Context: an optimization exercise on an open-source flow, tuned for small area. The choices shown serve that exercise and are no tape-out recipe. At most, simulation tests tie the RTL to the original design; equivalence was not proved. Not every run is shown, and edits may drop behaviour that the tests do not exercise. Function not checked in run 2: the RTL went through the layout flow alone. No activity file was given, so power comes from the tool's default toggle rates.

**flow/config.mk**
```make
export PLATFORM = sky130hd
export DESIGN_NAME = AHB_master
export DESIGN_NICKNAME = AHB_master
export VERILOG_FILES = /design/flow/design.v
export SDC_FILE = /design/flow/constraint.sdc
export NUM_CORES = 4
export LEC_CHECK = 0
export CAP_MARGIN = 20
export CORE_MARGIN = 2
export CORE_UTILIZATION = 40
export SLEW_MARGIN = 20
```
**flow/design.v**
```verilog
module AHB_master(
	input wire HCLK,  
	input wire HRESET_n,  
	input wire d_EN,  
	input wire d_busy,  
	input wire d_write,  
	input wire [31:0] d_wdata,  
	input wire [2:0] d_burst,  
	input wire [31:0] d_addr,  
	input wire [2:0] d_size,  
	input wire d_burst_stop,  
	input wire HREADY,  
	input wire HRESP,  
	input wire [31:0] HRDATA,  
	output reg [31:0] HADDR,  
	output reg [2:0] HBURST,  
	output reg [2:0] HSIZE,  
	output reg [1:0] HTRANS,  
	output reg [31:0] HWDATA,  
	output reg HWRITE  
);
	parameter [1:0] IDLE = 0;  
	parameter [1:0] BUSY = 1;  
	parameter [1:0] SINGLE = 2;  
	parameter [1:0] BURST = 3;  
	reg [1:0] cs; 
	reg [31:0] pending_data;  
	reg [4:0] burst_count;  
	reg [4:0] required_count;  
	reg [31:0] burst_inc;  
	reg [4:0] new_required_count;
	reg [31:0] new_burst_inc; 
	always@(posedge HCLK or negedge HRESET_n) begin
		if(!HRESET_n) begin
			cs <= IDLE;
			HTRANS <= 2'b0;
			HWRITE <= 1'b0; 
			HADDR <= 32'b0;
			HSIZE <= 1'b0;
			HWDATA <= 32'b0;
			HBURST <= 3'b0;
			pending_data <= 32'b0;
			burst_count <= 0;
			burst_inc <= 0;
			required_count <= 0;
		end
		else begin
			case(cs)
				IDLE: begin 
					HWRITE <= d_write; 
					HADDR <= d_addr;
					HBURST <= d_burst;
					HSIZE <= d_size;
					pending_data <= d_wdata;
					required_count <= new_required_count;
					burst_inc <= new_burst_inc;
					if(d_EN && (HREADY || (HRESP == 1'b0) )) begin
						HTRANS <= 2'b10;
						if(|d_burst) begin 
							if(d_busy) begin
								cs <= BUSY;
								HTRANS <= 2'b01;
								burst_count <= 0;
							end
							else begin
								cs <= BURST; 
								burst_count <= 1'b1;
							end
						end
						else begin
							cs <= SINGLE;
							burst_count <= 0;
						end
					end
					else begin
						HTRANS <= 2'b00;
						burst_count <= 0;
					end
				end
				SINGLE: begin
					if(HREADY) begin
						if(HWRITE) begin
							HWDATA <= pending_data;
						end
						HWRITE <= d_write; 
						HADDR <= d_addr;
						HBURST <= d_burst;
						HSIZE <= d_size;
						pending_data <= d_wdata;
						required_count <= new_required_count;
						burst_inc <= new_burst_inc;
						if(d_EN) begin
							HTRANS <= 2'b10;
							if(|d_burst) begin 
								if(d_busy) begin
									cs <= BUSY;
									HTRANS <= 2'b01;
									burst_count <= 1'b0;
								end
								else begin
									cs <= BURST ;
									burst_count <= 1'b1;
								end
							end
							else begin
								cs <= SINGLE;
								burst_count <= 1'b0;
							end
						end
						else begin
							cs <= IDLE;
							HTRANS <= 2'b0;
							burst_count <= 1'b0;
							pending_data <= 32'b0;
						end
					end
					else if(HRESP == 1'b1) begin
						cs <= IDLE;
						HWRITE <= d_write; 
						HADDR <= d_addr;
						HBURST <= d_burst;
						HSIZE <= d_size;
						pending_data <= d_wdata;
						required_count <= new_required_count;
						burst_inc <= new_burst_inc;
						HTRANS <= 2'b0;
						burst_count <= 0;
					end
				end		
				BURST: begin
					if(HREADY) begin
						if(HWRITE) begin
							HWDATA <= pending_data;
						end
						if( (burst_count == required_count && (HBURST != 3'b1)) || (d_burst_stop && HBURST == 3'b1)) begin
							HWRITE <= d_write; 
							HADDR <= d_addr;
							HBURST <= d_burst;
							HSIZE <= d_size;
							pending_data <= d_wdata;
							required_count <= new_required_count;
							burst_inc <= new_burst_inc;
							if(d_EN) begin
								if(|d_burst) begin 					
									if(d_busy) begin
										cs <= BUSY;
										HTRANS <= 2'b01;
										burst_count <= 0;
									end
									else begin
										cs <= BURST;
										HTRANS <= 2'b10;
										burst_count <= 1'b1;
									end	
								end
								else begin
									cs <= SINGLE;
									HTRANS <= 2'b10;
									burst_count <= 0;
								end
							end
							else begin
								cs <= IDLE;
								HTRANS <= 2'b0;
								burst_count <= 0;
							end		
						end
						else begin
							pending_data <= d_wdata;
							if(d_busy) begin
								HTRANS <= 2'b01;
								HADDR <= HADDR + burst_inc; 
								cs <= BUSY;
							end
							else begin
								burst_count <= burst_count + 5'b1;
								HTRANS <= 2'b11;
								HADDR <= HADDR + burst_inc; 
							end
						end
					end
					else if(HRESP == 1'b1) begin
						cs <= IDLE;
						HWRITE <= d_write; 
						HADDR <= d_addr;
						HBURST <= d_burst;
						HSIZE <= d_size;
						pending_data <= d_wdata;
						required_count <= new_required_count;
						burst_inc <= new_burst_inc;
						HTRANS <= 2'b0;
						burst_count <= 0;
					end
				end
				BUSY: begin
					if((HRESP == 1'b1) && !HREADY) begin
						cs <= IDLE;
						HWRITE <= d_write; 
						HADDR <= d_addr;
						HBURST <= d_burst;
						HSIZE <= d_size;
						pending_data <= d_wdata;
						required_count <= new_required_count;
						burst_inc <= new_burst_inc;
						HTRANS <= 2'b0;
						burst_count <= 0;
					end
					else if(!d_busy) begin
						if((HBURST == 3'b1) && d_burst_stop && !HREADY) begin
							HWRITE <= d_write; 
							HADDR <= d_addr;
							HBURST <= d_burst;
							HSIZE <= d_size;
							pending_data <= d_wdata;
							required_count <= new_required_count;
							burst_inc <= new_burst_inc;
							if(d_EN) begin
								if(|d_burst) begin 
									cs <= BURST;
									HTRANS <= 2'b10;
									burst_count <= 1;
								end
								else begin
									cs <= SINGLE;
									HTRANS <= 2'b10;
									burst_count <= 0;
								end
							end
							else begin
								cs <= IDLE;
								HTRANS <= 2'b0;
								burst_count <= 0;
							end
						end
						else if(burst_count == 0) begin
							cs <= BURST; 
							HTRANS <= 2'b10; 
							burst_count <= 1;
						end
						else begin
							cs <= BURST;
							HTRANS <= 2'b11; 
							burst_count <= burst_count + 1;
						end
					end
				end
			endcase
		end
	end
	always@(*) begin
		new_burst_inc = 0;
		new_required_count = 0;
		case(d_burst) 
			3'b011: begin
				new_required_count = 5'd4;
			end
			3'b101: begin
				new_required_count = 5'd8;
			end
			3'b111: begin
				new_required_count = 5'd16;
			end
			default : begin  
				new_required_count = 0;
			end 
		endcase
		case(d_size)
			3'b000: begin
				new_burst_inc = 32'h1;
			end
			3'b001: begin
				new_burst_inc = 32'h2;
			end
			3'b010: begin
				new_burst_inc = 32'h4;
			end
			3'b011: begin
				new_burst_inc = 32'h8;
			end
			3'b100: begin
				new_burst_inc = 32'h10;
			end
			3'b101: begin
				new_burst_inc = 32'h20;
			end
			3'b110: begin
				new_burst_inc = 32'h40;
			end
			3'b111: begin
				new_burst_inc = 32'h80;
			end
		endcase
	end
endmodule
```
**flow/run.sh**
```bash
#!/bin/bash
# synth_recipe.tcl (not shown) runs the flow's synth.tcl, then flattens the netlist and writes it again
# the make line also repeats each setting of config.mk as NAME=value (left out here)
make -C /OpenROAD-flow-scripts/flow DESIGN_CONFIG=/design/flow/config.mk WORK_HOME=/design/flow/orfs CLKGATE_MAP_FILE= SYNTH_SCRIPT=/design/flow/synth_recipe.tcl finish
```
**flow/constraint.sdc**
```tcl
create_clock -name core_clock -period 4.0 [get_ports {HCLK}]
set_input_delay 0.8000 -clock core_clock [delete_from_list [all_inputs] [get_ports {HCLK}]]
set_output_delay 0.8000 -clock core_clock [all_outputs]
set_load 0.01 [all_outputs]
```
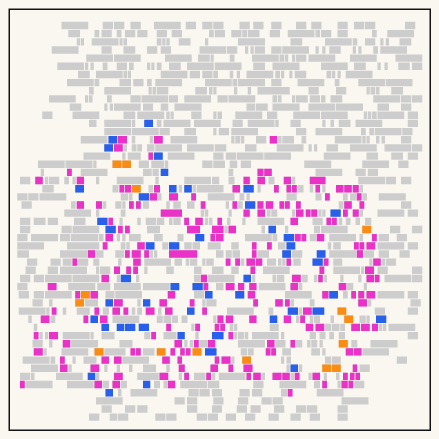
run_1/gate_families.png
Scale: 3 px per um.
legend:
  inverting AOI/OAI gates:
    colour: magenta
    cells: 207
  AND-OR and OR-AND gates:
    colour: blue
    cells: 49
  XOR/XNOR gates:
    colour: orange
    cells: 15

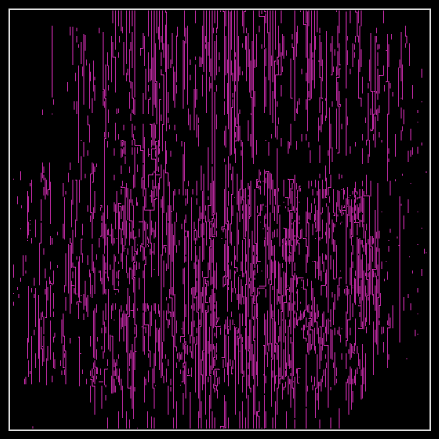
run_1/met2.png
Scale: 3 px per um.
nets with wire on the layer: 865
wire length on this layer: 10,600 um
main direction: vertical
longest straight run: 51.0 um
share of all routed wire: 46%

==> run_results.csv, run 1 <==
group,metric,value,unit
status,outcome,"timing/DRC/antenna clean",
timing,grt_setup_unrepaired,"no",
setup_path,worstSetupEndpoint,"HADDR[31]$_DFFE_PN0P_",
die,fp-row-count,49,
synthesis,postSynthCellCount,820,
detailed_routing,drcViolationCount,0,
clock_tree,total_setup_buffers_inserted_after_cts,0,
setup_path,cp_data_arrival_time,3190,ps
timing,hold_viol,0,
detailed_routing,drt.antenna.violating_nets,0,
grt,first_pass_grt_wire_length,36700,um
synthesis,yosysTopAreaCellShare,41.7,%
placement,port_buffer_cells,150,
detailed_routing,via_per_inst,5.89,
pwr,combinationalPower,3.58,mW
layout,reg.largest.list,"HADDR (32), HWDATA (32), pending_data (32)",
pwr,internal-power,4.47,mW
layout,area.growth.synth_to_final,31.9,%
pwr,fin_total_pwr,7.55,mW
grt,grtUsageTotal,23.8,%
layout,finish.cell_count_without_fillers,1203,
setup_path,path_buf_inv,0,
clock_tree,cts-htree-levels,4,
setup_path,crit_end_element,"flop",
grt,grt_start_max_net_pins,73,
die,die_area,0.0195,sq mm
placement,dp.final_hpwl,16000,um
placement,detailed_place.area,0.00914,sq mm
pwr,seqPwrFrac,31.8,%
pwr,power_top_consumer,"combinational logic",
synthesis,synth.net_count,941,
detailed_routing,routed_wl,23000,um
synthesis,syn-mean-instance-area,9.00,sq um
synthesis,synth-warning-count,1,
timing,timing.setup.tns,0,ps
timing,timing.final.crit_share,72.9,%
clock_tree,cts_hold_buf,0,
setup_path,r2r-end,"HADDR[31]$_DFFE_PN0P_",
pwr,vdd_ir_drop_max,0.000382,V
timing,setup_ws,1080,ps
layout,layout-drive-gt1-share,11.6,%
setup_path,worstPathCellList,"ha_1, a21o_1, nand4_1, a21oi_1, o21ai_0, nor4_1, a2111oi_2",
setup_path,crit_fanout,6,
layout,mostFrequentLayoutCells,"sky130_fd_sc_hd__clkdlybuf4s50_1 (149), sky130_fd_sc_hd__nand2_1 (132), sky130_fd_sc_hd__dfrtp_1 (123)",
die,floorplan.initialDensity,40.9,%
grt,grt_antenna_before_repair,0,
pwr,combPwrFrac,47.5,%
synthesis,sequential_share_of_the_synthesized_area,41.7,%
synthesis,synth.most_common_cell,"sky130_fd_sc_hd__nand2_1",
timing,finalSetupViolations,0,
timing,finalHoldWorstSlack,416,ps
setup_path,startpoint_type,"flop",
layout,num-nets-final,1082,
placement,dp_worst_setup_slack,723,ps
setup_path,worst_path_max_delay_cell,"sky130_fd_sc_hd__nor4_1",
clock_tree,cts.path.max_buffers,2,
synthesis,synth.top_cells.by_area,"sky130_fd_sc_hd__dfrtp_1 (42%), sky130_fd_sc_hd__nand2_1 (6.7%), sky130_fd_sc_hd__mux2_2 (6.1%)",
synthesis,synth-seq-cells,123,
clock_tree,worst_skew_pair.late_latency,430,ps
setup_path,timing.reg2reg.worst_path_depth,7,
die,die_x,140,um
pwr,areal_power_density_over_the_cells,775,mW/mm^2
synthesis,post_synth_instance_area,0.00738,sq mm
grt,globalRouteOverflowTotal,0,
clock_tree,clock_sinks,123,
die,coreArea,0.0180,sq mm
pwr,swShare,40.8,%
setup_path,critPathMaxStageDelay,610,ps
layout,utilization_of_the_core_after_routing,54.0,%
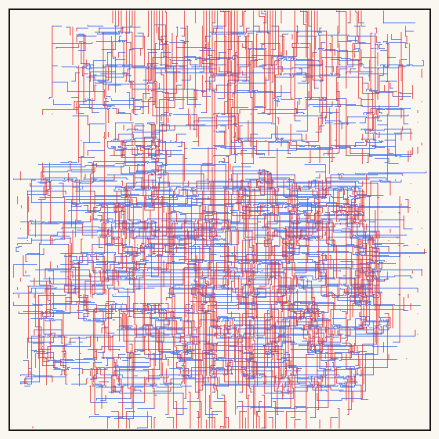
run_1/metal_stack.png
Scale: 3 px per um. Two of the layers only.
legend:
  met2:
    colour: red
    wire_length: 10,600 um
  met1:
    colour: blue
    wire_length: 10,600 um

==> run 1: final cells by class <==
| class | instances | area [sq um] | share of cell area, % |
|---|---|---|---|
| inverters | 23 | 86.3 | 0.887 |
| clock buffers | 17 | 425 | 4.37 |
| multi-input cells | 621 | 3990 | 41.0 |
| repair buffers | 175 | 1700 | 17.5 |
| clock inverters | 15 | 165 | 1.70 |
| well taps | 229 | 287 | 2.94 |
| flip-flops and latches | 123 | 3080 | 31.6 |
==> run 1: cells by family (layout without fill, tap and decap cells) <==
group | after synthesis | in the layout | share of synthesized area, %
XOR/XNOR | 15 | 15 | 1.78
adder cells (fa/ha/maj) | 11 | 11 | 1.97
multiplexers | 51 | 51 | 7.60
buffers and inverters | 76 | 230 | 4.29
AND/OR/NAND/NOR | 288 | 288 | 18.2
flip-flops | 123 | 123 | 41.7
AO/OA/AOI/OAI | 256 | 256 | 24.4
==> run 1: metal layers <==
layer | GRT usage, % | share of wire [%] | vias up
met4 | 6.37 | 1.3 | 0
met2 | 35.8 | 46 | 263
met3 | 4.68 | 6.5 | 21
li1 | - | - | 3323
met1 | 35.0 | 46 | 3474
met5 | 0 | 0 | -
==> run 2, diff against run 1 <==
==> flow/design.v (replaced) <==
module AHB_master(
	input wire HCLK,
	input wire HRESET_n,
	input wire d_EN,
	input wire d_busy,
	input wire d_write,
	input wire [31:0] d_wdata,
	input wire [2:0] d_burst,
	input wire [31:0] d_addr,
	input wire [2:0] d_size,
	input wire d_burst_stop,
	input wire HREADY,
	input wire HRESP,
	input wire [31:0] HRDATA,
	output reg [31:0] HADDR,
	output reg [2:0] HBURST,
	output reg [2:0] HSIZE,
	output reg [1:0] HTRANS,
	output reg [31:0] HWDATA,
	output reg HWRITE
);
	reg [31:0] pending_data;  
	reg [4:0] burst_count;    
	wire st_idle = (HTRANS == 2'b00);
	wire st_busy = (HTRANS == 2'b01);
	wire act     = HTRANS[1];
	wire hb_zero = (HBURST == 3'b000);
	wire hb_incr = (HBURST == 3'b001);
	wire st_burst = act & ~hb_zero;
	wire err = HRESP & ~HREADY;
	reg cnt_hit;
	always @(*) begin
		case (HBURST)
			3'b011: cnt_hit = (burst_count == 5'd4);
			3'b101: cnt_hit = (burst_count == 5'd8);
			3'b111: cnt_hit = (burst_count == 5'd16);
			default: cnt_hit = (burst_count == 5'd0);
		endcase
	end
	wire endc = hb_incr ? d_burst_stop : cnt_hit;
	wire busy_stop = ~d_busy & hb_incr & d_burst_stop & ~HREADY;
	wire load = st_idle
	          | (act & ~hb_zero & ((HREADY & endc) | err))
	          | (act & hb_zero & (HREADY | HRESP))
	          | (st_busy & (err | busy_stop));
	wire step = st_burst & HREADY & ~endc;
	wire bstep = st_busy & ~err & ~d_busy & ~busy_stop;
	wire go = d_EN & ~err;
	wire [1:0] new_trans = go ? (((|d_burst) & d_busy) ? 2'b01 : 2'b10) : 2'b00;
	wire [31:0] tog;
	assign tog[0] = step & (HSIZE == 3'd0);
	genvar k;
	generate
		for (k = 1; k < 32; k = k + 1) begin : g_inc
			if (k < 8)
				assign tog[k] = (step & (HSIZE == k)) | (tog[k-1] & HADDR[k-1]);
			else
				assign tog[k] = tog[k-1] & HADDR[k-1];
		end
	endgenerate
	always @(posedge HCLK or negedge HRESET_n) begin
		if (!HRESET_n) begin
			HTRANS <= 2'b0;
			HWRITE <= 1'b0;
			HADDR <= 32'b0;
			HSIZE <= 3'b0;
			HBURST <= 3'b0;
			HWDATA <= 32'b0;
		end else begin
			if (act & HREADY & HWRITE)
				HWDATA <= pending_data;
			if (load) begin
				HWRITE <= d_write;
				HADDR <= d_addr;
				HBURST <= d_burst;
				HSIZE <= d_size;
				HTRANS <= new_trans;
			end else begin
				HADDR <= HADDR ^ tog;
			end
			if (step) begin
				HTRANS <= d_busy ? 2'b01 : 2'b11;
			end else if (~load & bstep) begin
				HTRANS <= (burst_count == 5'd0) ? 2'b10 : 2'b11;
			end
		end
	end
	always @(posedge HCLK) begin
		if (load | step)
			pending_data <= d_wdata;
		if (load)
			burst_count <= {4'b0, ~d_busy};
		else if ((step & ~d_busy) | bstep)
			burst_count <= burst_count + 5'd1;
	end
endmodule
==> flow/flow/run.sh (new file) <==
#!/bin/bash
set -o pipefail
export BUFFER_PORTS_ARGS="-buffer_cell sky130_fd_sc_hd__buf_1"
export CTS_ARGS="-sink_clustering_enable -repair_clock_nets -buf_list sky130_fd_sc_hd__clkbuf_8 -dont_use_dummy_load"
bash standard.sh > standard.log 2>&1
==> flow/standard.sh (new file) <==
#!/bin/bash
# synth_recipe.tcl (not shown) runs the flow's synth.tcl, then flattens the netlist and writes it again
# the make line also repeats each setting of config.mk as NAME=value (left out here)
make -C /OpenROAD-flow-scripts/flow DESIGN_CONFIG=/design/flow/config.mk WORK_HOME=/design/flow/orfs CLKGATE_MAP_FILE= SYNTH_SCRIPT=/design/flow/synth_recipe.tcl "${@:-finish}"
--- a/flow/config.mk
+++ b/flow/config.mk
@@ -10,2 +10,3 @@
 export CORE_UTILIZATION = 40
+export CTS_BUF_LIST = sky130_fd_sc_hd__clkbuf_8
 export SLEW_MARGIN = 20
removed: flow/run.sh
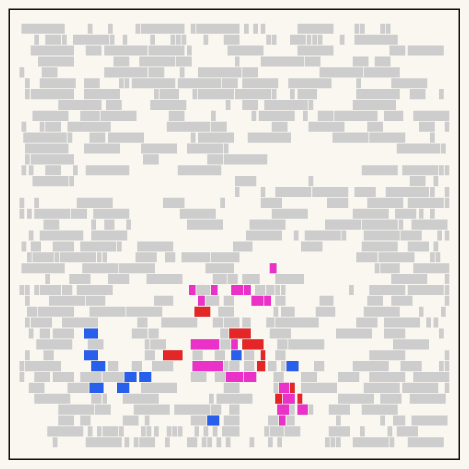
run_2/gate_families.png
Scale: 4 px per um.
legend:
  NOR gates:
    colour: red
    cells: 9
    where: south
  inverting AOI/OAI gates:
    colour: magenta
    cells: 18
    where: south
  AND-OR and OR-AND gates:
    colour: blue
    cells: 10

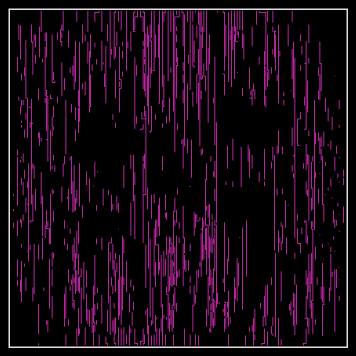
run_2/met2.png
Scale: 3 px per um.
nets with wire on the layer: 528
share of all routed wire: 50%
main direction: vertical

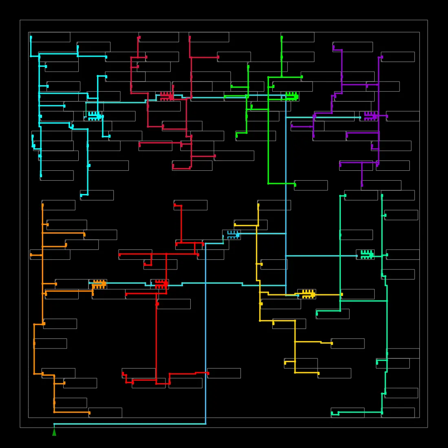
run_2/cts_layout.png
clock sink count: 110
H-tree depth: 3

==> run 2 against run 1 <==
Against the previous run: final cell count is 49% lower; sequential share of layout area grew 15 points; worst setup slack got worse by 5300 ps; register-to-register slack lost 5300 ps; the layout now fails its checks (negative setup slack); wire length is 57% lower; worst hold slack better by 45 ps; global-route usage fell by 6.7 points; clock skew grew 26 ps; combinational power decreased by 43%; largest power group is now sequential cells; area after synthesis down 37%; design area shrank 36%.
==> run_results.csv, run 2 <==
group,metric,value,unit
status,outcome,"complete, but fails checks",
status,check_failures,"negative setup slack",
pwr,internal-power,2.94,mW
setup_path,critPathMaxStageDelay,410,ps
pwr,power_top_consumer,"sequential cells",
synthesis,area_share_of_xor_xnor_cells_in_the_synthesized_design,0.187,%
layout,final.clkbuf_count,9,
setup_path,crit_end_element,"flop",
die,die_area,0.0126,sq mm
timing,drv_slew,0,
setup_path,crit_path_start,"burst_count[0]$_DFFE_PP_",
grt,globalRouteOverflowTotal,0,
timing,finClkSkew,36.3,ps
layout,multiInputGateArea,0.00216,sq mm
synthesis,postSynthCellCount,290,
layout,clkCellAreaFrac,2.00,%
layout,finish.cell_count_without_fillers,616,
min_path,worstHoldPathCells,1,
pwr,clock_power_share,11.7,%
synthesis,synth.top_cells.by_area,"sky130_fd_sc_hd__dfrtp_1 (39%), sky130_fd_sc_hd__edfxtp_1 (21%), sky130_fd_sc_hd__mux2_1 (9.6%)",
layout,final.signal_buffer_count,183,
timing,finalSetupViolations,26,
timing,hold_viol,0,
synthesis,netlist-cell-type-count,49,
synthesis,leading_area_contributor_after_synthesis,"sky130_fd_sc_hd__dfrtp_1",
clock_tree,register_clock_pin_slew_on_the_reported_worst_setup_and_hold_paths,110,ps
layout,antenna_cells_inserted,0,
setup_path,worstSetupEndpoint,"HADDR[31]$_DFF_PN0_",
pwr,switching_power,1.65,mW
placement,detailed_place.area,0.00602,sq mm
detailed_routing,drcViolationCount,0,
setup_path,crit_fanout,3,
layout,layout-drive-gt1-share,30.7,%
synthesis,synth_fa_ha_area_share,8.83,%
detailed_routing,drt.antenna.violating_nets,0,
placement,post-place-cells,605,
die,floorplan.initialDensity,41.0,%
layout,commonest_non_fill_non_tap_cell_in_the_layout,"sky130_fd_sc_hd__buf_1",
grt,grt_start_max_net_pins,74,
synthesis,post_synth_instance_area,0.00468,sq mm
layout,area.growth.synth_to_final,32.5,%
clock_tree,postCtsResizedCells,6,
timing,max_freq,122,MHz
pwr,combPwrFrac,44.1,%
grt,grtUsageTotal,17.0,%
synthesis,yosysTopAreaCellShare,39.0,%
setup_path,r2r-end,"HADDR[31]$_DFF_PN0_",
placement,dp.final_hpwl,7280,um
synthesis,post_synth_simple_gate_area,4.12,%
synthesis,synth-edff-count,33,
pwr,combinationalPower,2.03,mW
synthesis,synth_top_family_by_area,"multiplexers",
placement,port_buffer_cells,150,
timing,timing.setup.tns,-59680,ps
layout,num-multi-input-gates,165,
placement,dp_worst_setup_slack,-4510,ps
layout,seq_area_share,46.7,%
setup_path,required,4260,ps
die,coreArea,0.0114,sq mm
setup_path,timing.reg2reg.worst_path_depth,47,
synthesis,syn-mean-instance-area,16.1,sq um
grt,grt_antenna_before_repair,0,
grt,first_pass_grt_wire_length,16700,um
clock_tree,cts_hold_buf,0,
placement,place.gp.congestion,0.804,
layout,utilization_of_the_core_after_routing,54.3,%
layout,reg.largest.list,"HADDR (32), HWDATA (32), pending_data (32)",
pwr,swShare,35.9,%
timing,finalHoldWorstSlack,460,ps
setup_path,startpoint_type,"flop",
synthesis,synth-seq-cells,110,
synthesis,synth.mux.area_fraction,18.2,%
timing,setup_ws,-4170,ps
layout,inverters,6,
synthesis,synth.most_common_cell,"sky130_fd_sc_hd__dfrtp_1",
synthesis,synth.net_count,433,
layout,bufAreaShareNonClock,13.1,%
pwr,areal_power_density_over_the_cells,740,mW/mm^2
layout,layout.cells.largest_class,"sequential cells",
clock_tree,cts.path.max_buffers,2,
clock_tree,worst_skew_pair.late_latency,390,ps
detailed_routing,via_per_inst,4.92,
setup_path,cp_data_arrival_time,8420,ps
die,nWellTaps,143,
pwr,vdd_ir_drop_max,0.000413,V
pwr,power_sequential,2.03,mW
setup_path,worst_path_max_delay_cell,"sky130_fd_sc_hd__edfxtp_1",
layout,fill_cells,993,
timing,timing.final.crit_share,204,%
detailed_routing,drtPass1Iterations,4,
layout,multi_input_area_share,34.9,%
synthesis,synth-warning-count,1,
layout,mostFrequentLayoutCells,"sky130_fd_sc_hd__buf_1 (149), sky130_fd_sc_hd__dfrtp_1 (73), sky130_fd_sc_hd__buf_4 (34)",
die,fp-row-count,39,
layout,num-nets-final,618,
die,die-height,112,um
layout,area_occupied_by_registers,0.00290,sq mm
pwr,seqPwrFrac,44.2,%
layout,seq_cells,110,
synthesis,synth_compound_area_share,4.81,%
die,die_x,112,um
clock_tree,number_of_buffers_created_by_cts,9,
pwr,fin_total_pwr,4.59,mW
clock_tree,ctsRootBufferMaster,"sky130_fd_sc_hd__clkbuf_8",
timing,grt_setup_unrepaired,"yes",
detailed_routing,routed_wl,10000,um
clock_tree,total_setup_buffers_inserted_after_cts,1,
synthesis,sequential_share_of_the_synthesized_area,61.9,%
-- run 2: cell count changes in the layout (fill, tap and decap cells not counted), moves of 31 or more --
cell                              before  now
sky130_fd_sc_hd__dfrtp_1             123   73
sky130_fd_sc_hd__edfxtp_1              0   33
sky130_fd_sc_hd__buf_1                 0  149
sky130_fd_sc_hd__clkdlybuf4s50_1     149    0
sky130_fd_sc_hd__nand3_1              48    0
sky130_fd_sc_hd__o21ai_0              34    3
sky130_fd_sc_hd__a21oi_1              52    2
sky130_fd_sc_hd__nor2_1               41    3
sky130_fd_sc_hd__nand2_1             132    4
-- run 2: layer usage --
| metal | wire length [um] | GRT usage (%) | vias up | share of wire [%] |
|---|---|---|---|---|
| met1 | 4330 | 21.3 | 1483 | 43 |
| li1 | - | - | 1450 | - |
| met2 | 4960 | 28.4 | 89 | 50 |
| met3 | 597 | 6.32 | 8 | 6.0 |
| met5 | 0 | 0 | - | 0 |
| met4 | 104 | 3.98 | 0 | 1.0 |
-- run 2: critical path, delay by kind of cell, from the launching register on --
kind / cells / cell delay, ps
compound gates: 9 / 1730
xor+xnor: 1 / 150
fa+ha+maj: 32 / 4940
buf+inv: 1 / 80
flops: 1 / 410
mux: 1 / 260
simple gates: 3 / 440
==> run 3, diff against run 2 <==
--- a/flow/design.v
+++ b/flow/design.v
@@ -49,13 +49,2 @@
 	wire [1:0] new_trans = go ? (((|d_burst) & d_busy) ? 2'b01 : 2'b10) : 2'b00;
-	wire [31:0] tog;
-	assign tog[0] = step & (HSIZE == 3'd0);
-	genvar k;
-	generate
-		for (k = 1; k < 32; k = k + 1) begin : g_inc
-			if (k < 8)
-				assign tog[k] = (step & (HSIZE == k)) | (tog[k-1] & HADDR[k-1]);
-			else
-				assign tog[k] = tog[k-1] & HADDR[k-1];
-		end
-	endgenerate
 	always @(posedge HCLK or negedge HRESET_n) begin
@@ -77,8 +66,6 @@
 				HTRANS <= new_trans;
-			end else begin
-				HADDR <= HADDR ^ tog;
-			end
-			if (step) begin
+			end else if (step) begin
+				HADDR <= HADDR + (32'd1 << HSIZE);
 				HTRANS <= d_busy ? 2'b01 : 2'b11;
-			end else if (~load & bstep) begin
+			end else if (bstep) begin
 				HTRANS <= (burst_count == 5'd0) ? 2'b10 : 2'b11;
==> flow/run.sh (new file) <==
#!/bin/bash
# synth_recipe.tcl (not shown) runs the flow's synth.tcl, then flattens the netlist and writes it again
# the make line also repeats each setting of config.mk as NAME=value (left out here)
make -C /OpenROAD-flow-scripts/flow DESIGN_CONFIG=/design/flow/config.mk WORK_HOME=/design/flow/orfs CLKGATE_MAP_FILE= SYNTH_SCRIPT=/design/flow/synth_recipe.tcl finish
--- a/flow/config.mk
+++ b/flow/config.mk
@@ -10,3 +10,2 @@
 export CORE_UTILIZATION = 40
-export CTS_BUF_LIST = sky130_fd_sc_hd__clkbuf_8
 export SLEW_MARGIN = 20
removed: flow/flow/run.sh
removed: flow/standard.sh
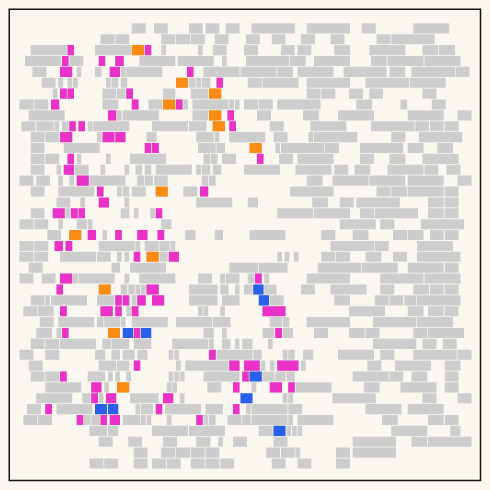
run_3/gate_families.png
Scale: 4 px per um.
legend:
  AND-OR and OR-AND gates:
    colour: blue
    cells: 9
    where: south
  XOR/XNOR gates:
    colour: orange
    cells: 13
  inverting AOI/OAI gates:
    colour: magenta
    cells: 81

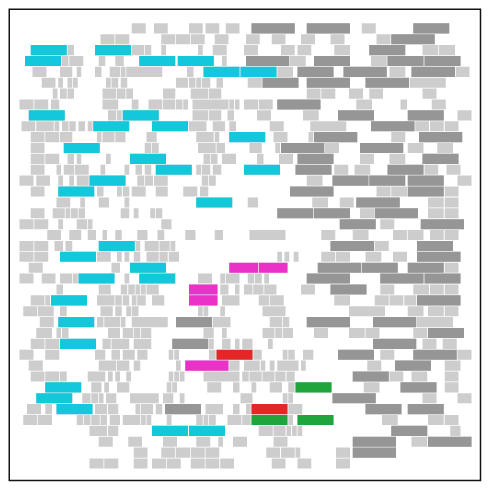
run_3/registers.png
Scale: 4 px per um.
legend:
  HBURST:
    colour: green
    sequential_cells: 3
  burst_count:
    colour: magenta
    sequential_cells: 5
    where: centre
  HADDR:
    colour: cyan
    sequential_cells: 32
  HTRANS:
    colour: red
    sequential_cells: 2
not coloured: 68

==> run 3 against run 2 <==
Against the previous run: synthesized cell count rose by 55%; worst setup slack improved by 5100 ps; largest power group is now combinational logic; sequential cell count did not move; worst hold slack improved by 17 ps; total power rose by 21%; clock power rose by 62%; the run now finishes clean.
==> run_results.csv, run 3 <==
group,metric,value,unit
status,outcome,"timing/DRC/antenna clean",
clock_tree,worst_skew_pair.late_latency,350,ps
layout,mostFrequentLayoutCells,"sky130_fd_sc_hd__clkdlybuf4s50_1 (149), sky130_fd_sc_hd__dfrtp_1 (73), sky130_fd_sc_hd__nand2_1 (55)",
pwr,power_top_consumer,"combinational logic",
synthesis,synth.most_common_cell,"sky130_fd_sc_hd__dfrtp_1",
detailed_routing,routed_wl,12800,um
placement,dp_worst_setup_slack,592,ps
detailed_routing,met3_wirelength,780,um
setup_path,worstPathCellList,"or3b_2, fa_1, nand2b_1, a21oi_1, a21oi_2, nand2b_1, o211ai_1, o311ai_1",
layout,reg.largest.list,"HADDR (32), HWDATA (32), pending_data (32)",
synthesis,yosysTopAreaCellShare,35.5,%
min_path,worstHoldPathCells,1,
synthesis,post_synth_instance_area,0.00515,sq mm
pwr,clock_power_share,15.6,%
clock_tree,register_clock_pin_slew_on_the_reported_worst_setup_and_hold_paths,80,ps
detailed_routing,drt.antenna.violating_nets,0,
synthesis,synth.top_cells.by_area,"sky130_fd_sc_hd__dfrtp_1 (35%), sky130_fd_sc_hd__edfxtp_1 (19%), sky130_fd_sc_hd__mux2_2 (7.4%)",
setup_path,critical_path.top_delay_family,"simple AND/OR/NAND/NOR gates",
grt,grt_use_met3,5.72,%
timing,timing.setup.tns,0,ps
timing,grt_setup_unrepaired,"no",
pwr,vdd_ir_drop_max,0.000295,V
grt,first_pass_grt_wire_length,21000,um
layout,num-nets-final,718,
synthesis,syn-mean-instance-area,11.4,sq um
placement,place.gp.congestion,0.767,
grt,grt_start_max_net_pins,74,
setup_path,cp_num_cells,8,
pwr,seqPwrFrac,37.6,%
timing,finalHoldWorstSlack,477,ps
synthesis,postSynthCellCount,450,
layout,layout-drive-gt1-share,12.5,%
pwr,power_sequential,2.09,mW
die,die-height,117,um
layout,commonest_non_fill_non_tap_cell_in_the_layout,"sky130_fd_sc_hd__clkdlybuf4s50_1",
grt,grt_antenna_before_repair,0,
synthesis,synth_common_cells,"sky130_fd_sc_hd__dfrtp_1 (73), sky130_fd_sc_hd__nand2_1 (55), sky130_fd_sc_hd__mux2_2 (34), sky130_fd_sc_hd__edfxtp_1 (33), sky130_fd_sc_hd__a21oi_1 (28)",
clock_tree,cts_hold_buf,0,
setup_path,path_buf_inv,0,
setup_path,r2r-end,"HADDR[10]$_DFFE_PN0P_",
die,die_x,117,um
clock_tree,postCtsResizedCells,0,
detailed_routing,via_per_inst,5.19,
detailed_routing,drtPass1Iterations,6,
synthesis,synth-seq-cells,110,
pwr,swShare,37.7,%
setup_path,reg2reg_slack,920,ps
timing,max_freq,324,MHz
setup_path,worstSetupEndpoint,"HADDR[10]$_DFFE_PN0P_",
pwr,power.clock.total,0.868,mW
timing,setup_ws,916,ps
setup_path,crit_end_element,"flop",
layout,antenna_cells_inserted,0,
layout,area.growth.synth_to_final,37.6,%
timing,timing.final.crit_share,77.1,%
die,coreArea,0.0126,sq mm
grt,grtUsageTotal,18.9,%
die,floorplan.initialDensity,40.8,%
placement,port_buffer_cells,150,
timing,drv_slew,0,
clock_tree,cts_tree,"yes",
setup_path,crit_path_start,"HSIZE[0]$_DFFE_PN0P_",
detailed_routing,route.layer.met1.wl,6050,um
grt,grt.busiest_layer,"met2",
die,die_area,0.0138,sq mm
timing,finClkSkew,6.87,ps
pwr,combinationalPower,2.60,mW
grt,grt.met1_usage,25.7,%
detailed_routing,routed.top_layer,"met4",
synthesis,synth-warning-count,1,
placement,dp.final_hpwl,8790,um
clock_tree,cts.path.max_buffers,2,
synthesis,sequential_share_of_the_synthesized_area,56.3,%
timing,finalSetupViolations,0,
clock_tree,cts-htree-levels,3,
setup_path,cp_data_arrival_time,3310,ps
setup_path,startpoint_type,"flop",
setup_path,critPathMaxStageDelay,530,ps
synthesis,synth-edff-count,33,
grt,globalRouteOverflowTotal,0,
die,fp-row-count,41,
setup_path,worst_path_max_delay_cell,"sky130_fd_sc_hd__dfrtp_1",
pwr,combPwrFrac,46.8,%
setup_path,required,4230,ps
detailed_routing,routed-wl-met2,5900,um
synthesis,leading_area_contributor_after_synthesis,"sky130_fd_sc_hd__dfrtp_1",
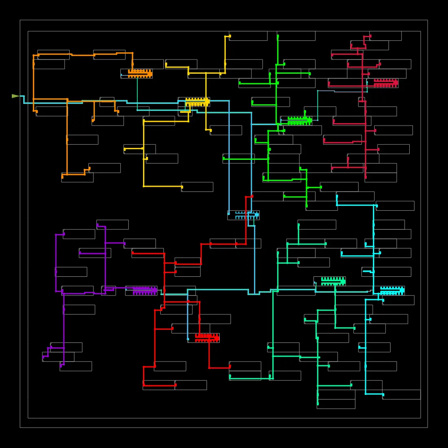
run_3/cts_layout.png
number of flip-flops and latches: 110
number of buffers created by CTS: 9
cell chosen for the clock root: sky130_fd_sc_hd__clkbuf_16

-- run 3: cell count changes after synthesis, sizes merged, moves of 10 or more --
| cell | change |
|---|---|
| nand2 | +52 |
| mux2 | -38 |
| a21oi | +26 |
| ha | -23 |
| nor2 | +23 |
| o21ai | +18 |
| nor3 | +13 |
| buf | +11 |
| xnor2 | +11 |
| nand3 | +10 |
-- run 3: cell families after synthesis --
family                   count (synthesis)  share of synthesized area [%]
flip-flops                             110                           56.3
buffers and inverters                   35                           3.30
multiplexers                            44                           9.38
adder cells (fa/ha/maj)                 11                           2.82
AND/OR/NAND/NOR                        147                           14.9
XOR/XNOR                                13                           2.21
AO/OA/AOI/OAI                           90                           11.2
-- run 3: layout make-up --
cell class / instances / area (sq um)
inverters: 14 / 52.6
multi-input cells: 305 / 2090
fillers: 1131 / 5530
repair buffers: 157 / 1550
well taps: 172 / 215
flip-flops and latches: 110 / 2900
clock inverters: 6 / 55.1
clock buffers: 10 / 229
-- run 3: through the flow --
step	total power, mW	instance area, sq um	util (%)	instances
after detailed placement	4.71	6800	53.9	758
final	5.55	7090	56.2	774
after floorplan	3.49	5150	-	450
after global placement	4.65	6800	53.9	758
after CTS	5.61	7080	56.1	774
after global routing	5.93	7090	56.2	774
==> run 4, diff against run 3 <==
--- a/flow/design.v
+++ b/flow/design.v
@@ -49,2 +49,45 @@
 	wire [1:0] new_trans = go ? (((|d_burst) & d_busy) ? 2'b01 : 2'b10) : 2'b00;
+	wire [7:0] sz;    
+	wire [8:0] ones;  
+	genvar k;
+	generate
+		for (k = 0; k < 8; k = k + 1) begin : g_sz
+			assign sz[k] = (HSIZE == k);
+		end
+	endgenerate
+	assign ones[0] = sz[0];
+	generate
+		for (k = 1; k < 9; k = k + 1) begin : g_ones
+			if (k < 8)
+				assign ones[k] = sz[k] | (ones[k-1] & HADDR[k-1]);
+			else
+				assign ones[k] = ones[k-1] & HADDR[k-1];
+		end
+	endgenerate
+	wire [7:0] blk;  
+	wire [7:0] cin;  
+	generate
+		for (k = 0; k < 8; k = k + 1) begin : g_blk
+			assign blk[k] = &HADDR[4*k+3:4*k];
+		end
+	endgenerate
+	assign cin[0] = sz[0];
+	assign cin[1] = ones[4];
+	assign cin[2] = ones[8];
+	generate
+		for (k = 3; k < 8; k = k + 1) begin : g_cin
+			assign cin[k] = cin[k-1] & blk[k-1];
+		end
+	endgenerate
+	wire [31:0] tog;
+	generate
+		for (k = 0; k < 32; k = k + 1) begin : g_tog
+			if (k % 4 == 0)
+				assign tog[k] = step & cin[k/4];
+			else if (k < 8)
+				assign tog[k] = (step & sz[k]) | (tog[k-1] & HADDR[k-1]);
+			else
+				assign tog[k] = tog[k-1] & HADDR[k-1];
+		end
+	endgenerate
 	always @(posedge HCLK or negedge HRESET_n) begin
@@ -66,6 +109,8 @@
 				HTRANS <= new_trans;
-			end else if (step) begin
-				HADDR <= HADDR + (32'd1 << HSIZE);
+			end else begin
+				HADDR <= HADDR ^ tog;
+			end
+			if (step) begin
 				HTRANS <= d_busy ? 2'b01 : 2'b11;
-			end else if (bstep) begin
+			end else if (~load & bstep) begin
 				HTRANS <= (burst_count == 5'd0) ? 2'b10 : 2'b11;
--- a/flow/config.mk
+++ b/flow/config.mk
@@ -10,2 +10,3 @@
 export CORE_UTILIZATION = 40
+export CTS_BUF_LIST = sky130_fd_sc_hd__clkbuf_8
 export SLEW_MARGIN = 20
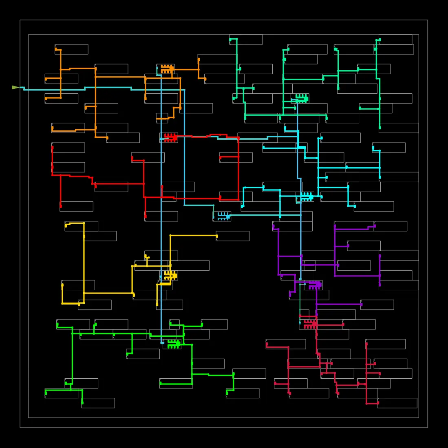
run_4/cts_layout.png
cell chosen for the clock root: sky130_fd_sc_hd__clkbuf_8

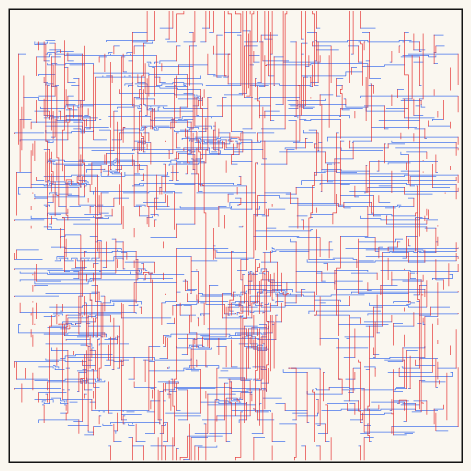
run_4/metal_stack.png
Scale: 4 px per um. Two of the layers only.
legend:
  met2:
    colour: red
    wire_length: 4,900 um
  met1:
    colour: blue
    wire_length: 4,960 um

==> run 4 against run 3 <==
Against the previous run: still clean on timing, DRC and antenna; critical path depth up 2; combinational power down 16%; count of clock-buffer cells in the layout down 1; sequential share of layout area up 3.0 points; synthesized cell count down 13%; via count down 13%; largest cell class unchanged; largest power group unchanged; highest routed layer unchanged.
==> run_results.csv, run 4 <==
group,metric,value,unit
status,outcome,"timing/DRC/antenna clean",
synthesis,yosysTopAreaCellShare,38.5,%
timing,worst_slew_margin_rel,36.8,%
detailed_routing,drcViolationCount,0,
clock_tree,cts.path.max_buffers,2,
setup_path,critPathMaxStageDelay,680,ps
clock_tree,cts_tree,"yes",
setup_path,cp_num_cells,10,
detailed_routing,detailroute.via_count,3480,
pwr,clock_power_share,13.4,%
layout,final_cell_area,0.00661,sq mm
synthesis,sequential_share_of_the_synthesized_area,61.1,%
synthesis,synth.most_common_cell,"sky130_fd_sc_hd__nand2_1",
grt,grt.met1_usage,24.1,%
setup_path,critical_path.top_delay_family,"simple AND/OR/NAND/NOR gates",
timing,period_minus_slack,3190,ps
detailed_routing,met3_wirelength,820,um
synthesis,synth-async-reset-ratio,66.4,%
die,die_area,0.0127,sq mm
placement,post-place-cells,676,
detailed_routing,drt.antenna.violating_nets,0,
pwr,areal_power_density_over_the_cells,736,mW/mm^2
clock_tree,register_clock_pin_slew_on_the_reported_worst_setup_and_hold_paths,110,ps
placement,dp.final_hpwl,7620,um
min_path,hp-start,"pending_data[4]$_DFFE_PP_",
setup_path,worst_path_max_delay_cell,"sky130_fd_sc_hd__or4_1",
placement,detailed_place.area,0.00642,sq mm
placement,port_buffer_cells,150,
timing,setup_ws,807,ps
setup_path,r2r-end,"HADDR[7]$_DFF_PN0_",
synthesis,synth_common_cells,"sky130_fd_sc_hd__nand2_1 (99), sky130_fd_sc_hd__dfrtp_1 (73), sky130_fd_sc_hd__mux2_2 (34), sky130_fd_sc_hd__edfxtp_1 (33), sky130_fd_sc_hd__ha_1 (26)",
synthesis,post_synth_instance_area,0.00474,sq mm
setup_path,worstPathCellList,"clkdlybuf4s50_1, nand2_1, nand4b_2, or4_1, nor3_2, ha_1, ha_1, ha_1, xnor2_1, o21ai_0",
clock_tree,clock_sinks,110,
setup_path,crit_path_start,"HREADY",
timing,hold_viol,0,
layout,antenna_cells_inserted,0,
detailed_routing,routed-wl-met2,4900,um
timing,finalSetupViolations,0,
flow_run,max_cap_violations,0,
synthesis,leading_area_contributor_after_synthesis,"sky130_fd_sc_hd__dfrtp_1",
timing,timing.setup.tns,0,ps
min_path,worstHoldPathCells,1,
synthesis,synth_top_flop_cell,"sky130_fd_sc_hd__dfrtp_1",
pwr,swShare,36.1,%
layout,reg.largest.list,"HADDR (32), HWDATA (32), pending_data (32)",
clock_tree,cts-htree-levels,3,
timing,timing.final.crit_share,79.8,%
timing,drv_slew,0,
layout,commonest_non_fill_non_tap_cell_in_the_layout,"sky130_fd_sc_hd__clkdlybuf4s50_1",
synthesis,synth.net_count,528,
setup_path,crit_fanout,8,
layout,utilization_of_the_core_after_routing,57.6,%
synthesis,synth-warning-count,1,
synthesis,postSynthCellCount,392,
layout,area.growth.synth_to_final,39.4,%
grt,globalRouteOverflowTotal,0,
setup_path,timing.reg2reg.worst_path_depth,15,
setup_path,crit_end_element,"flop",
die,die-height,113,um
layout,finish.cell_count_without_fillers,692,
clock_tree,postCtsResizedCells,0,
timing,max_freq,313,MHz
synthesis,synth-seq-cells,110,
timing,grt_setup_unrepaired,"no",
layout,num-nets-final,680,
detailed_routing,routed_wl,10900,um
pwr,internal-power,3.11,mW
clock_tree,number_of_buffers_created_by_cts,9,
grt,grt_use_met3,4.18,%
setup_path,path_buf_inv,1,
layout,layout-drive-gt1-share,11.7,%
pwr,fin_total_pwr,4.87,mW
pwr,combPwrFrac,44.7,%
grt,grt.busiest_layer,"met2",
setup_path,required,4260,ps
setup_path,worstSetupEndpoint,"HADDR[31]$_DFF_PN0_",
grt,grt_start_max_net_pins,74,
synthesis,netlist-cell-type-count,46,
synthesis,synth.top_cells.by_area,"sky130_fd_sc_hd__dfrtp_1 (39%), sky130_fd_sc_hd__edfxtp_1 (21%), sky130_fd_sc_hd__mux2_2 (8.1%)",
die,coreArea,0.0115,sq mm
detailed_routing,via_per_inst,5.03,
grt,grtUsageTotal,17.4,%
layout,mostFrequentLayoutCells,"sky130_fd_sc_hd__clkdlybuf4s50_1 (149), sky130_fd_sc_hd__nand2_1 (99), sky130_fd_sc_hd__dfrtp_1 (73)",
die,die_x,113,um
clock_tree,total_setup_buffers_inserted_after_cts,0,
setup_path,reg2reg_slack,990,ps
pwr,seqPwrFrac,41.9,%
detailed_routing,routed.top_layer,"met4",
detailed_routing,drtPass1Iterations,4,
pwr,vdd_ir_drop_max,0.000345,V
die,fp-row-count,39,
pwr,switching_power,1.76,mW
detailed_routing,drt-initial-drc-count,180,
setup_path,startpoint_type,"input port",
grt,grt_antenna_before_repair,0,
synthesis,synth-edff-count,33,
placement,dp_worst_setup_slack,350,ps
timing,finClkSkew,9.74,ps
clock_tree,worst_skew_pair.late_latency,380,ps
die,floorplan.initialDensity,41.3,%
detailed_routing,route.layer.met1.wl,4960,um
grt,grt.met2_usage,26.4,%
clock_tree,cts_hold_buf,0,
setup_path,cp_data_arrival_time,3450,ps
placement,place.gp.congestion,0.766,
synthesis,syn-mean-instance-area,12.1,sq um
timing,finalHoldWorstSlack,482,ps
min_path,timing.hold.worst.class,"flop to flop",
grt,first_pass_grt_wire_length,17500,um
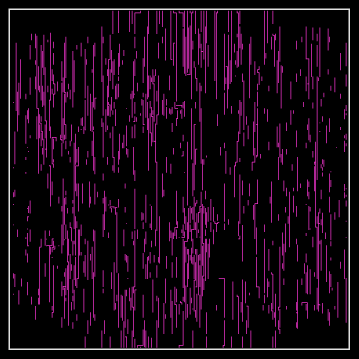
run_4/met2.png
Scale: 3 px per um.
longest straight run: 34.3 um
main direction: vertical
nets with wire on the layer: 547
share of all routed wire: 45%

==> run 4: cell types whose count changed in the layout (fill, tap and decap cells not counted), sizes merged, moves of 5 or more <==
cell / before / now
xnor2: 11 / 6
o22ai: 7 / 1
nand2: 56 / 99
a21oi: 29 / 5
and3: 5 / 0
nor3: 14 / 5
o21ai: 24 / 15
ha: 10 / 26
mux2i: 10 / 4
nor2: 27 / 10
==> run 4: power by group through the flow <==
stage                     Sequential, mW  Combinational [mW]  Clock (mW)
after floorplan                     2.16               0.949           0
after global placement              2.04                2.19           0
after detailed placement            2.06                2.21           0
after CTS                           2.04                2.22       0.679
after global routing                2.11                2.39       0.727
final                               2.04                2.18       0.652
==> run 4: cell families (layout without fill, tap and decap cells) <==
group	after synthesis	after routing	share of synthesized area (%)
DFF	110	110	61.1
AOI/OAI and AO/OA	38	38	5.31
buffers and inverters	26	183	2.51
muxes	38	38	8.92
xor gates and xnor gates	6	6	1.11
and+or+nand+nor	148	148	14.2
adders and majority gates	26	26	6.86
==> run 4: layout make-up <==
cell class	count	area, sq um
sequential	110	2900
fill	1017	4860
timing repair buffer	157	1560
multi-input combinational	256	1740
clock buffer	9	124
inverter	10	37.5
tap	143	179
clock inverter	7	63.8
run_4/gate_families.png
Scale: 4 px per um.
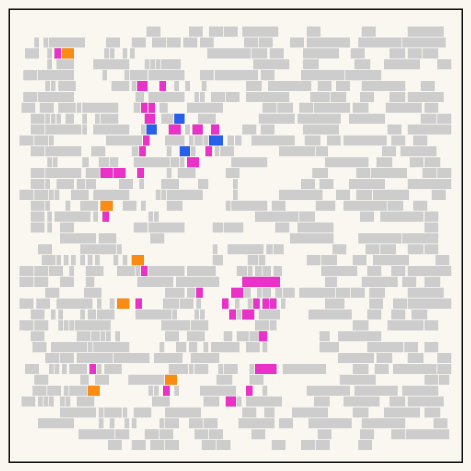

==> run 5, diff against run 4 <==
==> flow/flow/run.sh (new file) <==
#!/bin/bash
set -o pipefail
export BUFFER_PORTS_ARGS="-buffer_cell sky130_fd_sc_hd__buf_1"
export CTS_ARGS="-sink_clustering_enable -repair_clock_nets -dont_use_dummy_load -buf_list sky130_fd_sc_hd__clkbuf_8 -sink_clustering_size 30"
bash standard.sh > standard.log 2>&1
==> flow/standard.sh (new file) <==
#!/bin/bash
# synth_recipe.tcl (not shown) runs the flow's synth.tcl, then flattens the netlist and writes it again
# the make line also repeats each setting of config.mk as NAME=value (left out here)
make -C /OpenROAD-flow-scripts/flow DESIGN_CONFIG=/design/flow/config.mk WORK_HOME=/design/flow/orfs CLKGATE_MAP_FILE= SYNTH_SCRIPT=/design/flow/synth_recipe.tcl "${@:-finish}"
removed: flow/run.sh
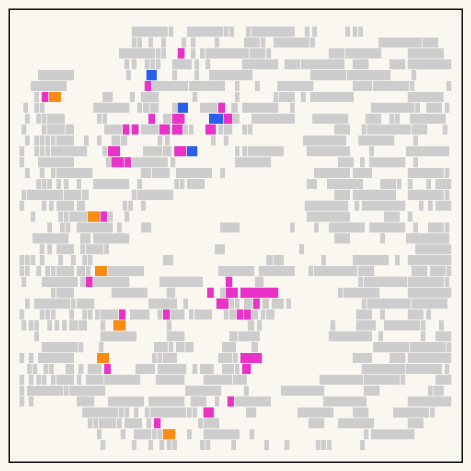
run_5/gate_families.png
Scale: 4 px per um.
legend:
  XOR/XNOR gates:
    colour: orange
    cells: 6
  inverting AOI/OAI gates:
    colour: magenta
    cells: 34
  AND-OR and OR-AND gates:
    colour: blue
    cells: 4
    where: north

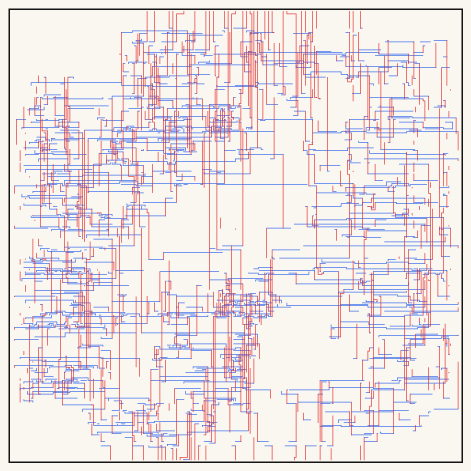
run_5/metal_stack.png
Scale: 4 px per um. Two of the layers only.
legend:
  met2:
    colour: red
    wire_length: 4,460 um
  met1:
    colour: blue
    wire_length: 4,690 um

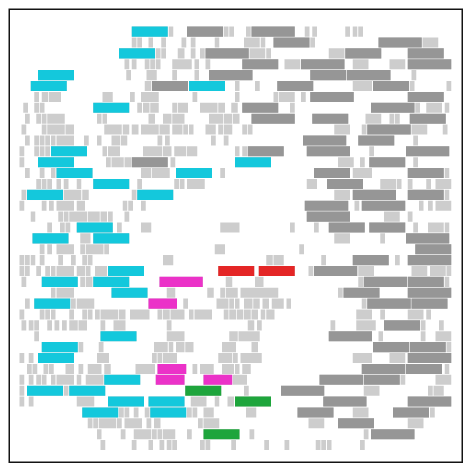
run_5/registers.png
Scale: 4 px per um.
legend:
  HBURST:
    colour: green
    sequential_cells: 3
  burst_count:
    colour: magenta
    sequential_cells: 5
  HTRANS:
    colour: red
    sequential_cells: 2
  HADDR:
    colour: cyan
    sequential_cells: 32

==> run 5 against run 4 <==
Against the previous run: largest power group is now sequential cells; still clean on timing, DRC and antenna; via count is 1.1% lower; global-route usage is 1.1 points lower; critical path depth is 7 higher; sequential power hardly changed; first-iteration DRC count is 18% higher; die area stayed put.
==> run_results.csv, run 5 <==
group,metric,value,unit
status,outcome,"timing/DRC/antenna clean",
pwr,swShare,39.4,%
detailed_routing,routed.top_layer,"met4",
synthesis,synth.top_cells.by_area,"sky130_fd_sc_hd__dfrtp_1 (39%), sky130_fd_sc_hd__edfxtp_1 (21%), sky130_fd_sc_hd__mux2_2 (8.1%)",
placement,dp_worst_setup_slack,702,ps
setup_path,path_buf_inv,3,
layout,area.growth.synth_to_final,18.0,%
synthesis,syn-mean-instance-area,12.1,sq um
die,floorplan.initialDensity,41.3,%
synthesis,synth_common_cells,"sky130_fd_sc_hd__nand2_1 (99), sky130_fd_sc_hd__dfrtp_1 (73), sky130_fd_sc_hd__mux2_2 (34), sky130_fd_sc_hd__edfxtp_1 (33), sky130_fd_sc_hd__ha_1 (26)",
layout,final_cell_area,0.00559,sq mm
timing,grt_setup_unrepaired,"no",
synthesis,synth-seq-cells,110,
detailed_routing,route.layer.met1.wl,4690,um
grt,globalRouteOverflowTotal,0,
pwr,power_top_consumer,"sequential cells",
setup_path,startpoint_type,"flop",
placement,dp.final_hpwl,7290,um
synthesis,synth.net_count,528,
clock_tree,cts_hold_buf,0,
timing,finalSetupViolations,0,
detailed_routing,via_per_inst,5.03,
synthesis,synth_top_flop_cell,"sky130_fd_sc_hd__dfrtp_1",
die,fp-row-count,39,
setup_path,required,4300,ps
setup_path,worst_path_max_delay_cell,"sky130_fd_sc_hd__edfxtp_1",
clock_tree,postCtsResizedCells,0,
layout,num-nets-final,679,
detailed_routing,routed-wl-met2,4460,um
grt,grt_antenna_before_repair,0,
detailed_routing,drt-initial-drc-count,212,
setup_path,critPathMaxStageDelay,430,ps
grt,grt.met1_usage,21.5,%
clock_tree,ctsRootBufferMaster,"sky130_fd_sc_hd__clkbuf_8",
placement,port_buffer_cells,150,
setup_path,crit_path_start,"burst_count[0]$_DFFE_PP_",
layout,layout-drive-gt1-share,10.4,%
synthesis,postSynthCellCount,392,
synthesis,synth-async-reset-ratio,66.4,%
pwr,seqPwrFrac,48.4,%
setup_path,crit_fanout,15,
detailed_routing,met3_wirelength,852,um
min_path,timing.hold.worst.class,"flop to flop",
placement,detailed_place.area,0.00547,sq mm
detailed_routing,drt.antenna.violating_nets,0,
pwr,fin_total_pwr,4.19,mW
synthesis,synth-warning-count,1,
setup_path,crit_end_element,"flop",
flow_run,max_cap_violations,0,
layout,utilization_of_the_core_after_routing,48.8,%
pwr,vdd_ir_drop_max,0.000374,V
grt,grtUsageTotal,16.3,%
grt,grt.busiest_layer,"met2",
setup_path,cp_data_arrival_time,3490,ps
pwr,areal_power_density_over_the_cells,749,mW/mm^2
detailed_routing,routed_wl,10200,um
clock_tree,clock_sinks,110,
layout,antenna_cells_inserted,0,
layout,reg.largest.list,"HADDR (32), HWDATA (32), pending_data (32)",
setup_path,critical_path.top_delay_family,"simple AND/OR/NAND/NOR gates",
synthesis,sequential_share_of_the_synthesized_area,61.1,%
grt,grt_use_met3,4.87,%
grt,grt_start_max_net_pins,74,
timing,timing.final.crit_share,79.7,%
timing,worst_slew_margin_rel,36.1,%
die,die_x,113,um
layout,finish.cell_count_without_fillers,684,
die,coreArea,0.0115,sq mm
## run 5: cell counts after synthesis
No cell type changed its count.
## run 5: kinds of logic after synthesis
| group | share of synthesized area (%) |
|---|---|
| AND/OR/NAND/NOR | 14.2 |
| flip-flops | 61.1 |
| AO/OA/AOI/OAI | 5.31 |
| multiplexers | 8.92 |
| buffers and inverters | 2.51 |
| adder cells (fa/ha/maj) | 6.86 |
| XOR/XNOR | 1.11 |
## run 5: path summary, 6_finish.rpt
path                                          end  slack (ps)  depth (start not counted)
setup / recovery               HADDR[3]$_DFF_PN0_         810                         17
hold / removal              HWDATA[0]$_DFFE_PN0P_         480                          1
setup reg to reg               HADDR[3]$_DFF_PN0_         810                         17
hold reg to reg             HWDATA[0]$_DFFE_PN0P_         480                          1
max in group asynchronous     HADDR[18]$_DFF_PN0_        2780                          1
min in group asynchronous  HWDATA[14]$_DFFE_PN0P_         570                          1
## run 5: cell type report
type                    count  area, sq um  area share, %
flip-flops and latches    110         2900           51.8
multi-input cells         256         1740           31.1
repair buffers            156          612           10.9
well taps                 143          179           3.20
clock buffers               9          124           2.22
inverters                  10         37.5          0.671
==> run 6, diff against run 5 <==
==> flow/flow/run.sh (replaced) <==
#!/bin/bash
set -o pipefail
export BUFFER_PORTS_ARGS="-buffer_cell sky130_fd_sc_hd__buf_1"
export CTS_ARGS="-sink_clustering_enable -repair_clock_nets -dont_use_dummy_load -buf_list sky130_fd_sc_hd__clkbuf_16 -sink_clustering_size 40"
bash standard.sh > standard.log 2>&1
==> run 6 against run 5 <==
Against the previous run: worst hold slack got worse by 3.4 ps; die area unchanged; design area increased by 1.8%; still clean; critical path type unchanged; clock power increased by 41%; critical path depth unchanged.
==> run_results.csv, run 6 <==
group,metric,value,unit
status,outcome,"timing/DRC/antenna clean",
layout,mostFrequentLayoutCells,"sky130_fd_sc_hd__buf_1 (149), sky130_fd_sc_hd__nand2_1 (99), sky130_fd_sc_hd__dfrtp_1 (73)",
clock_tree,cts.path.max_buffers,2,
timing,drv_slew,0,
detailed_routing,drt.antenna.violating_nets,0,
placement,port_buffer_cells,150,
pwr,seqPwrFrac,46.0,%
synthesis,leading_area_contributor_after_synthesis,"sky130_fd_sc_hd__dfrtp_1",
pwr,swShare,37.9,%
timing,finClkSkew,10.7,ps
min_path,hp-start,"pending_data[0]$_DFFE_PP_",
detailed_routing,drcViolationCount,0,
clock_tree,number_of_buffers_created_by_cts,9,
timing,finalSetupViolations,0,
clock_tree,cts_hold_buf,0,
setup_path,timing.reg2reg.worst_path_depth,17,
synthesis,synth_top_flop_cell,"sky130_fd_sc_hd__dfrtp_1",
timing,worst_slew_margin_rel,36.0,%
setup_path,crit_end_element,"flop",
die,fp-row-count,39,
synthesis,synth.top_cells.by_area,"sky130_fd_sc_hd__dfrtp_1 (39%), sky130_fd_sc_hd__edfxtp_1 (21%), sky130_fd_sc_hd__mux2_2 (8.1%)",
setup_path,worstPathCellList,"inv_1, ha_1, nor4b_1, o22ai_1, nand4b_2, buf_4, nor4_1, ha_1, inv_1, o41ai_1, ha_1, o21bai_1, ha_1, nor2_1, o21ai_0, o32a_1, nand3_1",
synthesis,post_synth_instance_area,0.00474,sq mm
min_path,hold_worst_path_end,"HWDATA[0]$_DFFE_PN0P_",
synthesis,syn-mean-instance-area,12.1,sq um
min_path,timing.hold.worst.class,"flop to flop",
placement,dp_worst_setup_slack,702,ps
setup_path,startpoint_type,"flop",
pwr,switching_power,1.67,mW
layout,commonest_non_fill_non_tap_cell_in_the_layout,"sky130_fd_sc_hd__buf_1",
grt,grtUsageTotal,16.3,%
setup_path,worst_path_max_delay_cell,"sky130_fd_sc_hd__edfxtp_1",
layout,finish.cell_count_without_fillers,684,
setup_path,crit_path_start,"burst_count[0]$_DFFE_PP_",
pwr,fin_total_pwr,4.41,mW
grt,first_pass_grt_wire_length,16400,um
detailed_routing,via_per_inst,5.03,
flow_run,max_cap_violations,0,
pwr,areal_power_density_over_the_cells,775,mW/mm^2
detailed_routing,detailroute.via_count,3442,
synthesis,synth.most_common_cell,"sky130_fd_sc_hd__nand2_1",
layout,final_cell_area,0.00569,sq mm
timing,max_freq,313,MHz
placement,place.gp.congestion,0.803,
synthesis,synth-seq-cells,110,
layout,area.growth.synth_to_final,20.1,%
pwr,internal-power,2.74,mW
setup_path,r2r-end,"HADDR[3]$_DFF_PN0_",
min_path,worstHoldPathCells,1,
timing,timing.setup.tns,0,ps
die,floorplan.initialDensity,41.3,%
synthesis,yosysTopAreaCellShare,38.5,%
timing,finalHoldWorstSlack,477,ps
synthesis,postSynthCellCount,392,
setup_path,path_buf_inv,3,
layout,num-nets-final,679,
setup_path,worstSetupEndpoint,"HADDR[3]$_DFF_PN0_",
synthesis,netlist-cell-type-count,46,
placement,post-place-cells,675,
setup_path,cp_data_arrival_time,3470,ps
detailed_routing,routed_wl,10200,um
pwr,combPwrFrac,37.2,%
setup_path,required,4270,ps
synthesis,synth-warning-count,1,
timing,setup_ws,805,ps
setup_path,reg2reg_slack,800,ps
clock_tree,cts-htree-levels,3,
timing,timing.final.crit_share,79.9,%
synthesis,sequential_share_of_the_synthesized_area,61.1,%
synthesis,synth-async-reset-ratio,66.4,%
clock_tree,total_setup_buffers_inserted_after_cts,0,
clock_tree,postCtsResizedCells,0,
pwr,vdd_ir_drop_max,0.000432,V
layout,reg.largest.list,"HADDR (32), HWDATA (32), pending_data (32)",
setup_path,critical_path.top_delay_family,"simple AND/OR/NAND/NOR gates",
die,coreArea,0.0115,sq mm
setup_path,cp_num_cells,17,
grt,grt_antenna_before_repair,0,
layout,antenna_cells_inserted,0,
placement,detailed_place.area,0.00547,sq mm
grt,grt_start_max_net_pins,74,
detailed_routing,drt-initial-drc-count,199,
setup_path,critPathMaxStageDelay,420,ps
timing,period_minus_slack,3200,ps
pwr,clock_power_share,16.8,%
layout,layout-drive-gt1-share,10.4,%
timing,hold_viol,0,
layout,utilization_of_the_core_after_routing,49.6,%
synthesis,synth_common_cells,"sky130_fd_sc_hd__nand2_1 (99), sky130_fd_sc_hd__dfrtp_1 (73), sky130_fd_sc_hd__mux2_2 (34), sky130_fd_sc_hd__edfxtp_1 (33), sky130_fd_sc_hd__ha_1 (26)",
clock_tree,clock_sinks,110,
die,die-height,113,um
clock_tree,ctsRootBufferMaster,"sky130_fd_sc_hd__clkbuf_16",
detailed_routing,drtPass1Iterations,4,
clock_tree,worst_skew_pair.late_latency,340,ps
run 6: cell counts after synthesis:
Identical to the previous run, type by type.
run 6: power groups by stage:
stage	logic [mW]	clock network, mW	registers, mW
after detailed placement	1.67	0	2.05
final	1.64	0.741	2.03
after global placement	1.64	0	2.03
after global routing	1.85	0.815	2.10
after floorplan	0.949	0	2.16
after CTS	1.68	0.772	2.03
run 6: metal layers:
layer	share of wire, %	GRT usage, %	routed length, um	vias up
met1	46	21.4	4670	1623
met2	44	25.3	4490	133
li1	-	-	-	1670
met4	2.2	7.32	220	0
met5	0	0	0	-
met3	8.0	4.61	819	16
run 6: kinds of logic after synthesis:
group	synth area share, %
xor+xnor	1.11
compound gates	5.31
flops	61.1
simple gates	14.2
fa+ha+maj	6.86
buf+inv	2.51
mux	8.92
run 6: final cells by class:
class / instances / area, sq um
fill: 1048 / 5770
sequential: 110 / 2900
multi-input combinational: 256 / 1740
timing repair buffer: 156 / 612
clock buffer: 9 / 225
tap: 143 / 179
inverter: 10 / 37.5
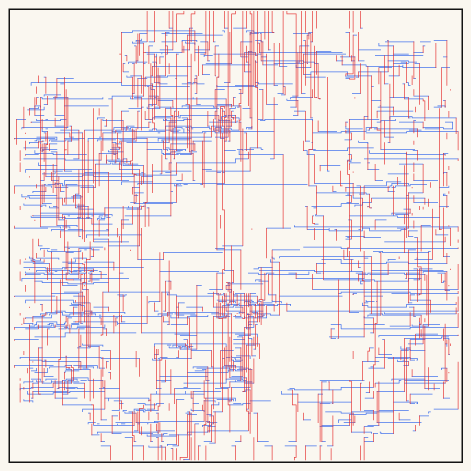
run_6/metal_stack.png
Scale: 4 px per um. Two of the layers only.
legend:
  met2:
    colour: red
    wire_length: 4,490 um
  met1:
    colour: blue
    wire_length: 4,670 um

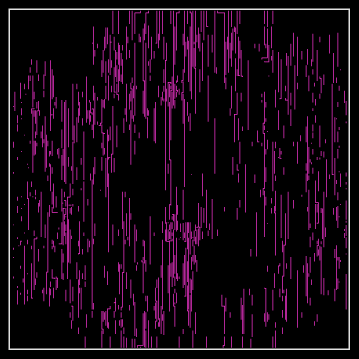
run_6/met2.png
Scale: 3 px per um.
nets with wire on the layer: 545
longest straight run: 43.2 um
main direction: vertical
wire length on this layer: 4,490 um

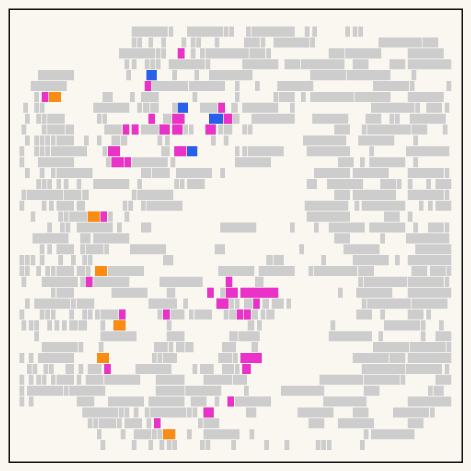
run_6/gate_families.png
Scale: 4 px per um.
legend:
  inverting AOI/OAI gates:
    colour: magenta
    cells: 34
  XOR/XNOR gates:
    colour: orange
    cells: 6
  AND-OR and OR-AND gates:
    colour: blue
    cells: 4
    where: north

==> run 7, diff against run 6 <==
==> flow/flow/run.sh (replaced) <==
#!/bin/bash
set -o pipefail
export BUFFER_PORTS_ARGS="-buffer_cell sky130_fd_sc_hd__buf_1"
export CTS_ARGS="-sink_clustering_enable -repair_clock_nets -buf_list sky130_fd_sc_hd__clkbuf_8 -dont_use_dummy_load"
bash standard.sh > standard.log 2>&1
--- a/flow/config.mk
+++ b/flow/config.mk
@@ -11,2 +11,3 @@
 export CTS_BUF_LIST = sky130_fd_sc_hd__clkbuf_8
+export GPL_TIMING_DRIVEN = 0
 export SLEW_MARGIN = 20
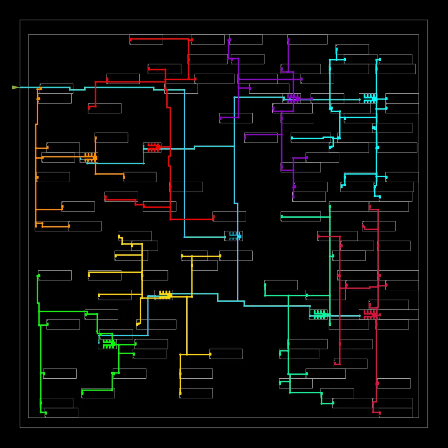
run_7/cts_layout.png

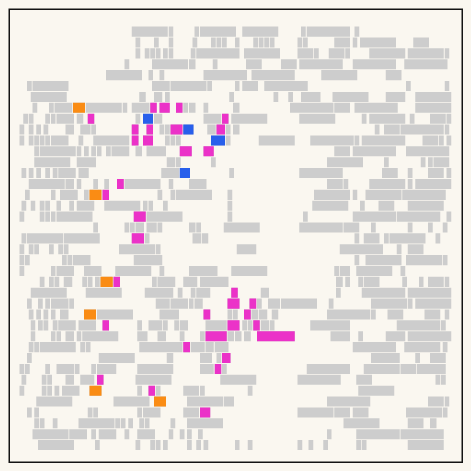
run_7/gate_families.png
Scale: 4 px per um.
legend:
  XOR/XNOR gates:
    colour: orange
    cells: 6
  AND-OR and OR-AND gates:
    colour: blue
    cells: 4
    where: north
  inverting AOI/OAI gates:
    colour: magenta
    cells: 34

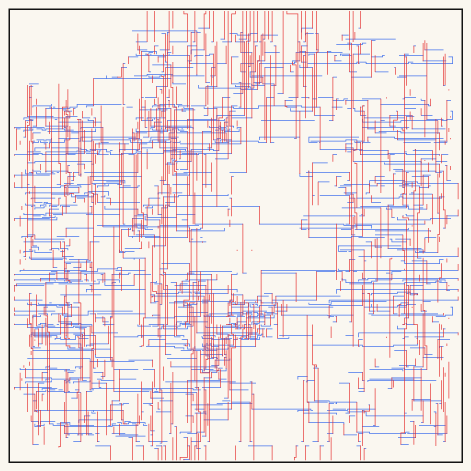
run_7/metal_stack.png
Scale: 4 px per um. Two of the layers only.
legend:
  met1:
    colour: blue
    wire_length: 4,690 um
  met2:
    colour: red
    wire_length: 5,080 um

==> run 7 against run 6 <==
Against the previous run: still clean on timing, DRC and antenna; final cell count rose by 1.9%; global-route usage rose by 1.4 points; clock power fell by 27%; clock skew rose by 8.1 ps; worst setup slack got worse by 310 ps; sequential cell count did not move; area after synthesis did not move; design area barely moved; register-to-register slack got worse by 310 ps; synthesized cell count did not move; largest cell class unchanged.
==> run_results.csv, run 7 <==
group,metric,value,unit
die,die_x,113,um
detailed_routing,met3_wirelength,846,um
die,die-height,113,um
grt,grt_start_max_net_pins,29,
layout,fill_cells,1080,
setup_path,critPathMaxStageDelay,450,ps
status,outcome,"timing/DRC/antenna clean",
synthesis,post_synth_instance_area,0.00474,sq mm
placement,dp.final_hpwl,8150,um
timing,finalSetupViolations,0,
synthesis,synth.top_cells.by_area,"sky130_fd_sc_hd__dfrtp_1 (39%), sky130_fd_sc_hd__edfxtp_1 (21%), sky130_fd_sc_hd__mux2_2 (8.1%)",
die,die_area,0.0127,sq mm
synthesis,netlist-cell-type-count,46,
detailed_routing,drtPass1Iterations,4,
timing,hold_viol,0,
detailed_routing,drt.antenna.violating_nets,0,
detailed_routing,via_per_inst,4.99,
timing,setup_ws,495,ps
setup_path,path_buf_inv,3,
clock_tree,cts_hold_buf,0,
pwr,areal_power_density_over_the_cells,754,mW/mm^2
timing,finClkSkew,18.8,ps
detailed_routing,detailroute.via_count,3479,
setup_path,crit_fanout,10,
die,fp-row-count,39,
clock_tree,worst_skew_pair.late_latency,380,ps
setup_path,cp_data_arrival_time,3820,ps
setup_path,reg2reg_slack,490,ps
placement,place.gp.congestion,0.771,
detailed_routing,drcViolationCount,0,
timing,finalHoldWorstSlack,405,ps
synthesis,leading_area_contributor_after_synthesis,"sky130_fd_sc_hd__dfrtp_1",
clock_tree,cts.path.max_buffers,2,
die,coreArea,0.0115,sq mm
grt,first_global_vias,3610,
placement,port_buffer_cells,150,
setup_path,critical_path.top_delay_family,"simple AND/OR/NAND/NOR gates",
flow_run,max_cap_violations,0,
grt,grtUsageTotal,17.7,%
placement,detailed_place.area,0.00557,sq mm
timing,max_freq,285,MHz
timing,grt_setup_unrepaired,"no",
setup_path,timing.reg2reg.worst_path_depth,17,
detailed_routing,drt-initial-drc-count,146,
layout,num-nets-final,692,
grt,globalRouteOverflowTotal,0,
pwr,vdd_ir_drop_max,0.000448,V
layout,utilization_of_the_core_after_routing,49.6,%
layout,commonest_non_fill_non_tap_cell_in_the_layout,"sky130_fd_sc_hd__buf_1",
synthesis,synth-edff-count,33,
timing,worst_slew_margin_rel,55.7,%
placement,post-place-cells,688,
layout,finish.cell_count_without_fillers,697,
synthesis,synth_common_cells,"sky130_fd_sc_hd__nand2_1 (99), sky130_fd_sc_hd__dfrtp_1 (73), sky130_fd_sc_hd__mux2_2 (34), sky130_fd_sc_hd__edfxtp_1 (33), sky130_fd_sc_hd__ha_1 (26)",
layout,layout-drive-gt1-share,11.0,%
clock_tree,register_clock_pin_slew_on_the_reported_worst_setup_and_hold_paths,100,ps
synthesis,synth-seq-cells,110,
clock_tree,number_of_buffers_created_by_cts,9,
clock_tree,postCtsResizedCells,0,
layout,area.growth.synth_to_final,20.1,%
synthesis,synth.most_common_cell,"sky130_fd_sc_hd__nand2_1",
setup_path,worst_path_max_delay_cell,"sky130_fd_sc_hd__clkbuf_1",
setup_path,required,4320,ps
setup_path,cp_num_cells,17,
synthesis,yosysTopAreaCellShare,38.5,%
timing,drv_slew,0,
die,floorplan.initialDensity,41.3,%
detailed_routing,routed-wl-met2,5080,um
setup_path,worstPathCellList,"inv_1, ha_1, nor4b_1, o22ai_1, nand4b_2, clkbuf_1, nor4_1, ha_1, inv_1, o41ai_1, ha_1, o21bai_1, ha_1, nor2_1, o21ai_0, o32a_1, nand3_1",
layout,antenna_cells_inserted,0,
setup_path,worstSetupEndpoint,"HADDR[3]$_DFF_PN0_",
synthesis,synth-warning-count,1,
timing,period_minus_slack,3510,ps
layout,mostFrequentLayoutCells,"sky130_fd_sc_hd__buf_1 (151), sky130_fd_sc_hd__nand2_1 (99), sky130_fd_sc_hd__dfrtp_1 (73)",
detailed_routing,routed.top_layer,"met4",
clock_tree,total_setup_buffers_inserted_after_cts,0,
layout,reg.largest.list,"HADDR (32), HWDATA (32), pending_data (32)",
synthesis,postSynthCellCount,392,
detailed_routing,route.layer.met1.wl,4690,um
clock_tree,ctsRootBufferMaster,"sky130_fd_sc_hd__clkbuf_8",
synthesis,sequential_share_of_the_synthesized_area,61.1,%
setup_path,crit_end_element,"flop",
synthesis,synth.net_count,528,
setup_path,crit_path_start,"burst_count[0]$_DFFE_PP_",
synthesis,syn-mean-instance-area,12.1,sq um
timing,timing.final.crit_share,87.6,%
clock_tree,clock_sinks,110,
placement,dp_worst_setup_slack,385,ps
detailed_routing,routed_wl,10700,um
min_path,timing.hold.worst.class,"input port to asynchronous set/reset pin",
pwr,fin_total_pwr,4.29,mW
grt,first_pass_grt_wire_length,17600,um
synthesis,synth-async-reset-ratio,66.4,%
synthesis,synth_top_flop_cell,"sky130_fd_sc_hd__dfrtp_1",
timing,timing.setup.tns,0,ps
clock_tree,cts_tree,"yes",
layout,final_cell_area,0.00569,sq mm
clock_tree,cts-htree-levels,3,
setup_path,startpoint_type,"flop",
grt,grt_antenna_before_repair,0,
-- run 7: area by class of cell --
cell class              instances  area (sq um)  share of cell area, %
repair buffers                153           632                   11.1
well taps                     143           179                   3.14
multi-input cells             256          1740                   30.6
clock buffers                   9           124                   2.18
plain buffers                  16          81.3                   1.43
flip-flops and latches        110          2900                   50.9
inverters                      10          37.5                  0.659
-- run 7: cells by family (layout without fill, tap and decap cells) --
kind of cell | after synthesis | after routing | share of synthesized area, %
buffers and inverters | 26 | 188 | 2.51
DFF | 110 | 110 | 61.1
muxes | 38 | 38 | 8.92
adders and majority gates | 26 | 26 | 6.86
AOI/OAI and AO/OA | 38 | 38 | 5.31
and+or+nand+nor | 148 | 148 | 14.2
xor gates and xnor gates | 6 | 6 | 1.11
-- run 7: where the power goes --
part	switching (mW)	total [mW]	internal (mW)	leakage, nW
Combinational	1.03	1.74	0.707	1.13
Sequential	0.332	2.01	1.68	1.24
Clock	0.335	0.538	0.203	0.0647
-- run 7: layer usage --
metal,vias to the layer above,global-route usage (%)
li1,1701,-
met4,0,5.20
met5,-,0
met3,10,6.64
met1,1641,21.7
met2,127,29.5
run_7/met2.png
Scale: 3 px per um.
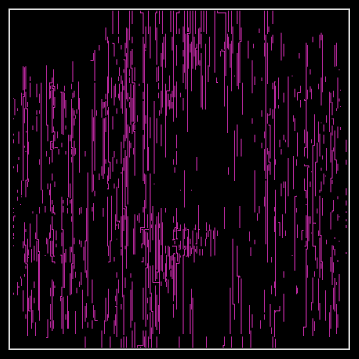

==> run 8, diff against run 7 <==
--- a/flow/config.mk
+++ b/flow/config.mk
@@ -11,3 +11,2 @@
 export CTS_BUF_LIST = sky130_fd_sc_hd__clkbuf_8
-export GPL_TIMING_DRIVEN = 0
 export SLEW_MARGIN = 20
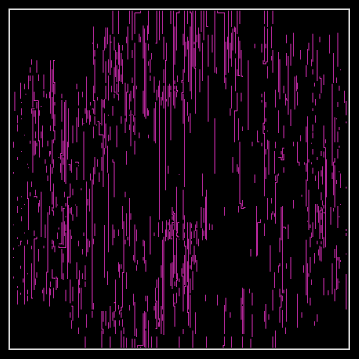
run_8/met2.png
Scale: 3 px per um.
longest straight run: 46.2 um
wire length on this layer: 4,460 um
nets with wire on the layer: 543

==> run 8 against run 7 <==
Against the previous run: core utilization is 0.87 points lower; critical path depth unchanged; sequential share of layout area up 0.91 points; wire length decreased by 5.1%; via count down 1.1%; worst setup slack better by 320 ps; final cell count decreased by 1.9%; design area shrank 1.8%; largest cell class unchanged; highest routed layer unchanged.
==> run_results.csv, run 8 <==
group,metric,value,unit
status,outcome,"timing/DRC/antenna clean",
die,die-height,113,um
placement,detailed_place.area,0.00547,sq mm
grt,globalRouteOverflowTotal,0,
pwr,combPwrFrac,39.0,%
layout,antenna_cells_inserted,0,
synthesis,synth.most_common_cell,"sky130_fd_sc_hd__nand2_1",
grt,grtUsageTotal,16.3,%
synthesis,synth_common_cells,"sky130_fd_sc_hd__nand2_1 (99), sky130_fd_sc_hd__dfrtp_1 (73), sky130_fd_sc_hd__mux2_2 (34), sky130_fd_sc_hd__edfxtp_1 (33), sky130_fd_sc_hd__ha_1 (26)",
synthesis,syn-mean-instance-area,12.1,sq um
pwr,combinationalPower,1.64,mW
min_path,hp-start,"pending_data[0]$_DFFE_PP_",
setup_path,critical_path.top_delay_family,"simple AND/OR/NAND/NOR gates",
setup_path,crit_path_start,"burst_count[0]$_DFFE_PP_",
timing,finalSetupViolations,0,
synthesis,synth.top_cells.by_area,"sky130_fd_sc_hd__dfrtp_1 (39%), sky130_fd_sc_hd__edfxtp_1 (21%), sky130_fd_sc_hd__mux2_2 (8.1%)",
die,die_x,113,um
synthesis,synth-seq-cells,110,
pwr,power.clock.total,0.526,mW
clock_tree,cts_hold_buf,0,
layout,num-nets-final,679,
pwr,seqPwrFrac,48.4,%
detailed_routing,drcViolationCount,0,
timing,grt_setup_unrepaired,"no",
grt,first_pass_grt_wire_length,16400,um
layout,layout-drive-gt1-share,10.4,%
synthesis,postSynthCellCount,392,
pwr,areal_power_density_over_the_cells,749,mW/mm^2
die,fp-row-count,39,
setup_path,timing.reg2reg.worst_path_depth,17,
layout,final_cell_area,0.00559,sq mm
layout,mostFrequentLayoutCells,"sky130_fd_sc_hd__buf_1 (149), sky130_fd_sc_hd__nand2_1 (99), sky130_fd_sc_hd__dfrtp_1 (73)",
min_path,hold_worst_path_end,"HWDATA[0]$_DFFE_PN0P_",
synthesis,netlist-cell-type-count,46,
flow_run,max_cap_violations,0,
clock_tree,total_setup_buffers_inserted_after_cts,0,
setup_path,startpoint_type,"flop",
layout,reg.largest.list,"HADDR (32), HWDATA (32), pending_data (32)",
timing,timing.setup.tns,0,ps
setup_path,worst_path_max_delay_cell,"sky130_fd_sc_hd__edfxtp_1",
setup_path,cp_data_arrival_time,3490,ps
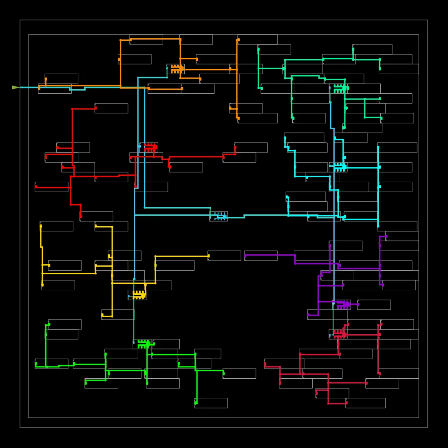
run_8/cts_layout.png

## run 8: cell counts after synthesis
Identical to the previous run, type by type.
## run 8: cells by family after synthesis
family          after synthesis  share of synthesized area [%]
xor+xnor                      6                           1.11
buf+inv                      26                           2.51
flops                       110                           61.1
compound gates               38                           5.31
simple gates                148                           14.2
mux                          38                           8.92
fa+ha+maj                    26                           6.86
## run 8: layout make-up
cell class	instances	area, sq um	area share, %
clock buffers	9	124	2.22
flip-flops and latches	110	2900	51.8
inverters	10	37.5	0.671
repair buffers	156	612	10.9
multi-input cells	256	1740	31.1
well taps	143	179	3.20
## run 8: metal layers
metal  global-route usage [%]  part of all wire, %
met2                     24.9                   44
met1                     21.5                   46
met5                        0                    0
met3                     4.87                  8.4
met4                     7.07                  2.0
## run 8: stage by stage
stage | util [%] | total power, mW | hold WS [ps]
finish | 48.8 | 4.19 | 480
global placement | 47.7 | 3.67 | 457
floorplan | - | 3.11 | 455
detailed placement | 47.7 | 3.72 | 464
CTS | 48.8 | 4.25 | 484
global route | 48.8 | 4.54 | 502
==> run 9, diff against run 8 <==
--- a/flow/config.mk
+++ b/flow/config.mk
@@ -9,3 +9,3 @@
 export CORE_MARGIN = 2
-export CORE_UTILIZATION = 40
+export CORE_UTILIZATION = 65
 export CTS_BUF_LIST = sky130_fd_sc_hd__clkbuf_8
==> run 9 against run 8 <==
Against the previous run: still clean; clock power shrank 1%; combinational power barely moved; sequential cell count did not move; global-route usage increased by 7.7 points; critical path type unchanged.
==> run_results.csv, run 9 <==
group,metric,value,unit
layout,mostFrequentLayoutCells,"sky130_fd_sc_hd__buf_1 (149), sky130_fd_sc_hd__nand2_1 (99), sky130_fd_sc_hd__dfrtp_1 (73)",
placement,dp_worst_setup_slack,704,ps
placement,post-place-cells,632,
detailed_routing,drt.antenna.violating_nets,0,
setup_path,reg2reg_slack,790,ps
layout,area.growth.synth_to_final,16.9,%
setup_path,crit_end_element,"flop",
synthesis,synth_common_cells,"sky130_fd_sc_hd__nand2_1 (99), sky130_fd_sc_hd__dfrtp_1 (73), sky130_fd_sc_hd__mux2_2 (34), sky130_fd_sc_hd__edfxtp_1 (33), sky130_fd_sc_hd__ha_1 (26)",
setup_path,cp_num_cells,17,
clock_tree,worst_skew_pair.late_latency,370,ps
setup_path,worstSetupEndpoint,"HADDR[3]$_DFF_PN0_",
die,die_x,89.4,um
synthesis,synth-seq-cells,110,
detailed_routing,drt-initial-drc-count,178,
setup_path,worstPathCellList,"inv_1, ha_1, nor4b_1, o22ai_1, nand4b_2, buf_4, nor4_1, ha_1, inv_1, o41ai_1, ha_1, o21bai_1, ha_1, nor2_1, o21ai_0, o32a_1, nand3_1",
clock_tree,cts_tree,"yes",
layout,finish.cell_count_without_fillers,641,
synthesis,synth.most_common_cell,"sky130_fd_sc_hd__nand2_1",
timing,finalSetupViolations,0,
die,die-height,89.4,um
synthesis,synth-warning-count,1,
timing,setup_ws,794,ps
placement,place.gp.congestion,0.841,
setup_path,critPathMaxStageDelay,430,ps
placement,dp.final_hpwl,6790,um
detailed_routing,drtPass1Iterations,4,
detailed_routing,detailroute.via_count,3426,
placement,detailed_place.area,0.00542,sq mm
setup_path,cp_data_arrival_time,3490,ps
timing,grt_setup_unrepaired,"no",
placement,port_buffer_cells,150,
timing,finClkSkew,30.7,ps
min_path,hold_worst_path_end,"HWDATA[28]$_DFFE_PN0P_",
pwr,internal-power,2.55,mW
synthesis,leading_area_contributor_after_synthesis,"sky130_fd_sc_hd__dfrtp_1",
setup_path,required,4290,ps
grt,grtUsageTotal,23.9,%
pwr,seqPwrFrac,48.6,%
timing,drv_slew,0,
layout,commonest_non_fill_non_tap_cell_in_the_layout,"sky130_fd_sc_hd__buf_1",
timing,worst_slew_margin_rel,39.8,%
clock_tree,register_clock_pin_slew_on_the_reported_worst_setup_and_hold_paths,110,ps
setup_path,crit_fanout,10,
synthesis,synth-async-reset-ratio,66.4,%
layout,fill_cells,527,
timing,max_freq,312,MHz
synthesis,sequential_share_of_the_synthesized_area,61.1,%
min_path,timing.hold.worst.class,"flop to flop",
clock_tree,cts-htree-levels,3,
synthesis,synth-edff-count,33,
synthesis,synth_top_flop_cell,"sky130_fd_sc_hd__dfrtp_1",
pwr,clock_power_share,12.4,%
clock_tree,cts_hold_buf,0,
setup_path,timing.reg2reg.worst_path_depth,17,
synthesis,netlist-cell-type-count,46,
pwr,combPwrFrac,39.0,%
flow_run,max_cap_violations,0,
setup_path,crit_path_start,"burst_count[0]$_DFFE_PP_",
pwr,swShare,39.1,%
die,floorplan.initialDensity,66.4,%
status,outcome,"timing/DRC/antenna clean",
pwr,vdd_ir_drop_max,0.000438,V
min_path,worstHoldPathCells,1,
==> run 9: cells by family after synthesis <==
| group | Yosys count | share of synthesized area [%] |
|---|---|---|
| flip-flops | 110 | 61.1 |
| adder cells (fa/ha/maj) | 26 | 6.86 |
| multiplexers | 38 | 8.92 |
| AO/OA/AOI/OAI | 38 | 5.31 |
| XOR/XNOR | 6 | 1.11 |
| buffers and inverters | 26 | 2.51 |
| AND/OR/NAND/NOR | 148 | 14.2 |
==> run 9: layout make-up <==
cell class	count	area, sq um	share of cell area, %
clock buffers	9	124	2.23
repair buffers	157	619	11.2
well taps	99	124	2.23
flip-flops and latches	110	2900	52.3
multi-input cells	256	1740	31.4
inverters	10	37.5	0.677
==> run 9: power by group through the flow <==
stage	registers, mW	clock network (mW)	logic [mW]
4_1_cts	2.03	0.528	1.66
5_1_grt	2.10	0.570	1.85
3_3_place_gp	2.02	0	1.60
6_report	2.03	0.520	1.63
2_1_floorplan	2.16	0	0.949
3_5_place_dp	2.05	0	1.65
==> run 9: layer usage <==
layer	vias up	track usage [%]
li1	1670	-
met1	1622	32.7
met2	126	38.1
met3	8	5.82
met4	0	7.73
met5	-	0
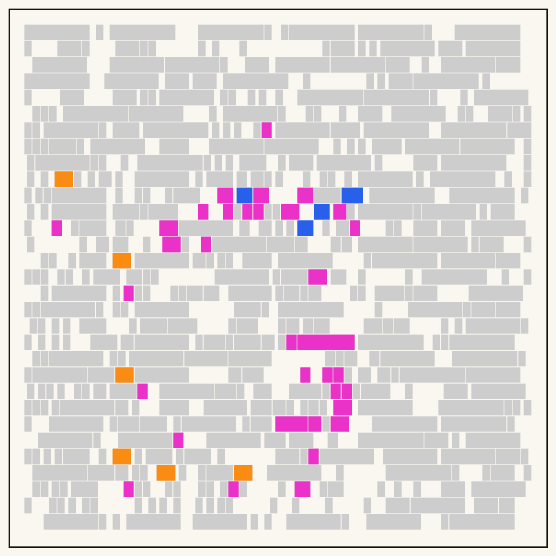
run_9/gate_families.png
Scale: 6 px per um.
legend:
  XOR/XNOR gates:
    colour: orange
    cells: 6
  AND-OR and OR-AND gates:
    colour: blue
    cells: 4
  inverting AOI/OAI gates:
    colour: magenta
    cells: 34

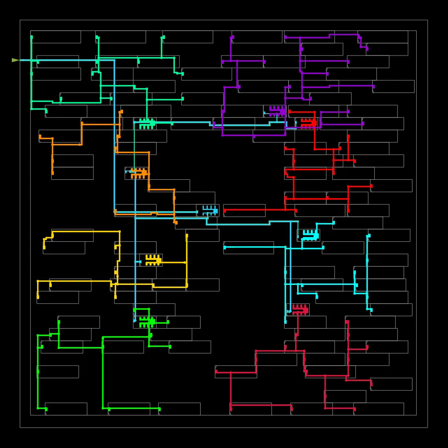
run_9/cts_layout.png

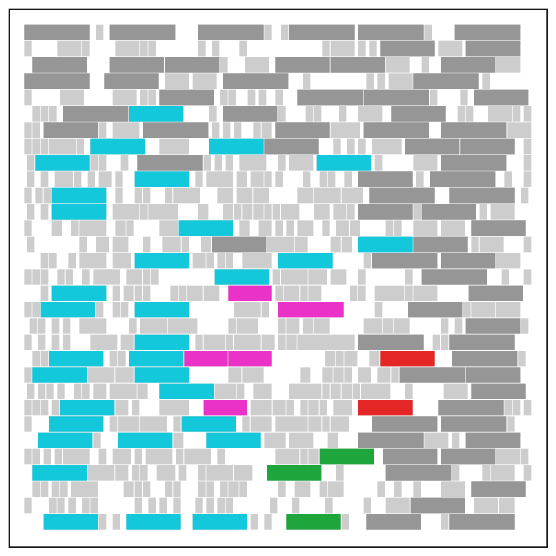
run_9/registers.png
Scale: 6 px per um.
legend:
  HBURST:
    colour: green
    sequential_cells: 3
  HTRANS:
    colour: red
    sequential_cells: 2
  burst_count:
    colour: magenta
    sequential_cells: 5
  HADDR:
    colour: cyan
    sequential_cells: 32

==> run 10, diff against run 9 <==
--- a/flow/config.mk
+++ b/flow/config.mk
@@ -7,6 +7,6 @@
 export LEC_CHECK = 0
-export CAP_MARGIN = 20
+export CAP_MARGIN = 0
 export CORE_MARGIN = 2
-export CORE_UTILIZATION = 65
+export CORE_UTILIZATION = 40
 export CTS_BUF_LIST = sky130_fd_sc_hd__clkbuf_8
-export SLEW_MARGIN = 20
+export SLEW_MARGIN = 0
==> run 10 against run 9 <==
Against the previous run: still clean on timing, DRC and antenna; first-iteration DRC count grew 18%; final cell count grew 6.7%; clock skew shrank 13 ps; worst setup slack gained 19 ps; core utilization shrank 29 points; design area grew 0.88%; total power grew 0.14%; non-clock buffer count shrank 1; die area grew 59%; combinational power is essentially flat; fmax grew 0.60%; sequential share of layout area shrank 0.46 points; largest cell class unchanged.
==> run_results.csv, run 10 <==
group,metric,value,unit
synthesis,synth_fa_ha_area_share,6.86,%
grt,first_global_vias,3411,
placement,dp.final_hpwl,7290,um
die,coreArea,0.0115,sq mm
min_path,worstHoldPathCells,1,
setup_path,startpoint_type,"flop",
detailed_routing,routed_wl,10200,um
status,outcome,"timing/DRC/antenna clean",
synthesis,synth-async-reset-ratio,66.4,%
clock_tree,worst_skew_pair.late_latency,370,ps
synthesis,synth_top_family_by_area,"simple AND/OR/NAND/NOR gates",
synthesis,leading_area_contributor_after_synthesis,"sky130_fd_sc_hd__dfrtp_1",
timing,worst_slew_margin_rel,30.7,%
synthesis,postSynthCellCount,392,
detailed_routing,drt-initial-drc-count,210,
clock_tree,ctsRootBufferMaster,"sky130_fd_sc_hd__clkbuf_8",
clock_tree,cts-htree-levels,3,
placement,port_buffer_cells,150,
grt,grt.met1_usage,21.5,%
die,floorplan.initialDensity,41.3,%
setup_path,crit_path_start,"burst_count[0]$_DFFE_PP_",
layout,reg.largest.list,"HADDR (32), HWDATA (32), pending_data (32)",
clock_tree,postCtsResizedCells,0,
timing,hold_viol,0,
pwr,vdd_ir_drop_max,0.000374,V
flow_run,max_cap_violations,0,
layout,area.growth.synth_to_final,18.0,%
detailed_routing,drcViolationCount,0,
detailed_routing,detailroute.via_count,3443,
min_path,hp-start,"pending_data[0]$_DFFE_PP_",
setup_path,path_buf_inv,3,
die,die_x,113,um
grt,grt.busiest_layer,"met2",
timing,finClkSkew,17.3,ps
die,die-height,113,um
synthesis,yosysTopAreaCellShare,38.5,%
synthesis,netlist-cell-type-count,46,
grt,grt_antenna_before_repair,0,
clock_tree,register_clock_pin_slew_on_the_reported_worst_setup_and_hold_paths,80,ps
grt,globalRouteOverflowTotal,0,
setup_path,worstSetupEndpoint,"HADDR[3]$_DFF_PN0_",
layout,area_occupied_by_registers,0.00290,sq mm
setup_path,crit_fanout,15,
die,die_area,0.0127,sq mm
min_path,hold_worst_path_end,"HWDATA[0]$_DFFE_PN0P_",
setup_path,crit_end_element,"flop",
timing,drv_slew,0,
synthesis,synth_common_cells,"sky130_fd_sc_hd__nand2_1 (99), sky130_fd_sc_hd__dfrtp_1 (73), sky130_fd_sc_hd__mux2_2 (34), sky130_fd_sc_hd__edfxtp_1 (33), sky130_fd_sc_hd__ha_1 (26)",
setup_path,cp_num_cells,17,
clock_tree,cts_hold_buf,0,
clock_tree,total_setup_buffers_inserted_after_cts,0,
layout,fill_cells,1060,
-- run 10: cell counts after synthesis --
Identical to the previous run, type by type.
-- run 10: power by group --
group / internal [mW] / total [mW] / leakage (nW) / switching [mW]
combinational: 0.656 / 1.64 / 1.08 / 0.980
clock: 0.203 / 0.527 / 0.0647 / 0.324
sequential: 1.68 / 2.03 / 1.24 / 0.345
total: 2.54 / 4.19 / 2.38 / 1.65
-- run 10: cell type report --
type                    count  share of cell area (%)
inverters                  10                   0.671
repair buffers            156                    10.9
multi-input cells         256                    31.1
clock buffers               9                    2.22
well taps                 143                    3.20
flip-flops and latches    110                    51.8
-- run 10: metal layers --
metal  routed length (um)  part of all wire, %  vias up
met5                    0                    0        -
met4                  200                  2.0        0
met3                  854                  8.4       14
met2                 4460                   44      129
met1                 4680                   46     1633
li1                     -                    -     1667
-- run 10: stage by stage --
stage	total power [mW]	setup WS, ps	cells	hold slack [ps]	cell area, sq um
floorplan	3.11	657	392	455	4740
finish	4.19	813	684	480	5590
global placement	3.67	796	675	457	5470
detailed placement	3.72	702	675	464	5470
CTS	4.25	768	684	484	5590
global route	4.54	564	684	502	5590
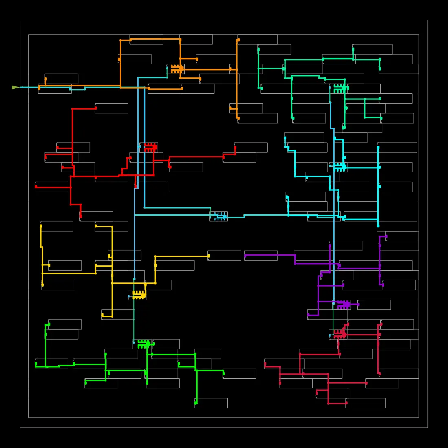
run_10/cts_layout.png

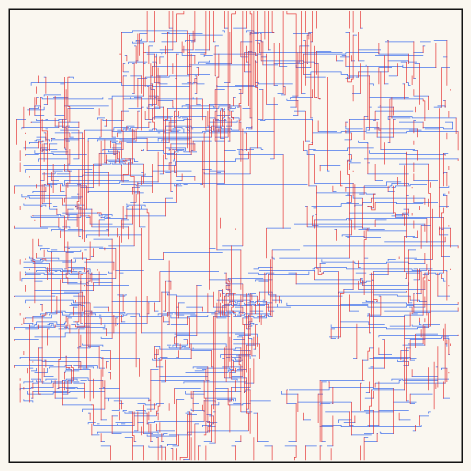
run_10/metal_stack.png
Scale: 4 px per um. Two of the layers only.
legend:
  met2:
    colour: red
    wire_length: 4,460 um
  met1:
    colour: blue
    wire_length: 4,680 um

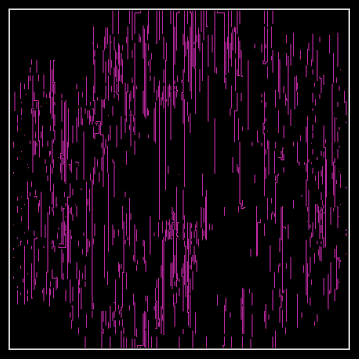
run_10/met2.png
Scale: 3 px per um.
nets with wire on the layer: 542
share of all routed wire: 44%
longest straight run: 46.2 um
wire length on this layer: 4,460 um

==> run 11, diff against run 10 <==
==> flow/flow/run.sh (replaced) <==
#!/bin/bash
# The standard layout with three changes: abc maps the logic with an
# area-oriented script (flow/area.abc), ports get the smallest buffer, and
# CTS uses clkbuf_8 without dummy loads.
set -o pipefail
here=$(pwd)
export AREA_ABC_SCRIPT=$here/flow/area.abc
export BUFFER_PORTS_ARGS="-buffer_cell sky130_fd_sc_hd__buf_1"
export CTS_ARGS="-sink_clustering_enable -repair_clock_nets -buf_list sky130_fd_sc_hd__clkbuf_8 -dont_use_dummy_load"
sed "s#SYNTH_SCRIPT=[^ ]*#SYNTH_SCRIPT=$here/flow/my_synth.tcl#" standard.sh > my_standard.sh
bash my_standard.sh > standard.log 2>&1
==> flow/flow/area.abc (new file) <==
strash
&get -n
&st
&dch
&nf -R 1000
&put
topo
==> flow/flow/my_synth.tcl (new file) <==
proc synth {args} { yosys synth -nofsm -noshare {*}$args }
# synth_recipe.tcl with one change: abc maps with flow/area.abc instead of ORFS's script.
proc abc {args} { set i [lsearch $args -script]; if {$i >= 0} { lset args [expr {$i+1}] $::env(AREA_ABC_SCRIPT) }; yosys abc {*}$args }
source $::env(SCRIPTS_DIR)/synth.tcl
# left out here: clear keep_hierarchy, flatten, clean up, hide names made inside functions, write 1_2_yosys.v
--- a/flow/config.mk
+++ b/flow/config.mk
@@ -7,3 +7,3 @@
 export LEC_CHECK = 0
-export CAP_MARGIN = 0
+export CAP_MARGIN = 20
 export CORE_MARGIN = 2
@@ -11,2 +11,2 @@
 export CTS_BUF_LIST = sky130_fd_sc_hd__clkbuf_8
-export SLEW_MARGIN = 0
+export SLEW_MARGIN = 20
==> run 11 against run 10 <==
Against the previous run: still clean; worst setup slack worse by 280 ps; total power decreased by 1.4%; worst hold slack got worse by 29 ps; wire length down 5.5%; synthesized cell count shrank 17%; global-route usage increased by 0.16 points; sequential cell count unchanged; critical path depth increased by 3; critical endpoint is now HADDR[30]$_DFF_PN0_; largest power group unchanged.
==> run_results.csv, run 11 <==
group,metric,value,unit
layout,fill_cells,1070,
flow_run,max_cap_violations,0,
pwr,vdd_ir_drop_max,0.000419,V
pwr,power_top_consumer,"sequential cells",
setup_path,timing.reg2reg.worst_path_depth,20,
synthesis,synth-warning-count,1,
timing,finClkSkew,23.2,ps
die,die-height,111,um
pwr,power_sequential,2.09,mW
synthesis,yosysTopAreaCellShare,39.6,%
clock_tree,total_setup_buffers_inserted_after_cts,0,
setup_path,cp_num_cells,20,
clock_tree,ctsRootBufferMaster,"sky130_fd_sc_hd__clkbuf_8",
grt,first_global_vias,3333,
pwr,combinationalPower,1.52,mW
synthesis,netlist-cell-type-count,37,
min_path,timing.hold.worst.class,"flop to flop",
detailed_routing,drt-initial-drc-count,134,
min_path,hold_worst_path_end,"HWDATA[29]$_DFFE_PN0P_",
synthesis,synth-seq-cells,110,
die,floorplan.initialDensity,40.8,%
layout,area.growth.synth_to_final,19.7,%
setup_path,crit_fanout,6,
setup_path,crit_end_element,"flop",
timing,timing.setup.tns,0,ps
die,coreArea,0.0113,sq mm
setup_path,path_buf_inv,1,
min_path,hp-start,"pending_data[29]$_DFFE_PP_",
pwr,switching_power,1.57,mW
timing,period_minus_slack,3470,ps
layout,area_occupied_by_registers,0.00290,sq mm
timing,max_freq,288,MHz
placement,place.gp.congestion,0.823,
pwr,areal_power_density_over_the_cells,748,mW/mm^2
timing,finalSetupViolations,0,
setup_path,required,4240,ps
clock_tree,cts-htree-levels,3,
pwr,clock_power_share,12.8,%
timing,drv_slew,0,
synthesis,leading_area_contributor_after_synthesis,"sky130_fd_sc_hd__dfrtp_1",
synthesis,synth-async-reset-ratio,66.4,%
status,outcome,"timing/DRC/antenna clean",
clock_tree,worst_skew_pair.late_latency,370,ps
synthesis,postSynthCellCount,324,
clock_tree,postCtsResizedCells,0,
pwr,swShare,37.9,%
setup_path,r2r-end,"HADDR[30]$_DFF_PN0_",
timing,worst_slew_margin_rel,35.6,%
grt,first_pass_grt_wire_length,16200,um
detailed_routing,drt.antenna.violating_nets,0,
setup_path,worstSetupEndpoint,"HADDR[30]$_DFF_PN0_",
timing,finalHoldWorstSlack,451,ps
placement,dp.final_hpwl,6870,um
layout,reg.largest.list,"HADDR (32), HWDATA (32), pending_data (32)",
pwr,combPwrFrac,36.7,%
layout,layout-drive-gt1-share,3.30,%
timing,timing.final.crit_share,86.7,%
clock_tree,cts_tree,"yes",
synthesis,sequential_share_of_the_synthesized_area,62.7,%
pwr,power.clock.total,0.528,mW
clock_tree,clock_sinks,110,
setup_path,worstPathCellList,"clkinv_1, nor3_1, o21ai_0, o21ai_0, nand2_1, o31ai_1, nand2_1, nand2_1, nand2_1, nand2_1, nand2_1, o21ai_0, nand2_1, nor3_1, nand3_1, nor4_1, ha_1, ha_1, ha_1, mux2_1",
synthesis,synth.most_common_cell,"sky130_fd_sc_hd__dfrtp_1",
placement,detailed_place.area,0.00540,sq mm
pwr,internal-power,2.57,mW
setup_path,critPathMaxStageDelay,430,ps
setup_path,crit_path_start,"HSIZE[1]$_DFFE_PN0P_",
detailed_routing,drtPass1Iterations,4,
synthesis,synth_top_flop_cell,"sky130_fd_sc_hd__dfrtp_1",
setup_path,reg2reg_slack,530,ps
die,die_x,111,um
layout,commonest_non_fill_non_tap_cell_in_the_layout,"sky130_fd_sc_hd__buf_1",
clock_tree,cts.path.max_buffers,2,
==> run 11: cell type report <==
class	instances	area share, %
clock buffer	9	2.24
sequential	110	52.4
inverter	6	0.407
multi-input combinational	207	30.8
tap	143	3.24
timing repair buffer	153	10.9
==> run 11: metal layers <==
metal	up-vias	part of all wire (%)	track usage, %
met5	-	0	0
met4	0	2.0	6.09
met3	15	9.2	7.29
met2	116	46	25.8
met1	1531	43	20.1
li1	1521	-	-
==> run 11: cells by family (layout without fill, tap and decap cells) <==
kind of cell | count (synthesis) | after routing | share of synthesized area [%]
AO/OA/AOI/OAI | 38 | 38 | 5.20
adder cells (fa/ha/maj) | 26 | 26 | 7.04
multiplexers | 62 | 62 | 15.1
XOR/XNOR | 8 | 8 | 1.52
buffers and inverters | 7 | 168 | 0.650
flip-flops | 110 | 110 | 62.7
AND/OR/NAND/NOR | 73 | 73 | 7.75
==> run 11: per-stage QoR <==
step | cells | util, % | worst slack, ps
2_1_floorplan | 324 | - | 840
3_3_place_gp | 619 | 47.7 | 493
3_5_place_dp | 619 | 47.7 | 508
4_1_cts | 628 | 48.8 | 471
5_1_grt | 628 | 48.8 | 88.0
6_report | 628 | 48.8 | 530
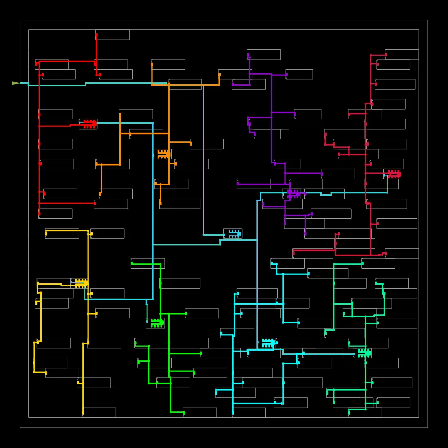
run_11/cts_layout.png

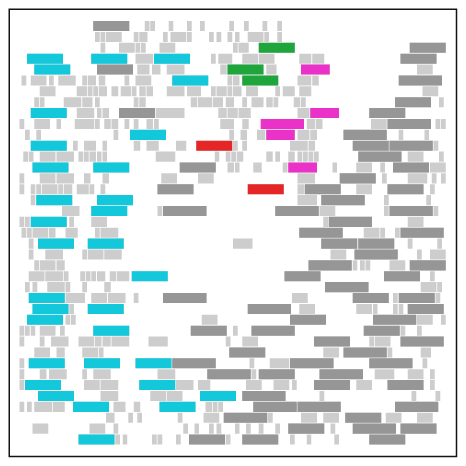
run_11/registers.png
Scale: 4 px per um.
legend:
  HADDR:
    colour: cyan
    sequential_cells: 32
  burst_count:
    colour: magenta
    sequential_cells: 5
  HBURST:
    colour: green
    sequential_cells: 3
  HTRANS:
    colour: red
    sequential_cells: 2
not coloured: 68

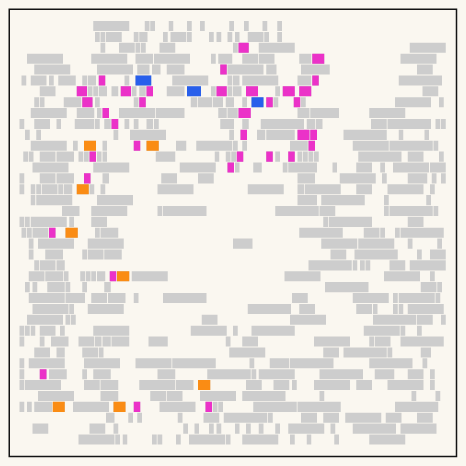
run_11/gate_families.png
Scale: 4 px per um.
legend:
  XOR/XNOR gates:
    colour: orange
    cells: 8
  AND-OR and OR-AND gates:
    colour: blue
    cells: 3
  inverting AOI/OAI gates:
    colour: magenta
    cells: 35

run_11/met2.png
Scale: 3 px per um.
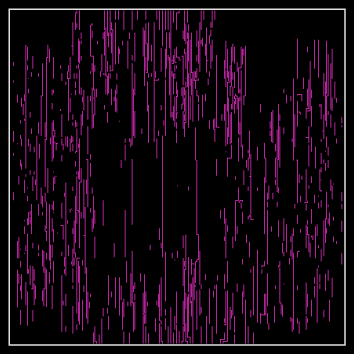

==> run 12, diff against run 11 <==
==> flow/flow/area.abc (replaced) <==
strash
&get -n
&st
&syn2
&dch -f
&nf -R 1000
&put
topo
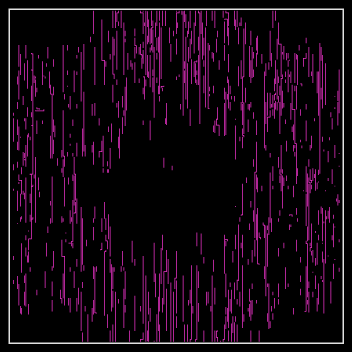
run_12/met2.png
Scale: 3 px per um.
share of all routed wire: 43%
main direction: vertical
wire length on this layer: 3,920 um
nets with wire on the layer: 508
longest straight run: 43.5 um

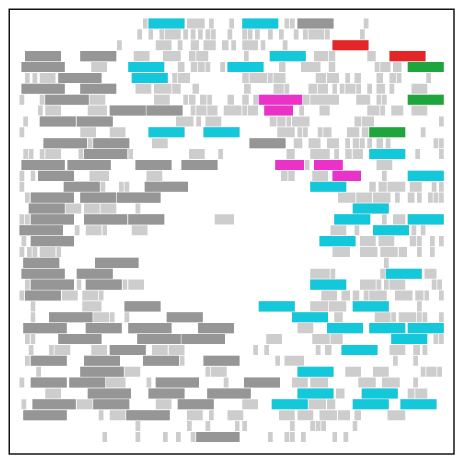
run_12/registers.png
Scale: 4 px per um.
legend:
  HTRANS:
    colour: red
    sequential_cells: 2
  HADDR:
    colour: cyan
    sequential_cells: 32
  HBURST:
    colour: green
    sequential_cells: 3
  burst_count:
    colour: magenta
    sequential_cells: 5

==> run 12 against run 11 <==
Against the previous run: still clean; total power is 0.10% higher; count of clock-buffer cells in the layout did not move; global-route usage down 0.97 points; worst setup slack better by 17 ps; core utilization decreased by 0.25 points; worst hold slack improved by 2.5 ps; design area shrank 0.95%; clock power about the same; via count decreased by 3.6%; clock skew down 3.8 ps.
==> run_results.csv, run 12 <==
group,metric,value,unit
setup_path,startpoint_type,"flop",
layout,utilization_of_the_core_after_routing,48.6,%
detailed_routing,drcViolationCount,0,
clock_tree,worst_skew_pair.late_latency,370,ps
timing,finClkSkew,19.4,ps
clock_tree,cts.path.max_buffers,2,
die,fp-row-count,39,
placement,port_buffer_cells,150,
layout,antenna_cells_inserted,0,
grt,first_pass_grt_wire_length,15200,um
clock_tree,cts-htree-levels,3,
clock_tree,ctsRootBufferMaster,"sky130_fd_sc_hd__clkbuf_8",
setup_path,worstPathCellList,"a21oi_1, nor3_1, o21ai_0, o21ai_0, nand3_1, o21ai_0, nand2_1, nor2_1, nand3_1, nor4_1, and3_1, ha_1, ha_1, ha_1, mux2_1",
layout,layout-drive-gt1-share,3.35,%
layout,fill_cells,1071,
layout,finish.cell_count_without_fillers,621,
layout,reg.largest.list,"HADDR (32), HWDATA (32), pending_data (32)",
grt,grt_antenna_before_repair,0,
detailed_routing,detailroute.via_count,3068,
timing,drv_slew,0,
layout,inverters,10,
pwr,clock_power_share,12.7,%
synthesis,yosysTopAreaCellShare,40.0,%
setup_path,required,4250,ps
detailed_routing,routed_wl,9040,um
pwr,power.clock.total,0.525,mW
layout,seq_cells,110,
setup_path,timing.reg2reg.worst_path_depth,15,
layout,num-nets-final,616,
detailed_routing,drt-initial-drc-count,177,
die,floorplan.initialDensity,40.5,%
layout,final.clkbuf_count,9,
setup_path,critPathMaxStageDelay,550,ps
placement,detailed_place.area,0.00535,sq mm
setup_path,reg2reg_slack,550,ps
synthesis,netlist-cell-type-count,33,
clock_tree,cts_tree,"yes",
timing,worst_slew_margin_rel,35.9,%
synthesis,synth.net_count,452,
pwr,power_sequential,2.10,mW
layout,area.growth.synth_to_final,20.0,%
placement,place.gp.congestion,0.826,
setup_path,cp_data_arrival_time,3710,ps
synthesis,synth-async-reset-ratio,66.4,%
layout,seq_area_share,52.9,%
pwr,swShare,37.8,%
setup_path,crit_end_element,"flop",
layout,layout.cells.largest_class,"sequential cells",
placement,dp.final_hpwl,6510,um
clock_tree,register_clock_pin_slew_on_the_reported_worst_setup_and_hold_paths,100,ps
pwr,combinationalPower,1.51,mW
synthesis,synth-edff-count,33,
clock_tree,cts_hold_buf,0,
timing,setup_ws,548,ps
flow_run,max_cap_violations,0,
layout,final_cell_area,0.00548,sq mm
setup_path,crit_fanout,12,
setup_path,worstSetupEndpoint,"HADDR[30]$_DFF_PN0_",
layout,multi_input_area_share,30.0,%
synthesis,leading_area_contributor_after_synthesis,"sky130_fd_sc_hd__dfrtp_1",
pwr,seqPwrFrac,50.8,%
layout,commonest_non_fill_non_tap_cell_in_the_layout,"sky130_fd_sc_hd__buf_1",
synthesis,synth_top_flop_cell,"sky130_fd_sc_hd__dfrtp_1",
min_path,timing.hold.worst.class,"flop to flop",
layout,multiInputGateArea,0.00164,sq mm
pwr,vdd_ir_drop_max,0.000411,V
synthesis,synth.most_common_cell,"sky130_fd_sc_hd__dfrtp_1",
die,die_x,111,um
die,nWellTaps,143,
setup_path,path_buf_inv,0,
pwr,internal-power,2.57,mW
clock_tree,total_setup_buffers_inserted_after_cts,0,
layout,final.signal_buffer_count,154,
grt,first_global_vias,3077,
grt,grtUsageTotal,15.5,%
timing,finalHoldWorstSlack,453,ps
detailed_routing,drt.antenna.violating_nets,0,
layout,bufAreaShareNonClock,10.9,%
status,outcome,"timing/DRC/antenna clean",
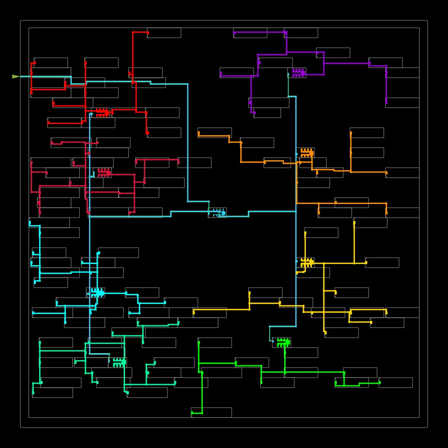
run_12/cts_layout.png

## run 12: cell count changes after synthesis, moves of 2 or more
cell / previous run / this run
sky130_fd_sc_hd__clkinv_1: 6 / 10
sky130_fd_sc_hd__o21ai_0: 18 / 21
sky130_fd_sc_hd__or3_1: 2 / 0
sky130_fd_sc_hd__nand3_1: 6 / 4
sky130_fd_sc_hd__nor4b_1: 3 / 1
sky130_fd_sc_hd__nand4_1: 4 / 7
sky130_fd_sc_hd__a311oi_1: 2 / 0
sky130_fd_sc_hd__nor2b_1: 2 / 0
sky130_fd_sc_hd__nor3_1: 8 / 6
sky130_fd_sc_hd__and3_1: 2 / 4
sky130_fd_sc_hd__nand2_1: 26 / 19
## run 12: logic make-up after synthesis
logic type,synth area share [%]
compound gates,5.32
xor+xnor,1.92
fa+ha+maj,7.13
buf+inv,0.987
flops,63.5
mux,15.0
simple gates,6.11
## run 12: metal layers
metal | wire length, um | up-vias
li1 | - | 1484
met1 | 4270 | 1459
met2 | 3920 | 113
met3 | 693 | 12
met4 | 159 | 0
met5 | 0 | -
==> run 13, diff against run 12 <==
==> flow/flow/area.abc (replaced) <==
strash
&get -n
&st
&syn2
&dch -f
&nf -R 1000
&put
strash
&get -n
&st
&syn2
&dch -f
&nf -R 1000
&put
topo
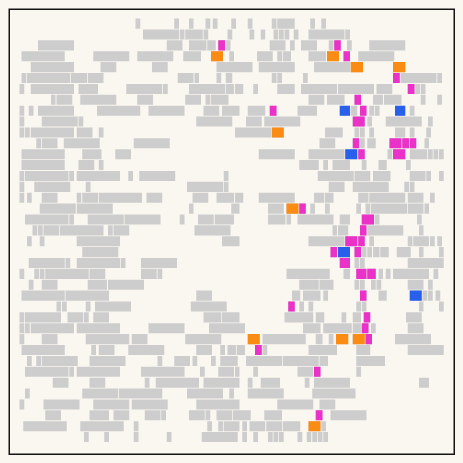
run_13/gate_families.png
Scale: 4 px per um.
legend:
  inverting AOI/OAI gates:
    colour: magenta
    cells: 33
  AND-OR and OR-AND gates:
    colour: blue
    cells: 5
  XOR/XNOR gates:
    colour: orange
    cells: 10

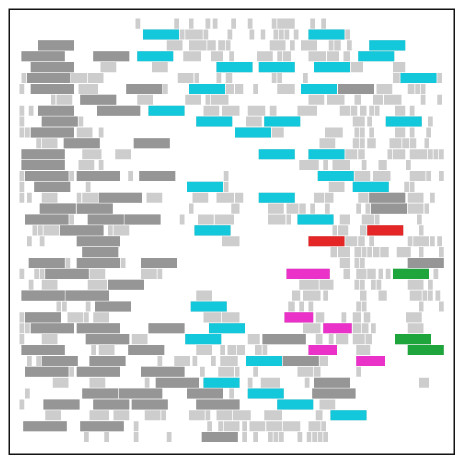
run_13/registers.png
Scale: 4 px per um.
legend:
  HTRANS:
    colour: red
    sequential_cells: 2
  HBURST:
    colour: green
    sequential_cells: 3
  burst_count:
    colour: magenta
    sequential_cells: 5
  HADDR:
    colour: cyan
    sequential_cells: 32
not coloured: 68

==> run 13 against run 12 <==
Against the previous run: still clean; non-clock buffer count increased by 1; synthesized cell count decreased by 0.63%; worst setup slack got worse by 150 ps; register-to-register slack got worse by 150 ps; fmax decreased by 4.1%; sequential cell count unchanged; design area about the same; clock skew increased by 2.7 ps; highest routed layer unchanged.
==> run_results.csv, run 13 <==
group,metric,value,unit
detailed_routing,detailroute.via_count,3079,
pwr,vdd_ir_drop_max,0.000351,V
flow_run,max_cap_violations,0,
min_path,hold_worst_path_end,"HWDATA[12]$_DFFE_PN0P_",
setup_path,crit_end_element,"flop",
placement,detailed_place.area,0.00535,sq mm
pwr,combPwrFrac,34.3,%
detailed_routing,drcViolationCount,0,
timing,period_minus_slack,3600,ps
setup_path,worst_path_max_delay_cell,"sky130_fd_sc_hd__a2111oi_0",
min_path,worstHoldPathCells,1,
pwr,swShare,36.9,%
clock_tree,worst_skew_pair.late_latency,380,ps
die,die_area,0.0123,sq mm
synthesis,synth-seq-cells,110,
setup_path,critical_path.top_delay_family,"simple AND/OR/NAND/NOR gates",
clock_tree,total_setup_buffers_inserted_after_cts,0,
pwr,switching_power,1.40,mW
synthesis,synth-edff-count,33,
layout,area.growth.synth_to_final,19.8,%
synthesis,synth.mux.area_fraction,15.5,%
detailed_routing,via_per_inst,4.97,
timing,finClkSkew,22.2,ps
setup_path,cp_data_arrival_time,3840,ps
synthesis,leading_area_contributor_after_synthesis,"sky130_fd_sc_hd__dfrtp_1",
synthesis,syn-mean-instance-area,14.5,sq um
synthesis,postSynthCellCount,314,
clock_tree,cts_hold_buf,0,
die,die-height,111,um
layout,antenna_cells_inserted,0,
grt,grtUsageTotal,16.1,%
detailed_routing,drtPass1Iterations,4,
pwr,power.clock.total,0.535,mW
status,outcome,"timing/DRC/antenna clean",
clock_tree,cts-htree-levels,3,
synthesis,sequential_share_of_the_synthesized_area,63.5,%
timing,worst_slew_margin_rel,36.3,%
synthesis,area_share_of_xor_xnor_cells_in_the_synthesized_design,1.92,%
synthesis,synth-async-reset-ratio,66.4,%
layout,final_cell_area,0.00547,sq mm
die,die_x,111,um
synthesis,synth.most_common_cell,"sky130_fd_sc_hd__dfrtp_1",
layout,mostFrequentLayoutCells,"sky130_fd_sc_hd__buf_1 (149), sky130_fd_sc_hd__dfrtp_1 (73), sky130_fd_sc_hd__mux2_1 (62)",
pwr,seqPwrFrac,51.7,%
pwr,power_top_consumer,"sequential cells",
timing,max_freq,278,MHz
clock_tree,clock_sinks,110,
detailed_routing,drt-initial-drc-count,137,
layout,reg.largest.list,"HADDR (32), HWDATA (32), pending_data (32)",
pwr,power_sequential,1.97,mW
synthesis,synth.net_count,450,
clock_tree,cts.path.max_buffers,2,
layout,num-nets-final,615,
setup_path,cp_num_cells,12,
synthesis,synth_top_family_by_area,"multiplexers",
pwr,fin_total_pwr,3.81,mW
grt,first_global_vias,3270,
setup_path,r2r-end,"HADDR[30]$_DFF_PN0_",
grt,globalRouteOverflowTotal,0,
synthesis,netlist-cell-type-count,36,
synthesis,synth_compound_area_share,5.04,%
synthesis,synth_common_cells,"sky130_fd_sc_hd__dfrtp_1 (73), sky130_fd_sc_hd__mux2_1 (62), sky130_fd_sc_hd__edfxtp_1 (33), sky130_fd_sc_hd__ha_1 (26), sky130_fd_sc_hd__nand2_1 (18)",
layout,commonest_non_fill_non_tap_cell_in_the_layout,"sky130_fd_sc_hd__buf_1",
timing,grt_setup_unrepaired,"no",
timing,timing.final.crit_share,90.0,%
clock_tree,register_clock_pin_slew_on_the_reported_worst_setup_and_hold_paths,90,ps
setup_path,startpoint_type,"flop",
detailed_routing,drt.antenna.violating_nets,0,
setup_path,crit_path_start,"HSIZE[1]$_DFFE_PN0P_",
synthesis,synth_top_flop_cell,"sky130_fd_sc_hd__dfrtp_1",
layout,layout-drive-gt1-share,3.56,%
pwr,areal_power_density_over_the_cells,696,mW/mm^2
die,fp-row-count,39,
grt,grt_start_max_net_pins,74,
clock_tree,number_of_buffers_created_by_cts,9,
setup_path,required,4240,ps
min_path,hp-start,"pending_data[12]$_DFFE_PP_",
clock_tree,postCtsResizedCells,0,
synthesis,yosysTopAreaCellShare,40.0,%
setup_path,reg2reg_slack,400,ps
placement,post-place-cells,611,
synthesis,post_synth_instance_area,0.00457,sq mm
die,coreArea,0.0113,sq mm
layout,finish.cell_count_without_fillers,620,
pwr,internal-power,2.40,mW
synthesis,synth.top_cells.by_area,"sky130_fd_sc_hd__dfrtp_1 (40%), sky130_fd_sc_hd__edfxtp_1 (22%), sky130_fd_sc_hd__mux2_1 (15%)",
synthesis,post_synth_simple_gate_area,6.22,%
min_path,timing.hold.worst.class,"flop to flop",
timing,setup_ws,399,ps
setup_path,timing.reg2reg.worst_path_depth,12,
timing,timing.setup.tns,0,ps
pwr,clock_power_share,14.0,%
timing,hold_viol,0,
grt,grt_antenna_before_repair,0,
die,floorplan.initialDensity,40.5,%
timing,finalSetupViolations,0,
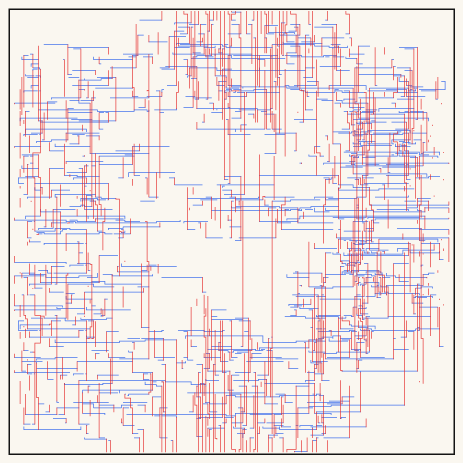
run_13/metal_stack.png
Scale: 4 px per um. Two of the layers only.
legend:
  met1:
    colour: blue
    wire_length: 4,060 um
  met2:
    colour: red
    wire_length: 4,370 um

[run 13: cell count changes after synthesis, moves of 2 or more]
| cell | previous run | this run |
|---|---|---|
| sky130_fd_sc_hd__a21o_1 | 0 | 2 |
| sky130_fd_sc_hd__a21oi_1 | 5 | 8 |
| sky130_fd_sc_hd__clkinv_1 | 10 | 7 |
| sky130_fd_sc_hd__nor2_1 | 11 | 15 |
| sky130_fd_sc_hd__nor3_1 | 6 | 3 |
| sky130_fd_sc_hd__o21ai_0 | 21 | 17 |
| sky130_fd_sc_hd__o221ai_1 | 2 | 0 |
[run 13: routing by layer]
| metal | vias to the layer above | track usage (%) | wire length, um |
|---|---|---|---|
| met5 | - | 0 | 0 |
| met3 | 12 | 5.63 | 748 |
| met4 | 0 | 7.33 | 179 |
| li1 | 1478 | - | - |
| met1 | 1486 | 19.8 | 4060 |
| met2 | 103 | 25.8 | 4370 |
[run 13: final cells by class]
class	instances	area, sq um	area share (%)
clock buffer	9	124	2.26
tap	143	179	3.27
multi-input combinational	196	1640	30.0
timing repair buffer	155	604	11.0
inverter	7	26.3	0.480
sequential	110	2900	52.9
run_13/met2.png
Scale: 3 px per um.
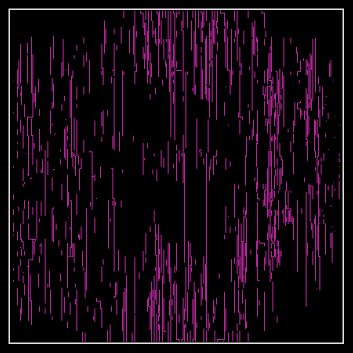

==> run 14, diff against run 13 <==
==> flow/flow/area.abc (replaced) <==
strash
&get -n
&fraig -x
&put
scorr
dc2
dretime
strash
&get -n
&dch -f
&nf {D}
&put
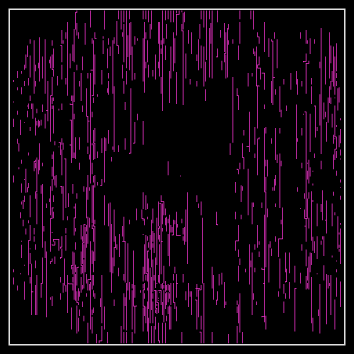
run_14/met2.png
Scale: 3 px per um.
longest straight run: 41.8 um
main direction: vertical

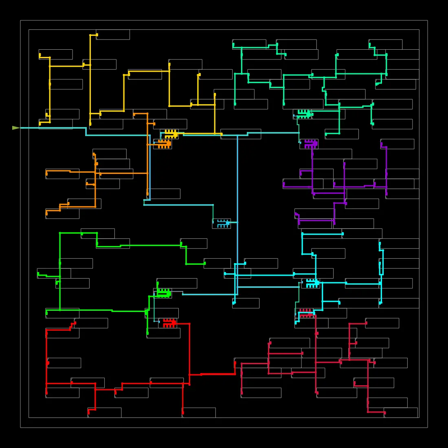
run_14/cts_layout.png

==> run 14 against run 13 <==
Against the previous run: worst setup slack improved by 370 ps; register-to-register slack improved by 370 ps; wire length is 2.7% higher; sequential cell count is the same; count of clock-buffer cells in the layout is the same; largest power group unchanged.
==> run_results.csv, run 14 <==
group,metric,value,unit
timing,drv_slew,0,
die,die_area,0.0124,sq mm
layout,mostFrequentLayoutCells,"sky130_fd_sc_hd__buf_1 (149), sky130_fd_sc_hd__nand2_1 (83), sky130_fd_sc_hd__dfrtp_1 (73)",
layout,area.growth.synth_to_final,19.9,%
pwr,seqPwrFrac,48.3,%
synthesis,leading_area_contributor_after_synthesis,"sky130_fd_sc_hd__dfrtp_1",
timing,hold_viol,0,
grt,first_global_vias,3292,
setup_path,timing.reg2reg.worst_path_depth,16,
setup_path,critical_path.top_delay_family,"compound AO/OA/AOI/OAI gates",
setup_path,worstPathCellList,"clkinv_1, ha_1, nor4b_1, a21oi_1, o21ai_0, nor2_1, buf_4, and3_1, ha_1, a41o_1, ha_1, o21bai_1, ha_1, a21oi_1, xor2_1, a21oi_1",
synthesis,synth_top_flop_cell,"sky130_fd_sc_hd__dfrtp_1",
setup_path,crit_end_element,"flop",
synthesis,synth.top_cells.by_area,"sky130_fd_sc_hd__dfrtp_1 (40%), sky130_fd_sc_hd__edfxtp_1 (22%), sky130_fd_sc_hd__mux2_1 (8.1%)",
timing,finalSetupViolations,0,
pwr,clock_power_share,12.9,%
clock_tree,number_of_buffers_created_by_cts,9,
min_path,worstHoldPathCells,1,
min_path,timing.hold.worst.class,"flop to flop",
clock_tree,total_setup_buffers_inserted_after_cts,0,
placement,post-place-cells,670,
pwr,fin_total_pwr,4.10,mW
setup_path,crit_path_start,"burst_count[0]$_DFFE_PP_",
layout,num-nets-final,674,
setup_path,r2r-end,"HADDR[3]$_DFF_PN0_",
pwr,combPwrFrac,38.8,%
layout,commonest_non_fill_non_tap_cell_in_the_layout,"sky130_fd_sc_hd__buf_1",
die,coreArea,0.0113,sq mm
clock_tree,ctsRootBufferMaster,"sky130_fd_sc_hd__clkbuf_8",
layout,area_occupied_by_registers,0.00290,sq mm
placement,dp_worst_setup_slack,702,ps
grt,grt_antenna_before_repair,0,
setup_path,cp_data_arrival_time,3430,ps
timing,period_minus_slack,3230,ps
grt,first_pass_grt_wire_length,15900,um
setup_path,reg2reg_slack,770,ps
clock_tree,clock_sinks,110,
timing,setup_ws,766,ps
layout,finish.cell_count_without_fillers,679,
clock_tree,cts.path.max_buffers,2,
placement,port_buffer_cells,150,
timing,max_freq,309,MHz
clock_tree,register_clock_pin_slew_on_the_reported_worst_setup_and_hold_paths,110,ps
synthesis,synth-edff-count,33,
pwr,internal-power,2.44,mW
clock_tree,cts_tree,"yes",
setup_path,path_buf_inv,2,
layout,fill_cells,1087,
min_path,hold_worst_path_end,"HWDATA[2]$_DFFE_PN0P_",
detailed_routing,via_per_inst,4.96,
synthesis,synth_common_cells,"sky130_fd_sc_hd__nand2_1 (83), sky130_fd_sc_hd__dfrtp_1 (73), sky130_fd_sc_hd__edfxtp_1 (33), sky130_fd_sc_hd__mux2_1 (33), sky130_fd_sc_hd__ha_1 (26)",
flow_run,max_cap_violations,0,
timing,grt_setup_unrepaired,"no",
die,floorplan.initialDensity,40.7,%
clock_tree,worst_skew_pair.late_latency,360,ps
placement,place.gp.congestion,0.798,
detailed_routing,drt-initial-drc-count,156,
synthesis,synth-seq-cells,110,
setup_path,worstSetupEndpoint,"HADDR[3]$_DFF_PN0_",
die,die_x,111,um
setup_path,cp_num_cells,16,
placement,detailed_place.area,0.00540,sq mm
synthesis,synth-warning-count,1,
synthesis,postSynthCellCount,374,
layout,final_cell_area,0.00552,sq mm
status,outcome,"timing/DRC/antenna clean",
detailed_routing,detailroute.via_count,3366,
detailed_routing,drcViolationCount,0,
die,die-height,111,um
setup_path,required,4200,ps
layout,utilization_of_the_core_after_routing,48.8,%
placement,dp.final_hpwl,6900,um
pwr,switching_power,1.65,mW
detailed_routing,drt.antenna.violating_nets,0,
layout,antenna_cells_inserted,0,
detailed_routing,routed_wl,9610,um
timing,timing.setup.tns,0,ps
detailed_routing,drtPass1Iterations,4,
clock_tree,postCtsResizedCells,0,
layout,layout-drive-gt1-share,3.36,%
clock_tree,cts_hold_buf,0,
timing,finalHoldWorstSlack,435,ps
pwr,swShare,40.3,%
setup_path,worst_path_max_delay_cell,"sky130_fd_sc_hd__edfxtp_1",
min_path,hp-start,"pending_data[2]$_DFFE_PP_",
timing,timing.final.crit_share,80.8,%
timing,finClkSkew,29.3,ps
setup_path,critPathMaxStageDelay,420,ps
grt,globalRouteOverflowTotal,0,
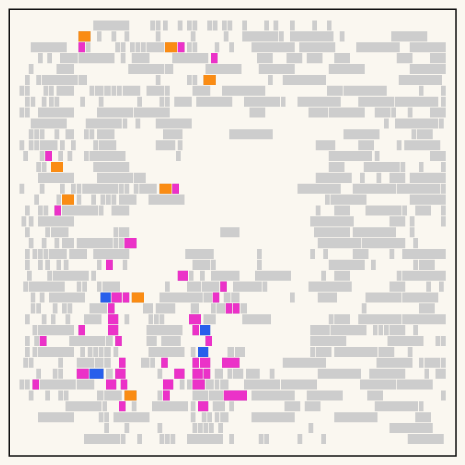
run_14/gate_families.png
Scale: 4 px per um.
legend:
  inverting AOI/OAI gates:
    colour: magenta
    cells: 43
  AND-OR and OR-AND gates:
    colour: blue
    cells: 4
  XOR/XNOR gates:
    colour: orange
    cells: 8

## run 14: cells by family (layout without fill, tap and decap cells)
group / count (synthesis) / count (layout) / synth area share, %
flops: 110 / 110 / 62.9
buf+inv: 13 / 175 / 1.14
compound gates: 47 / 47 / 6.36
simple gates: 135 / 135 / 12.5
xor+xnor: 8 / 8 / 1.52
fa+ha+maj: 26 / 26 / 7.06
mux: 35 / 35 / 8.50
## run 14: cell type report
class | count | area share (%)
multi-input combinational | 251 | 30.4
inverter | 12 | 0.838
clock buffer | 9 | 2.24
sequential | 110 | 52.5
tap | 143 | 3.24
timing repair buffer | 154 | 10.8
## run 14: power by group through the flow
stage                     clock (mW)  sequential [mW]  combinational (mW)
after floorplan                    0             2.13               0.857
after global placement             0             1.98                1.60
after detailed placement           0             2.01                1.63
after CTS                      0.559             1.99                1.63
after global routing           0.603             2.04                1.82
final                          0.527             1.98                1.59
## run 14: per-layer routing
metal	GRT usage (%)	vias up	wire length, um
met5	0	-	0
met4	2.96	0	68
met3	5.08	8	717
met2	25.2	125	4340
met1	21.6	1591	4480
li1	-	1642	-

re-timing with driven ports:
The flow's constraints put no driver on any port. The routed layouts listed below were extracted and timed again, unchanged, in two steps. Step 1: set_driving_cell puts a clkbuf_16 on HCLK and a buf_2 on each other input, an assumption about the parent block. Step 2 moves the port delays by t, midway between the first and last clock arrival at a register: inputs arrive t later, outputs are due t later. That takes back most of the time a late clock gives input paths. Slacks: ideal ports / drivers / drivers and shift; pairs: ideal ports / drivers.
| run | shift t [ns] | setup WS [ns] | latest minus earliest clock arrival (ns) | worst slew at a driven data input, ns |
|---|---|---|---|---|
| run 1 | 0.471 | 1.084 / 1.084 / 0.655 | 0.010 / 0.010 | 0.06 |
| run 2 | 0.400 | -4.168 / -4.168 / -4.475 | 0.037 / 0.038 | 0.05 |
| run 3 | 0.388 | 0.916 / 0.916 / 0.605 | 0.008 / 0.008 | 0.06 |
| run 4 | 0.406 | 0.807 / 0.798 / 0.392 | 0.012 / 0.012 | 0.06 |
| run 5 | 0.388 | 0.811 / 0.811 / 0.710 | 0.017 / 0.018 | 0.06 |
| run 6 | 0.370 | 0.805 / 0.805 / 0.712 | 0.010 / 0.011 | 0.06 |
| run 7 | 0.400 | 0.495 / 0.495 / 0.421 | 0.025 / 0.024 | 0.05 |
| run 8 | 0.388 | 0.811 / 0.811 / 0.710 | 0.017 / 0.018 | 0.06 |
| run 9 | 0.382 | 0.794 / 0.794 / 0.648 | 0.031 / 0.031 | 0.05 |
| run 10 | 0.388 | 0.813 / 0.813 / 0.712 | 0.018 / 0.017 | 0.06 |
| run 11 | 0.396 | 0.530 / 0.530 / 0.530 | 0.026 / 0.026 | 0.05 |
| run 12 | 0.392 | 0.548 / 0.548 / 0.522 | 0.024 / 0.024 | 0.06 |
| run 13 | 0.395 | 0.399 / 0.399 / 0.399 | 0.023 / 0.023 | 0.06 |
| run 14 | 0.374 | 0.766 / 0.766 / 0.671 | 0.035 / 0.035 | 0.05 |
The setup slack of run 1, which loses most, moves by 0.000 ns with the drivers and by -0.429 ns with both steps.
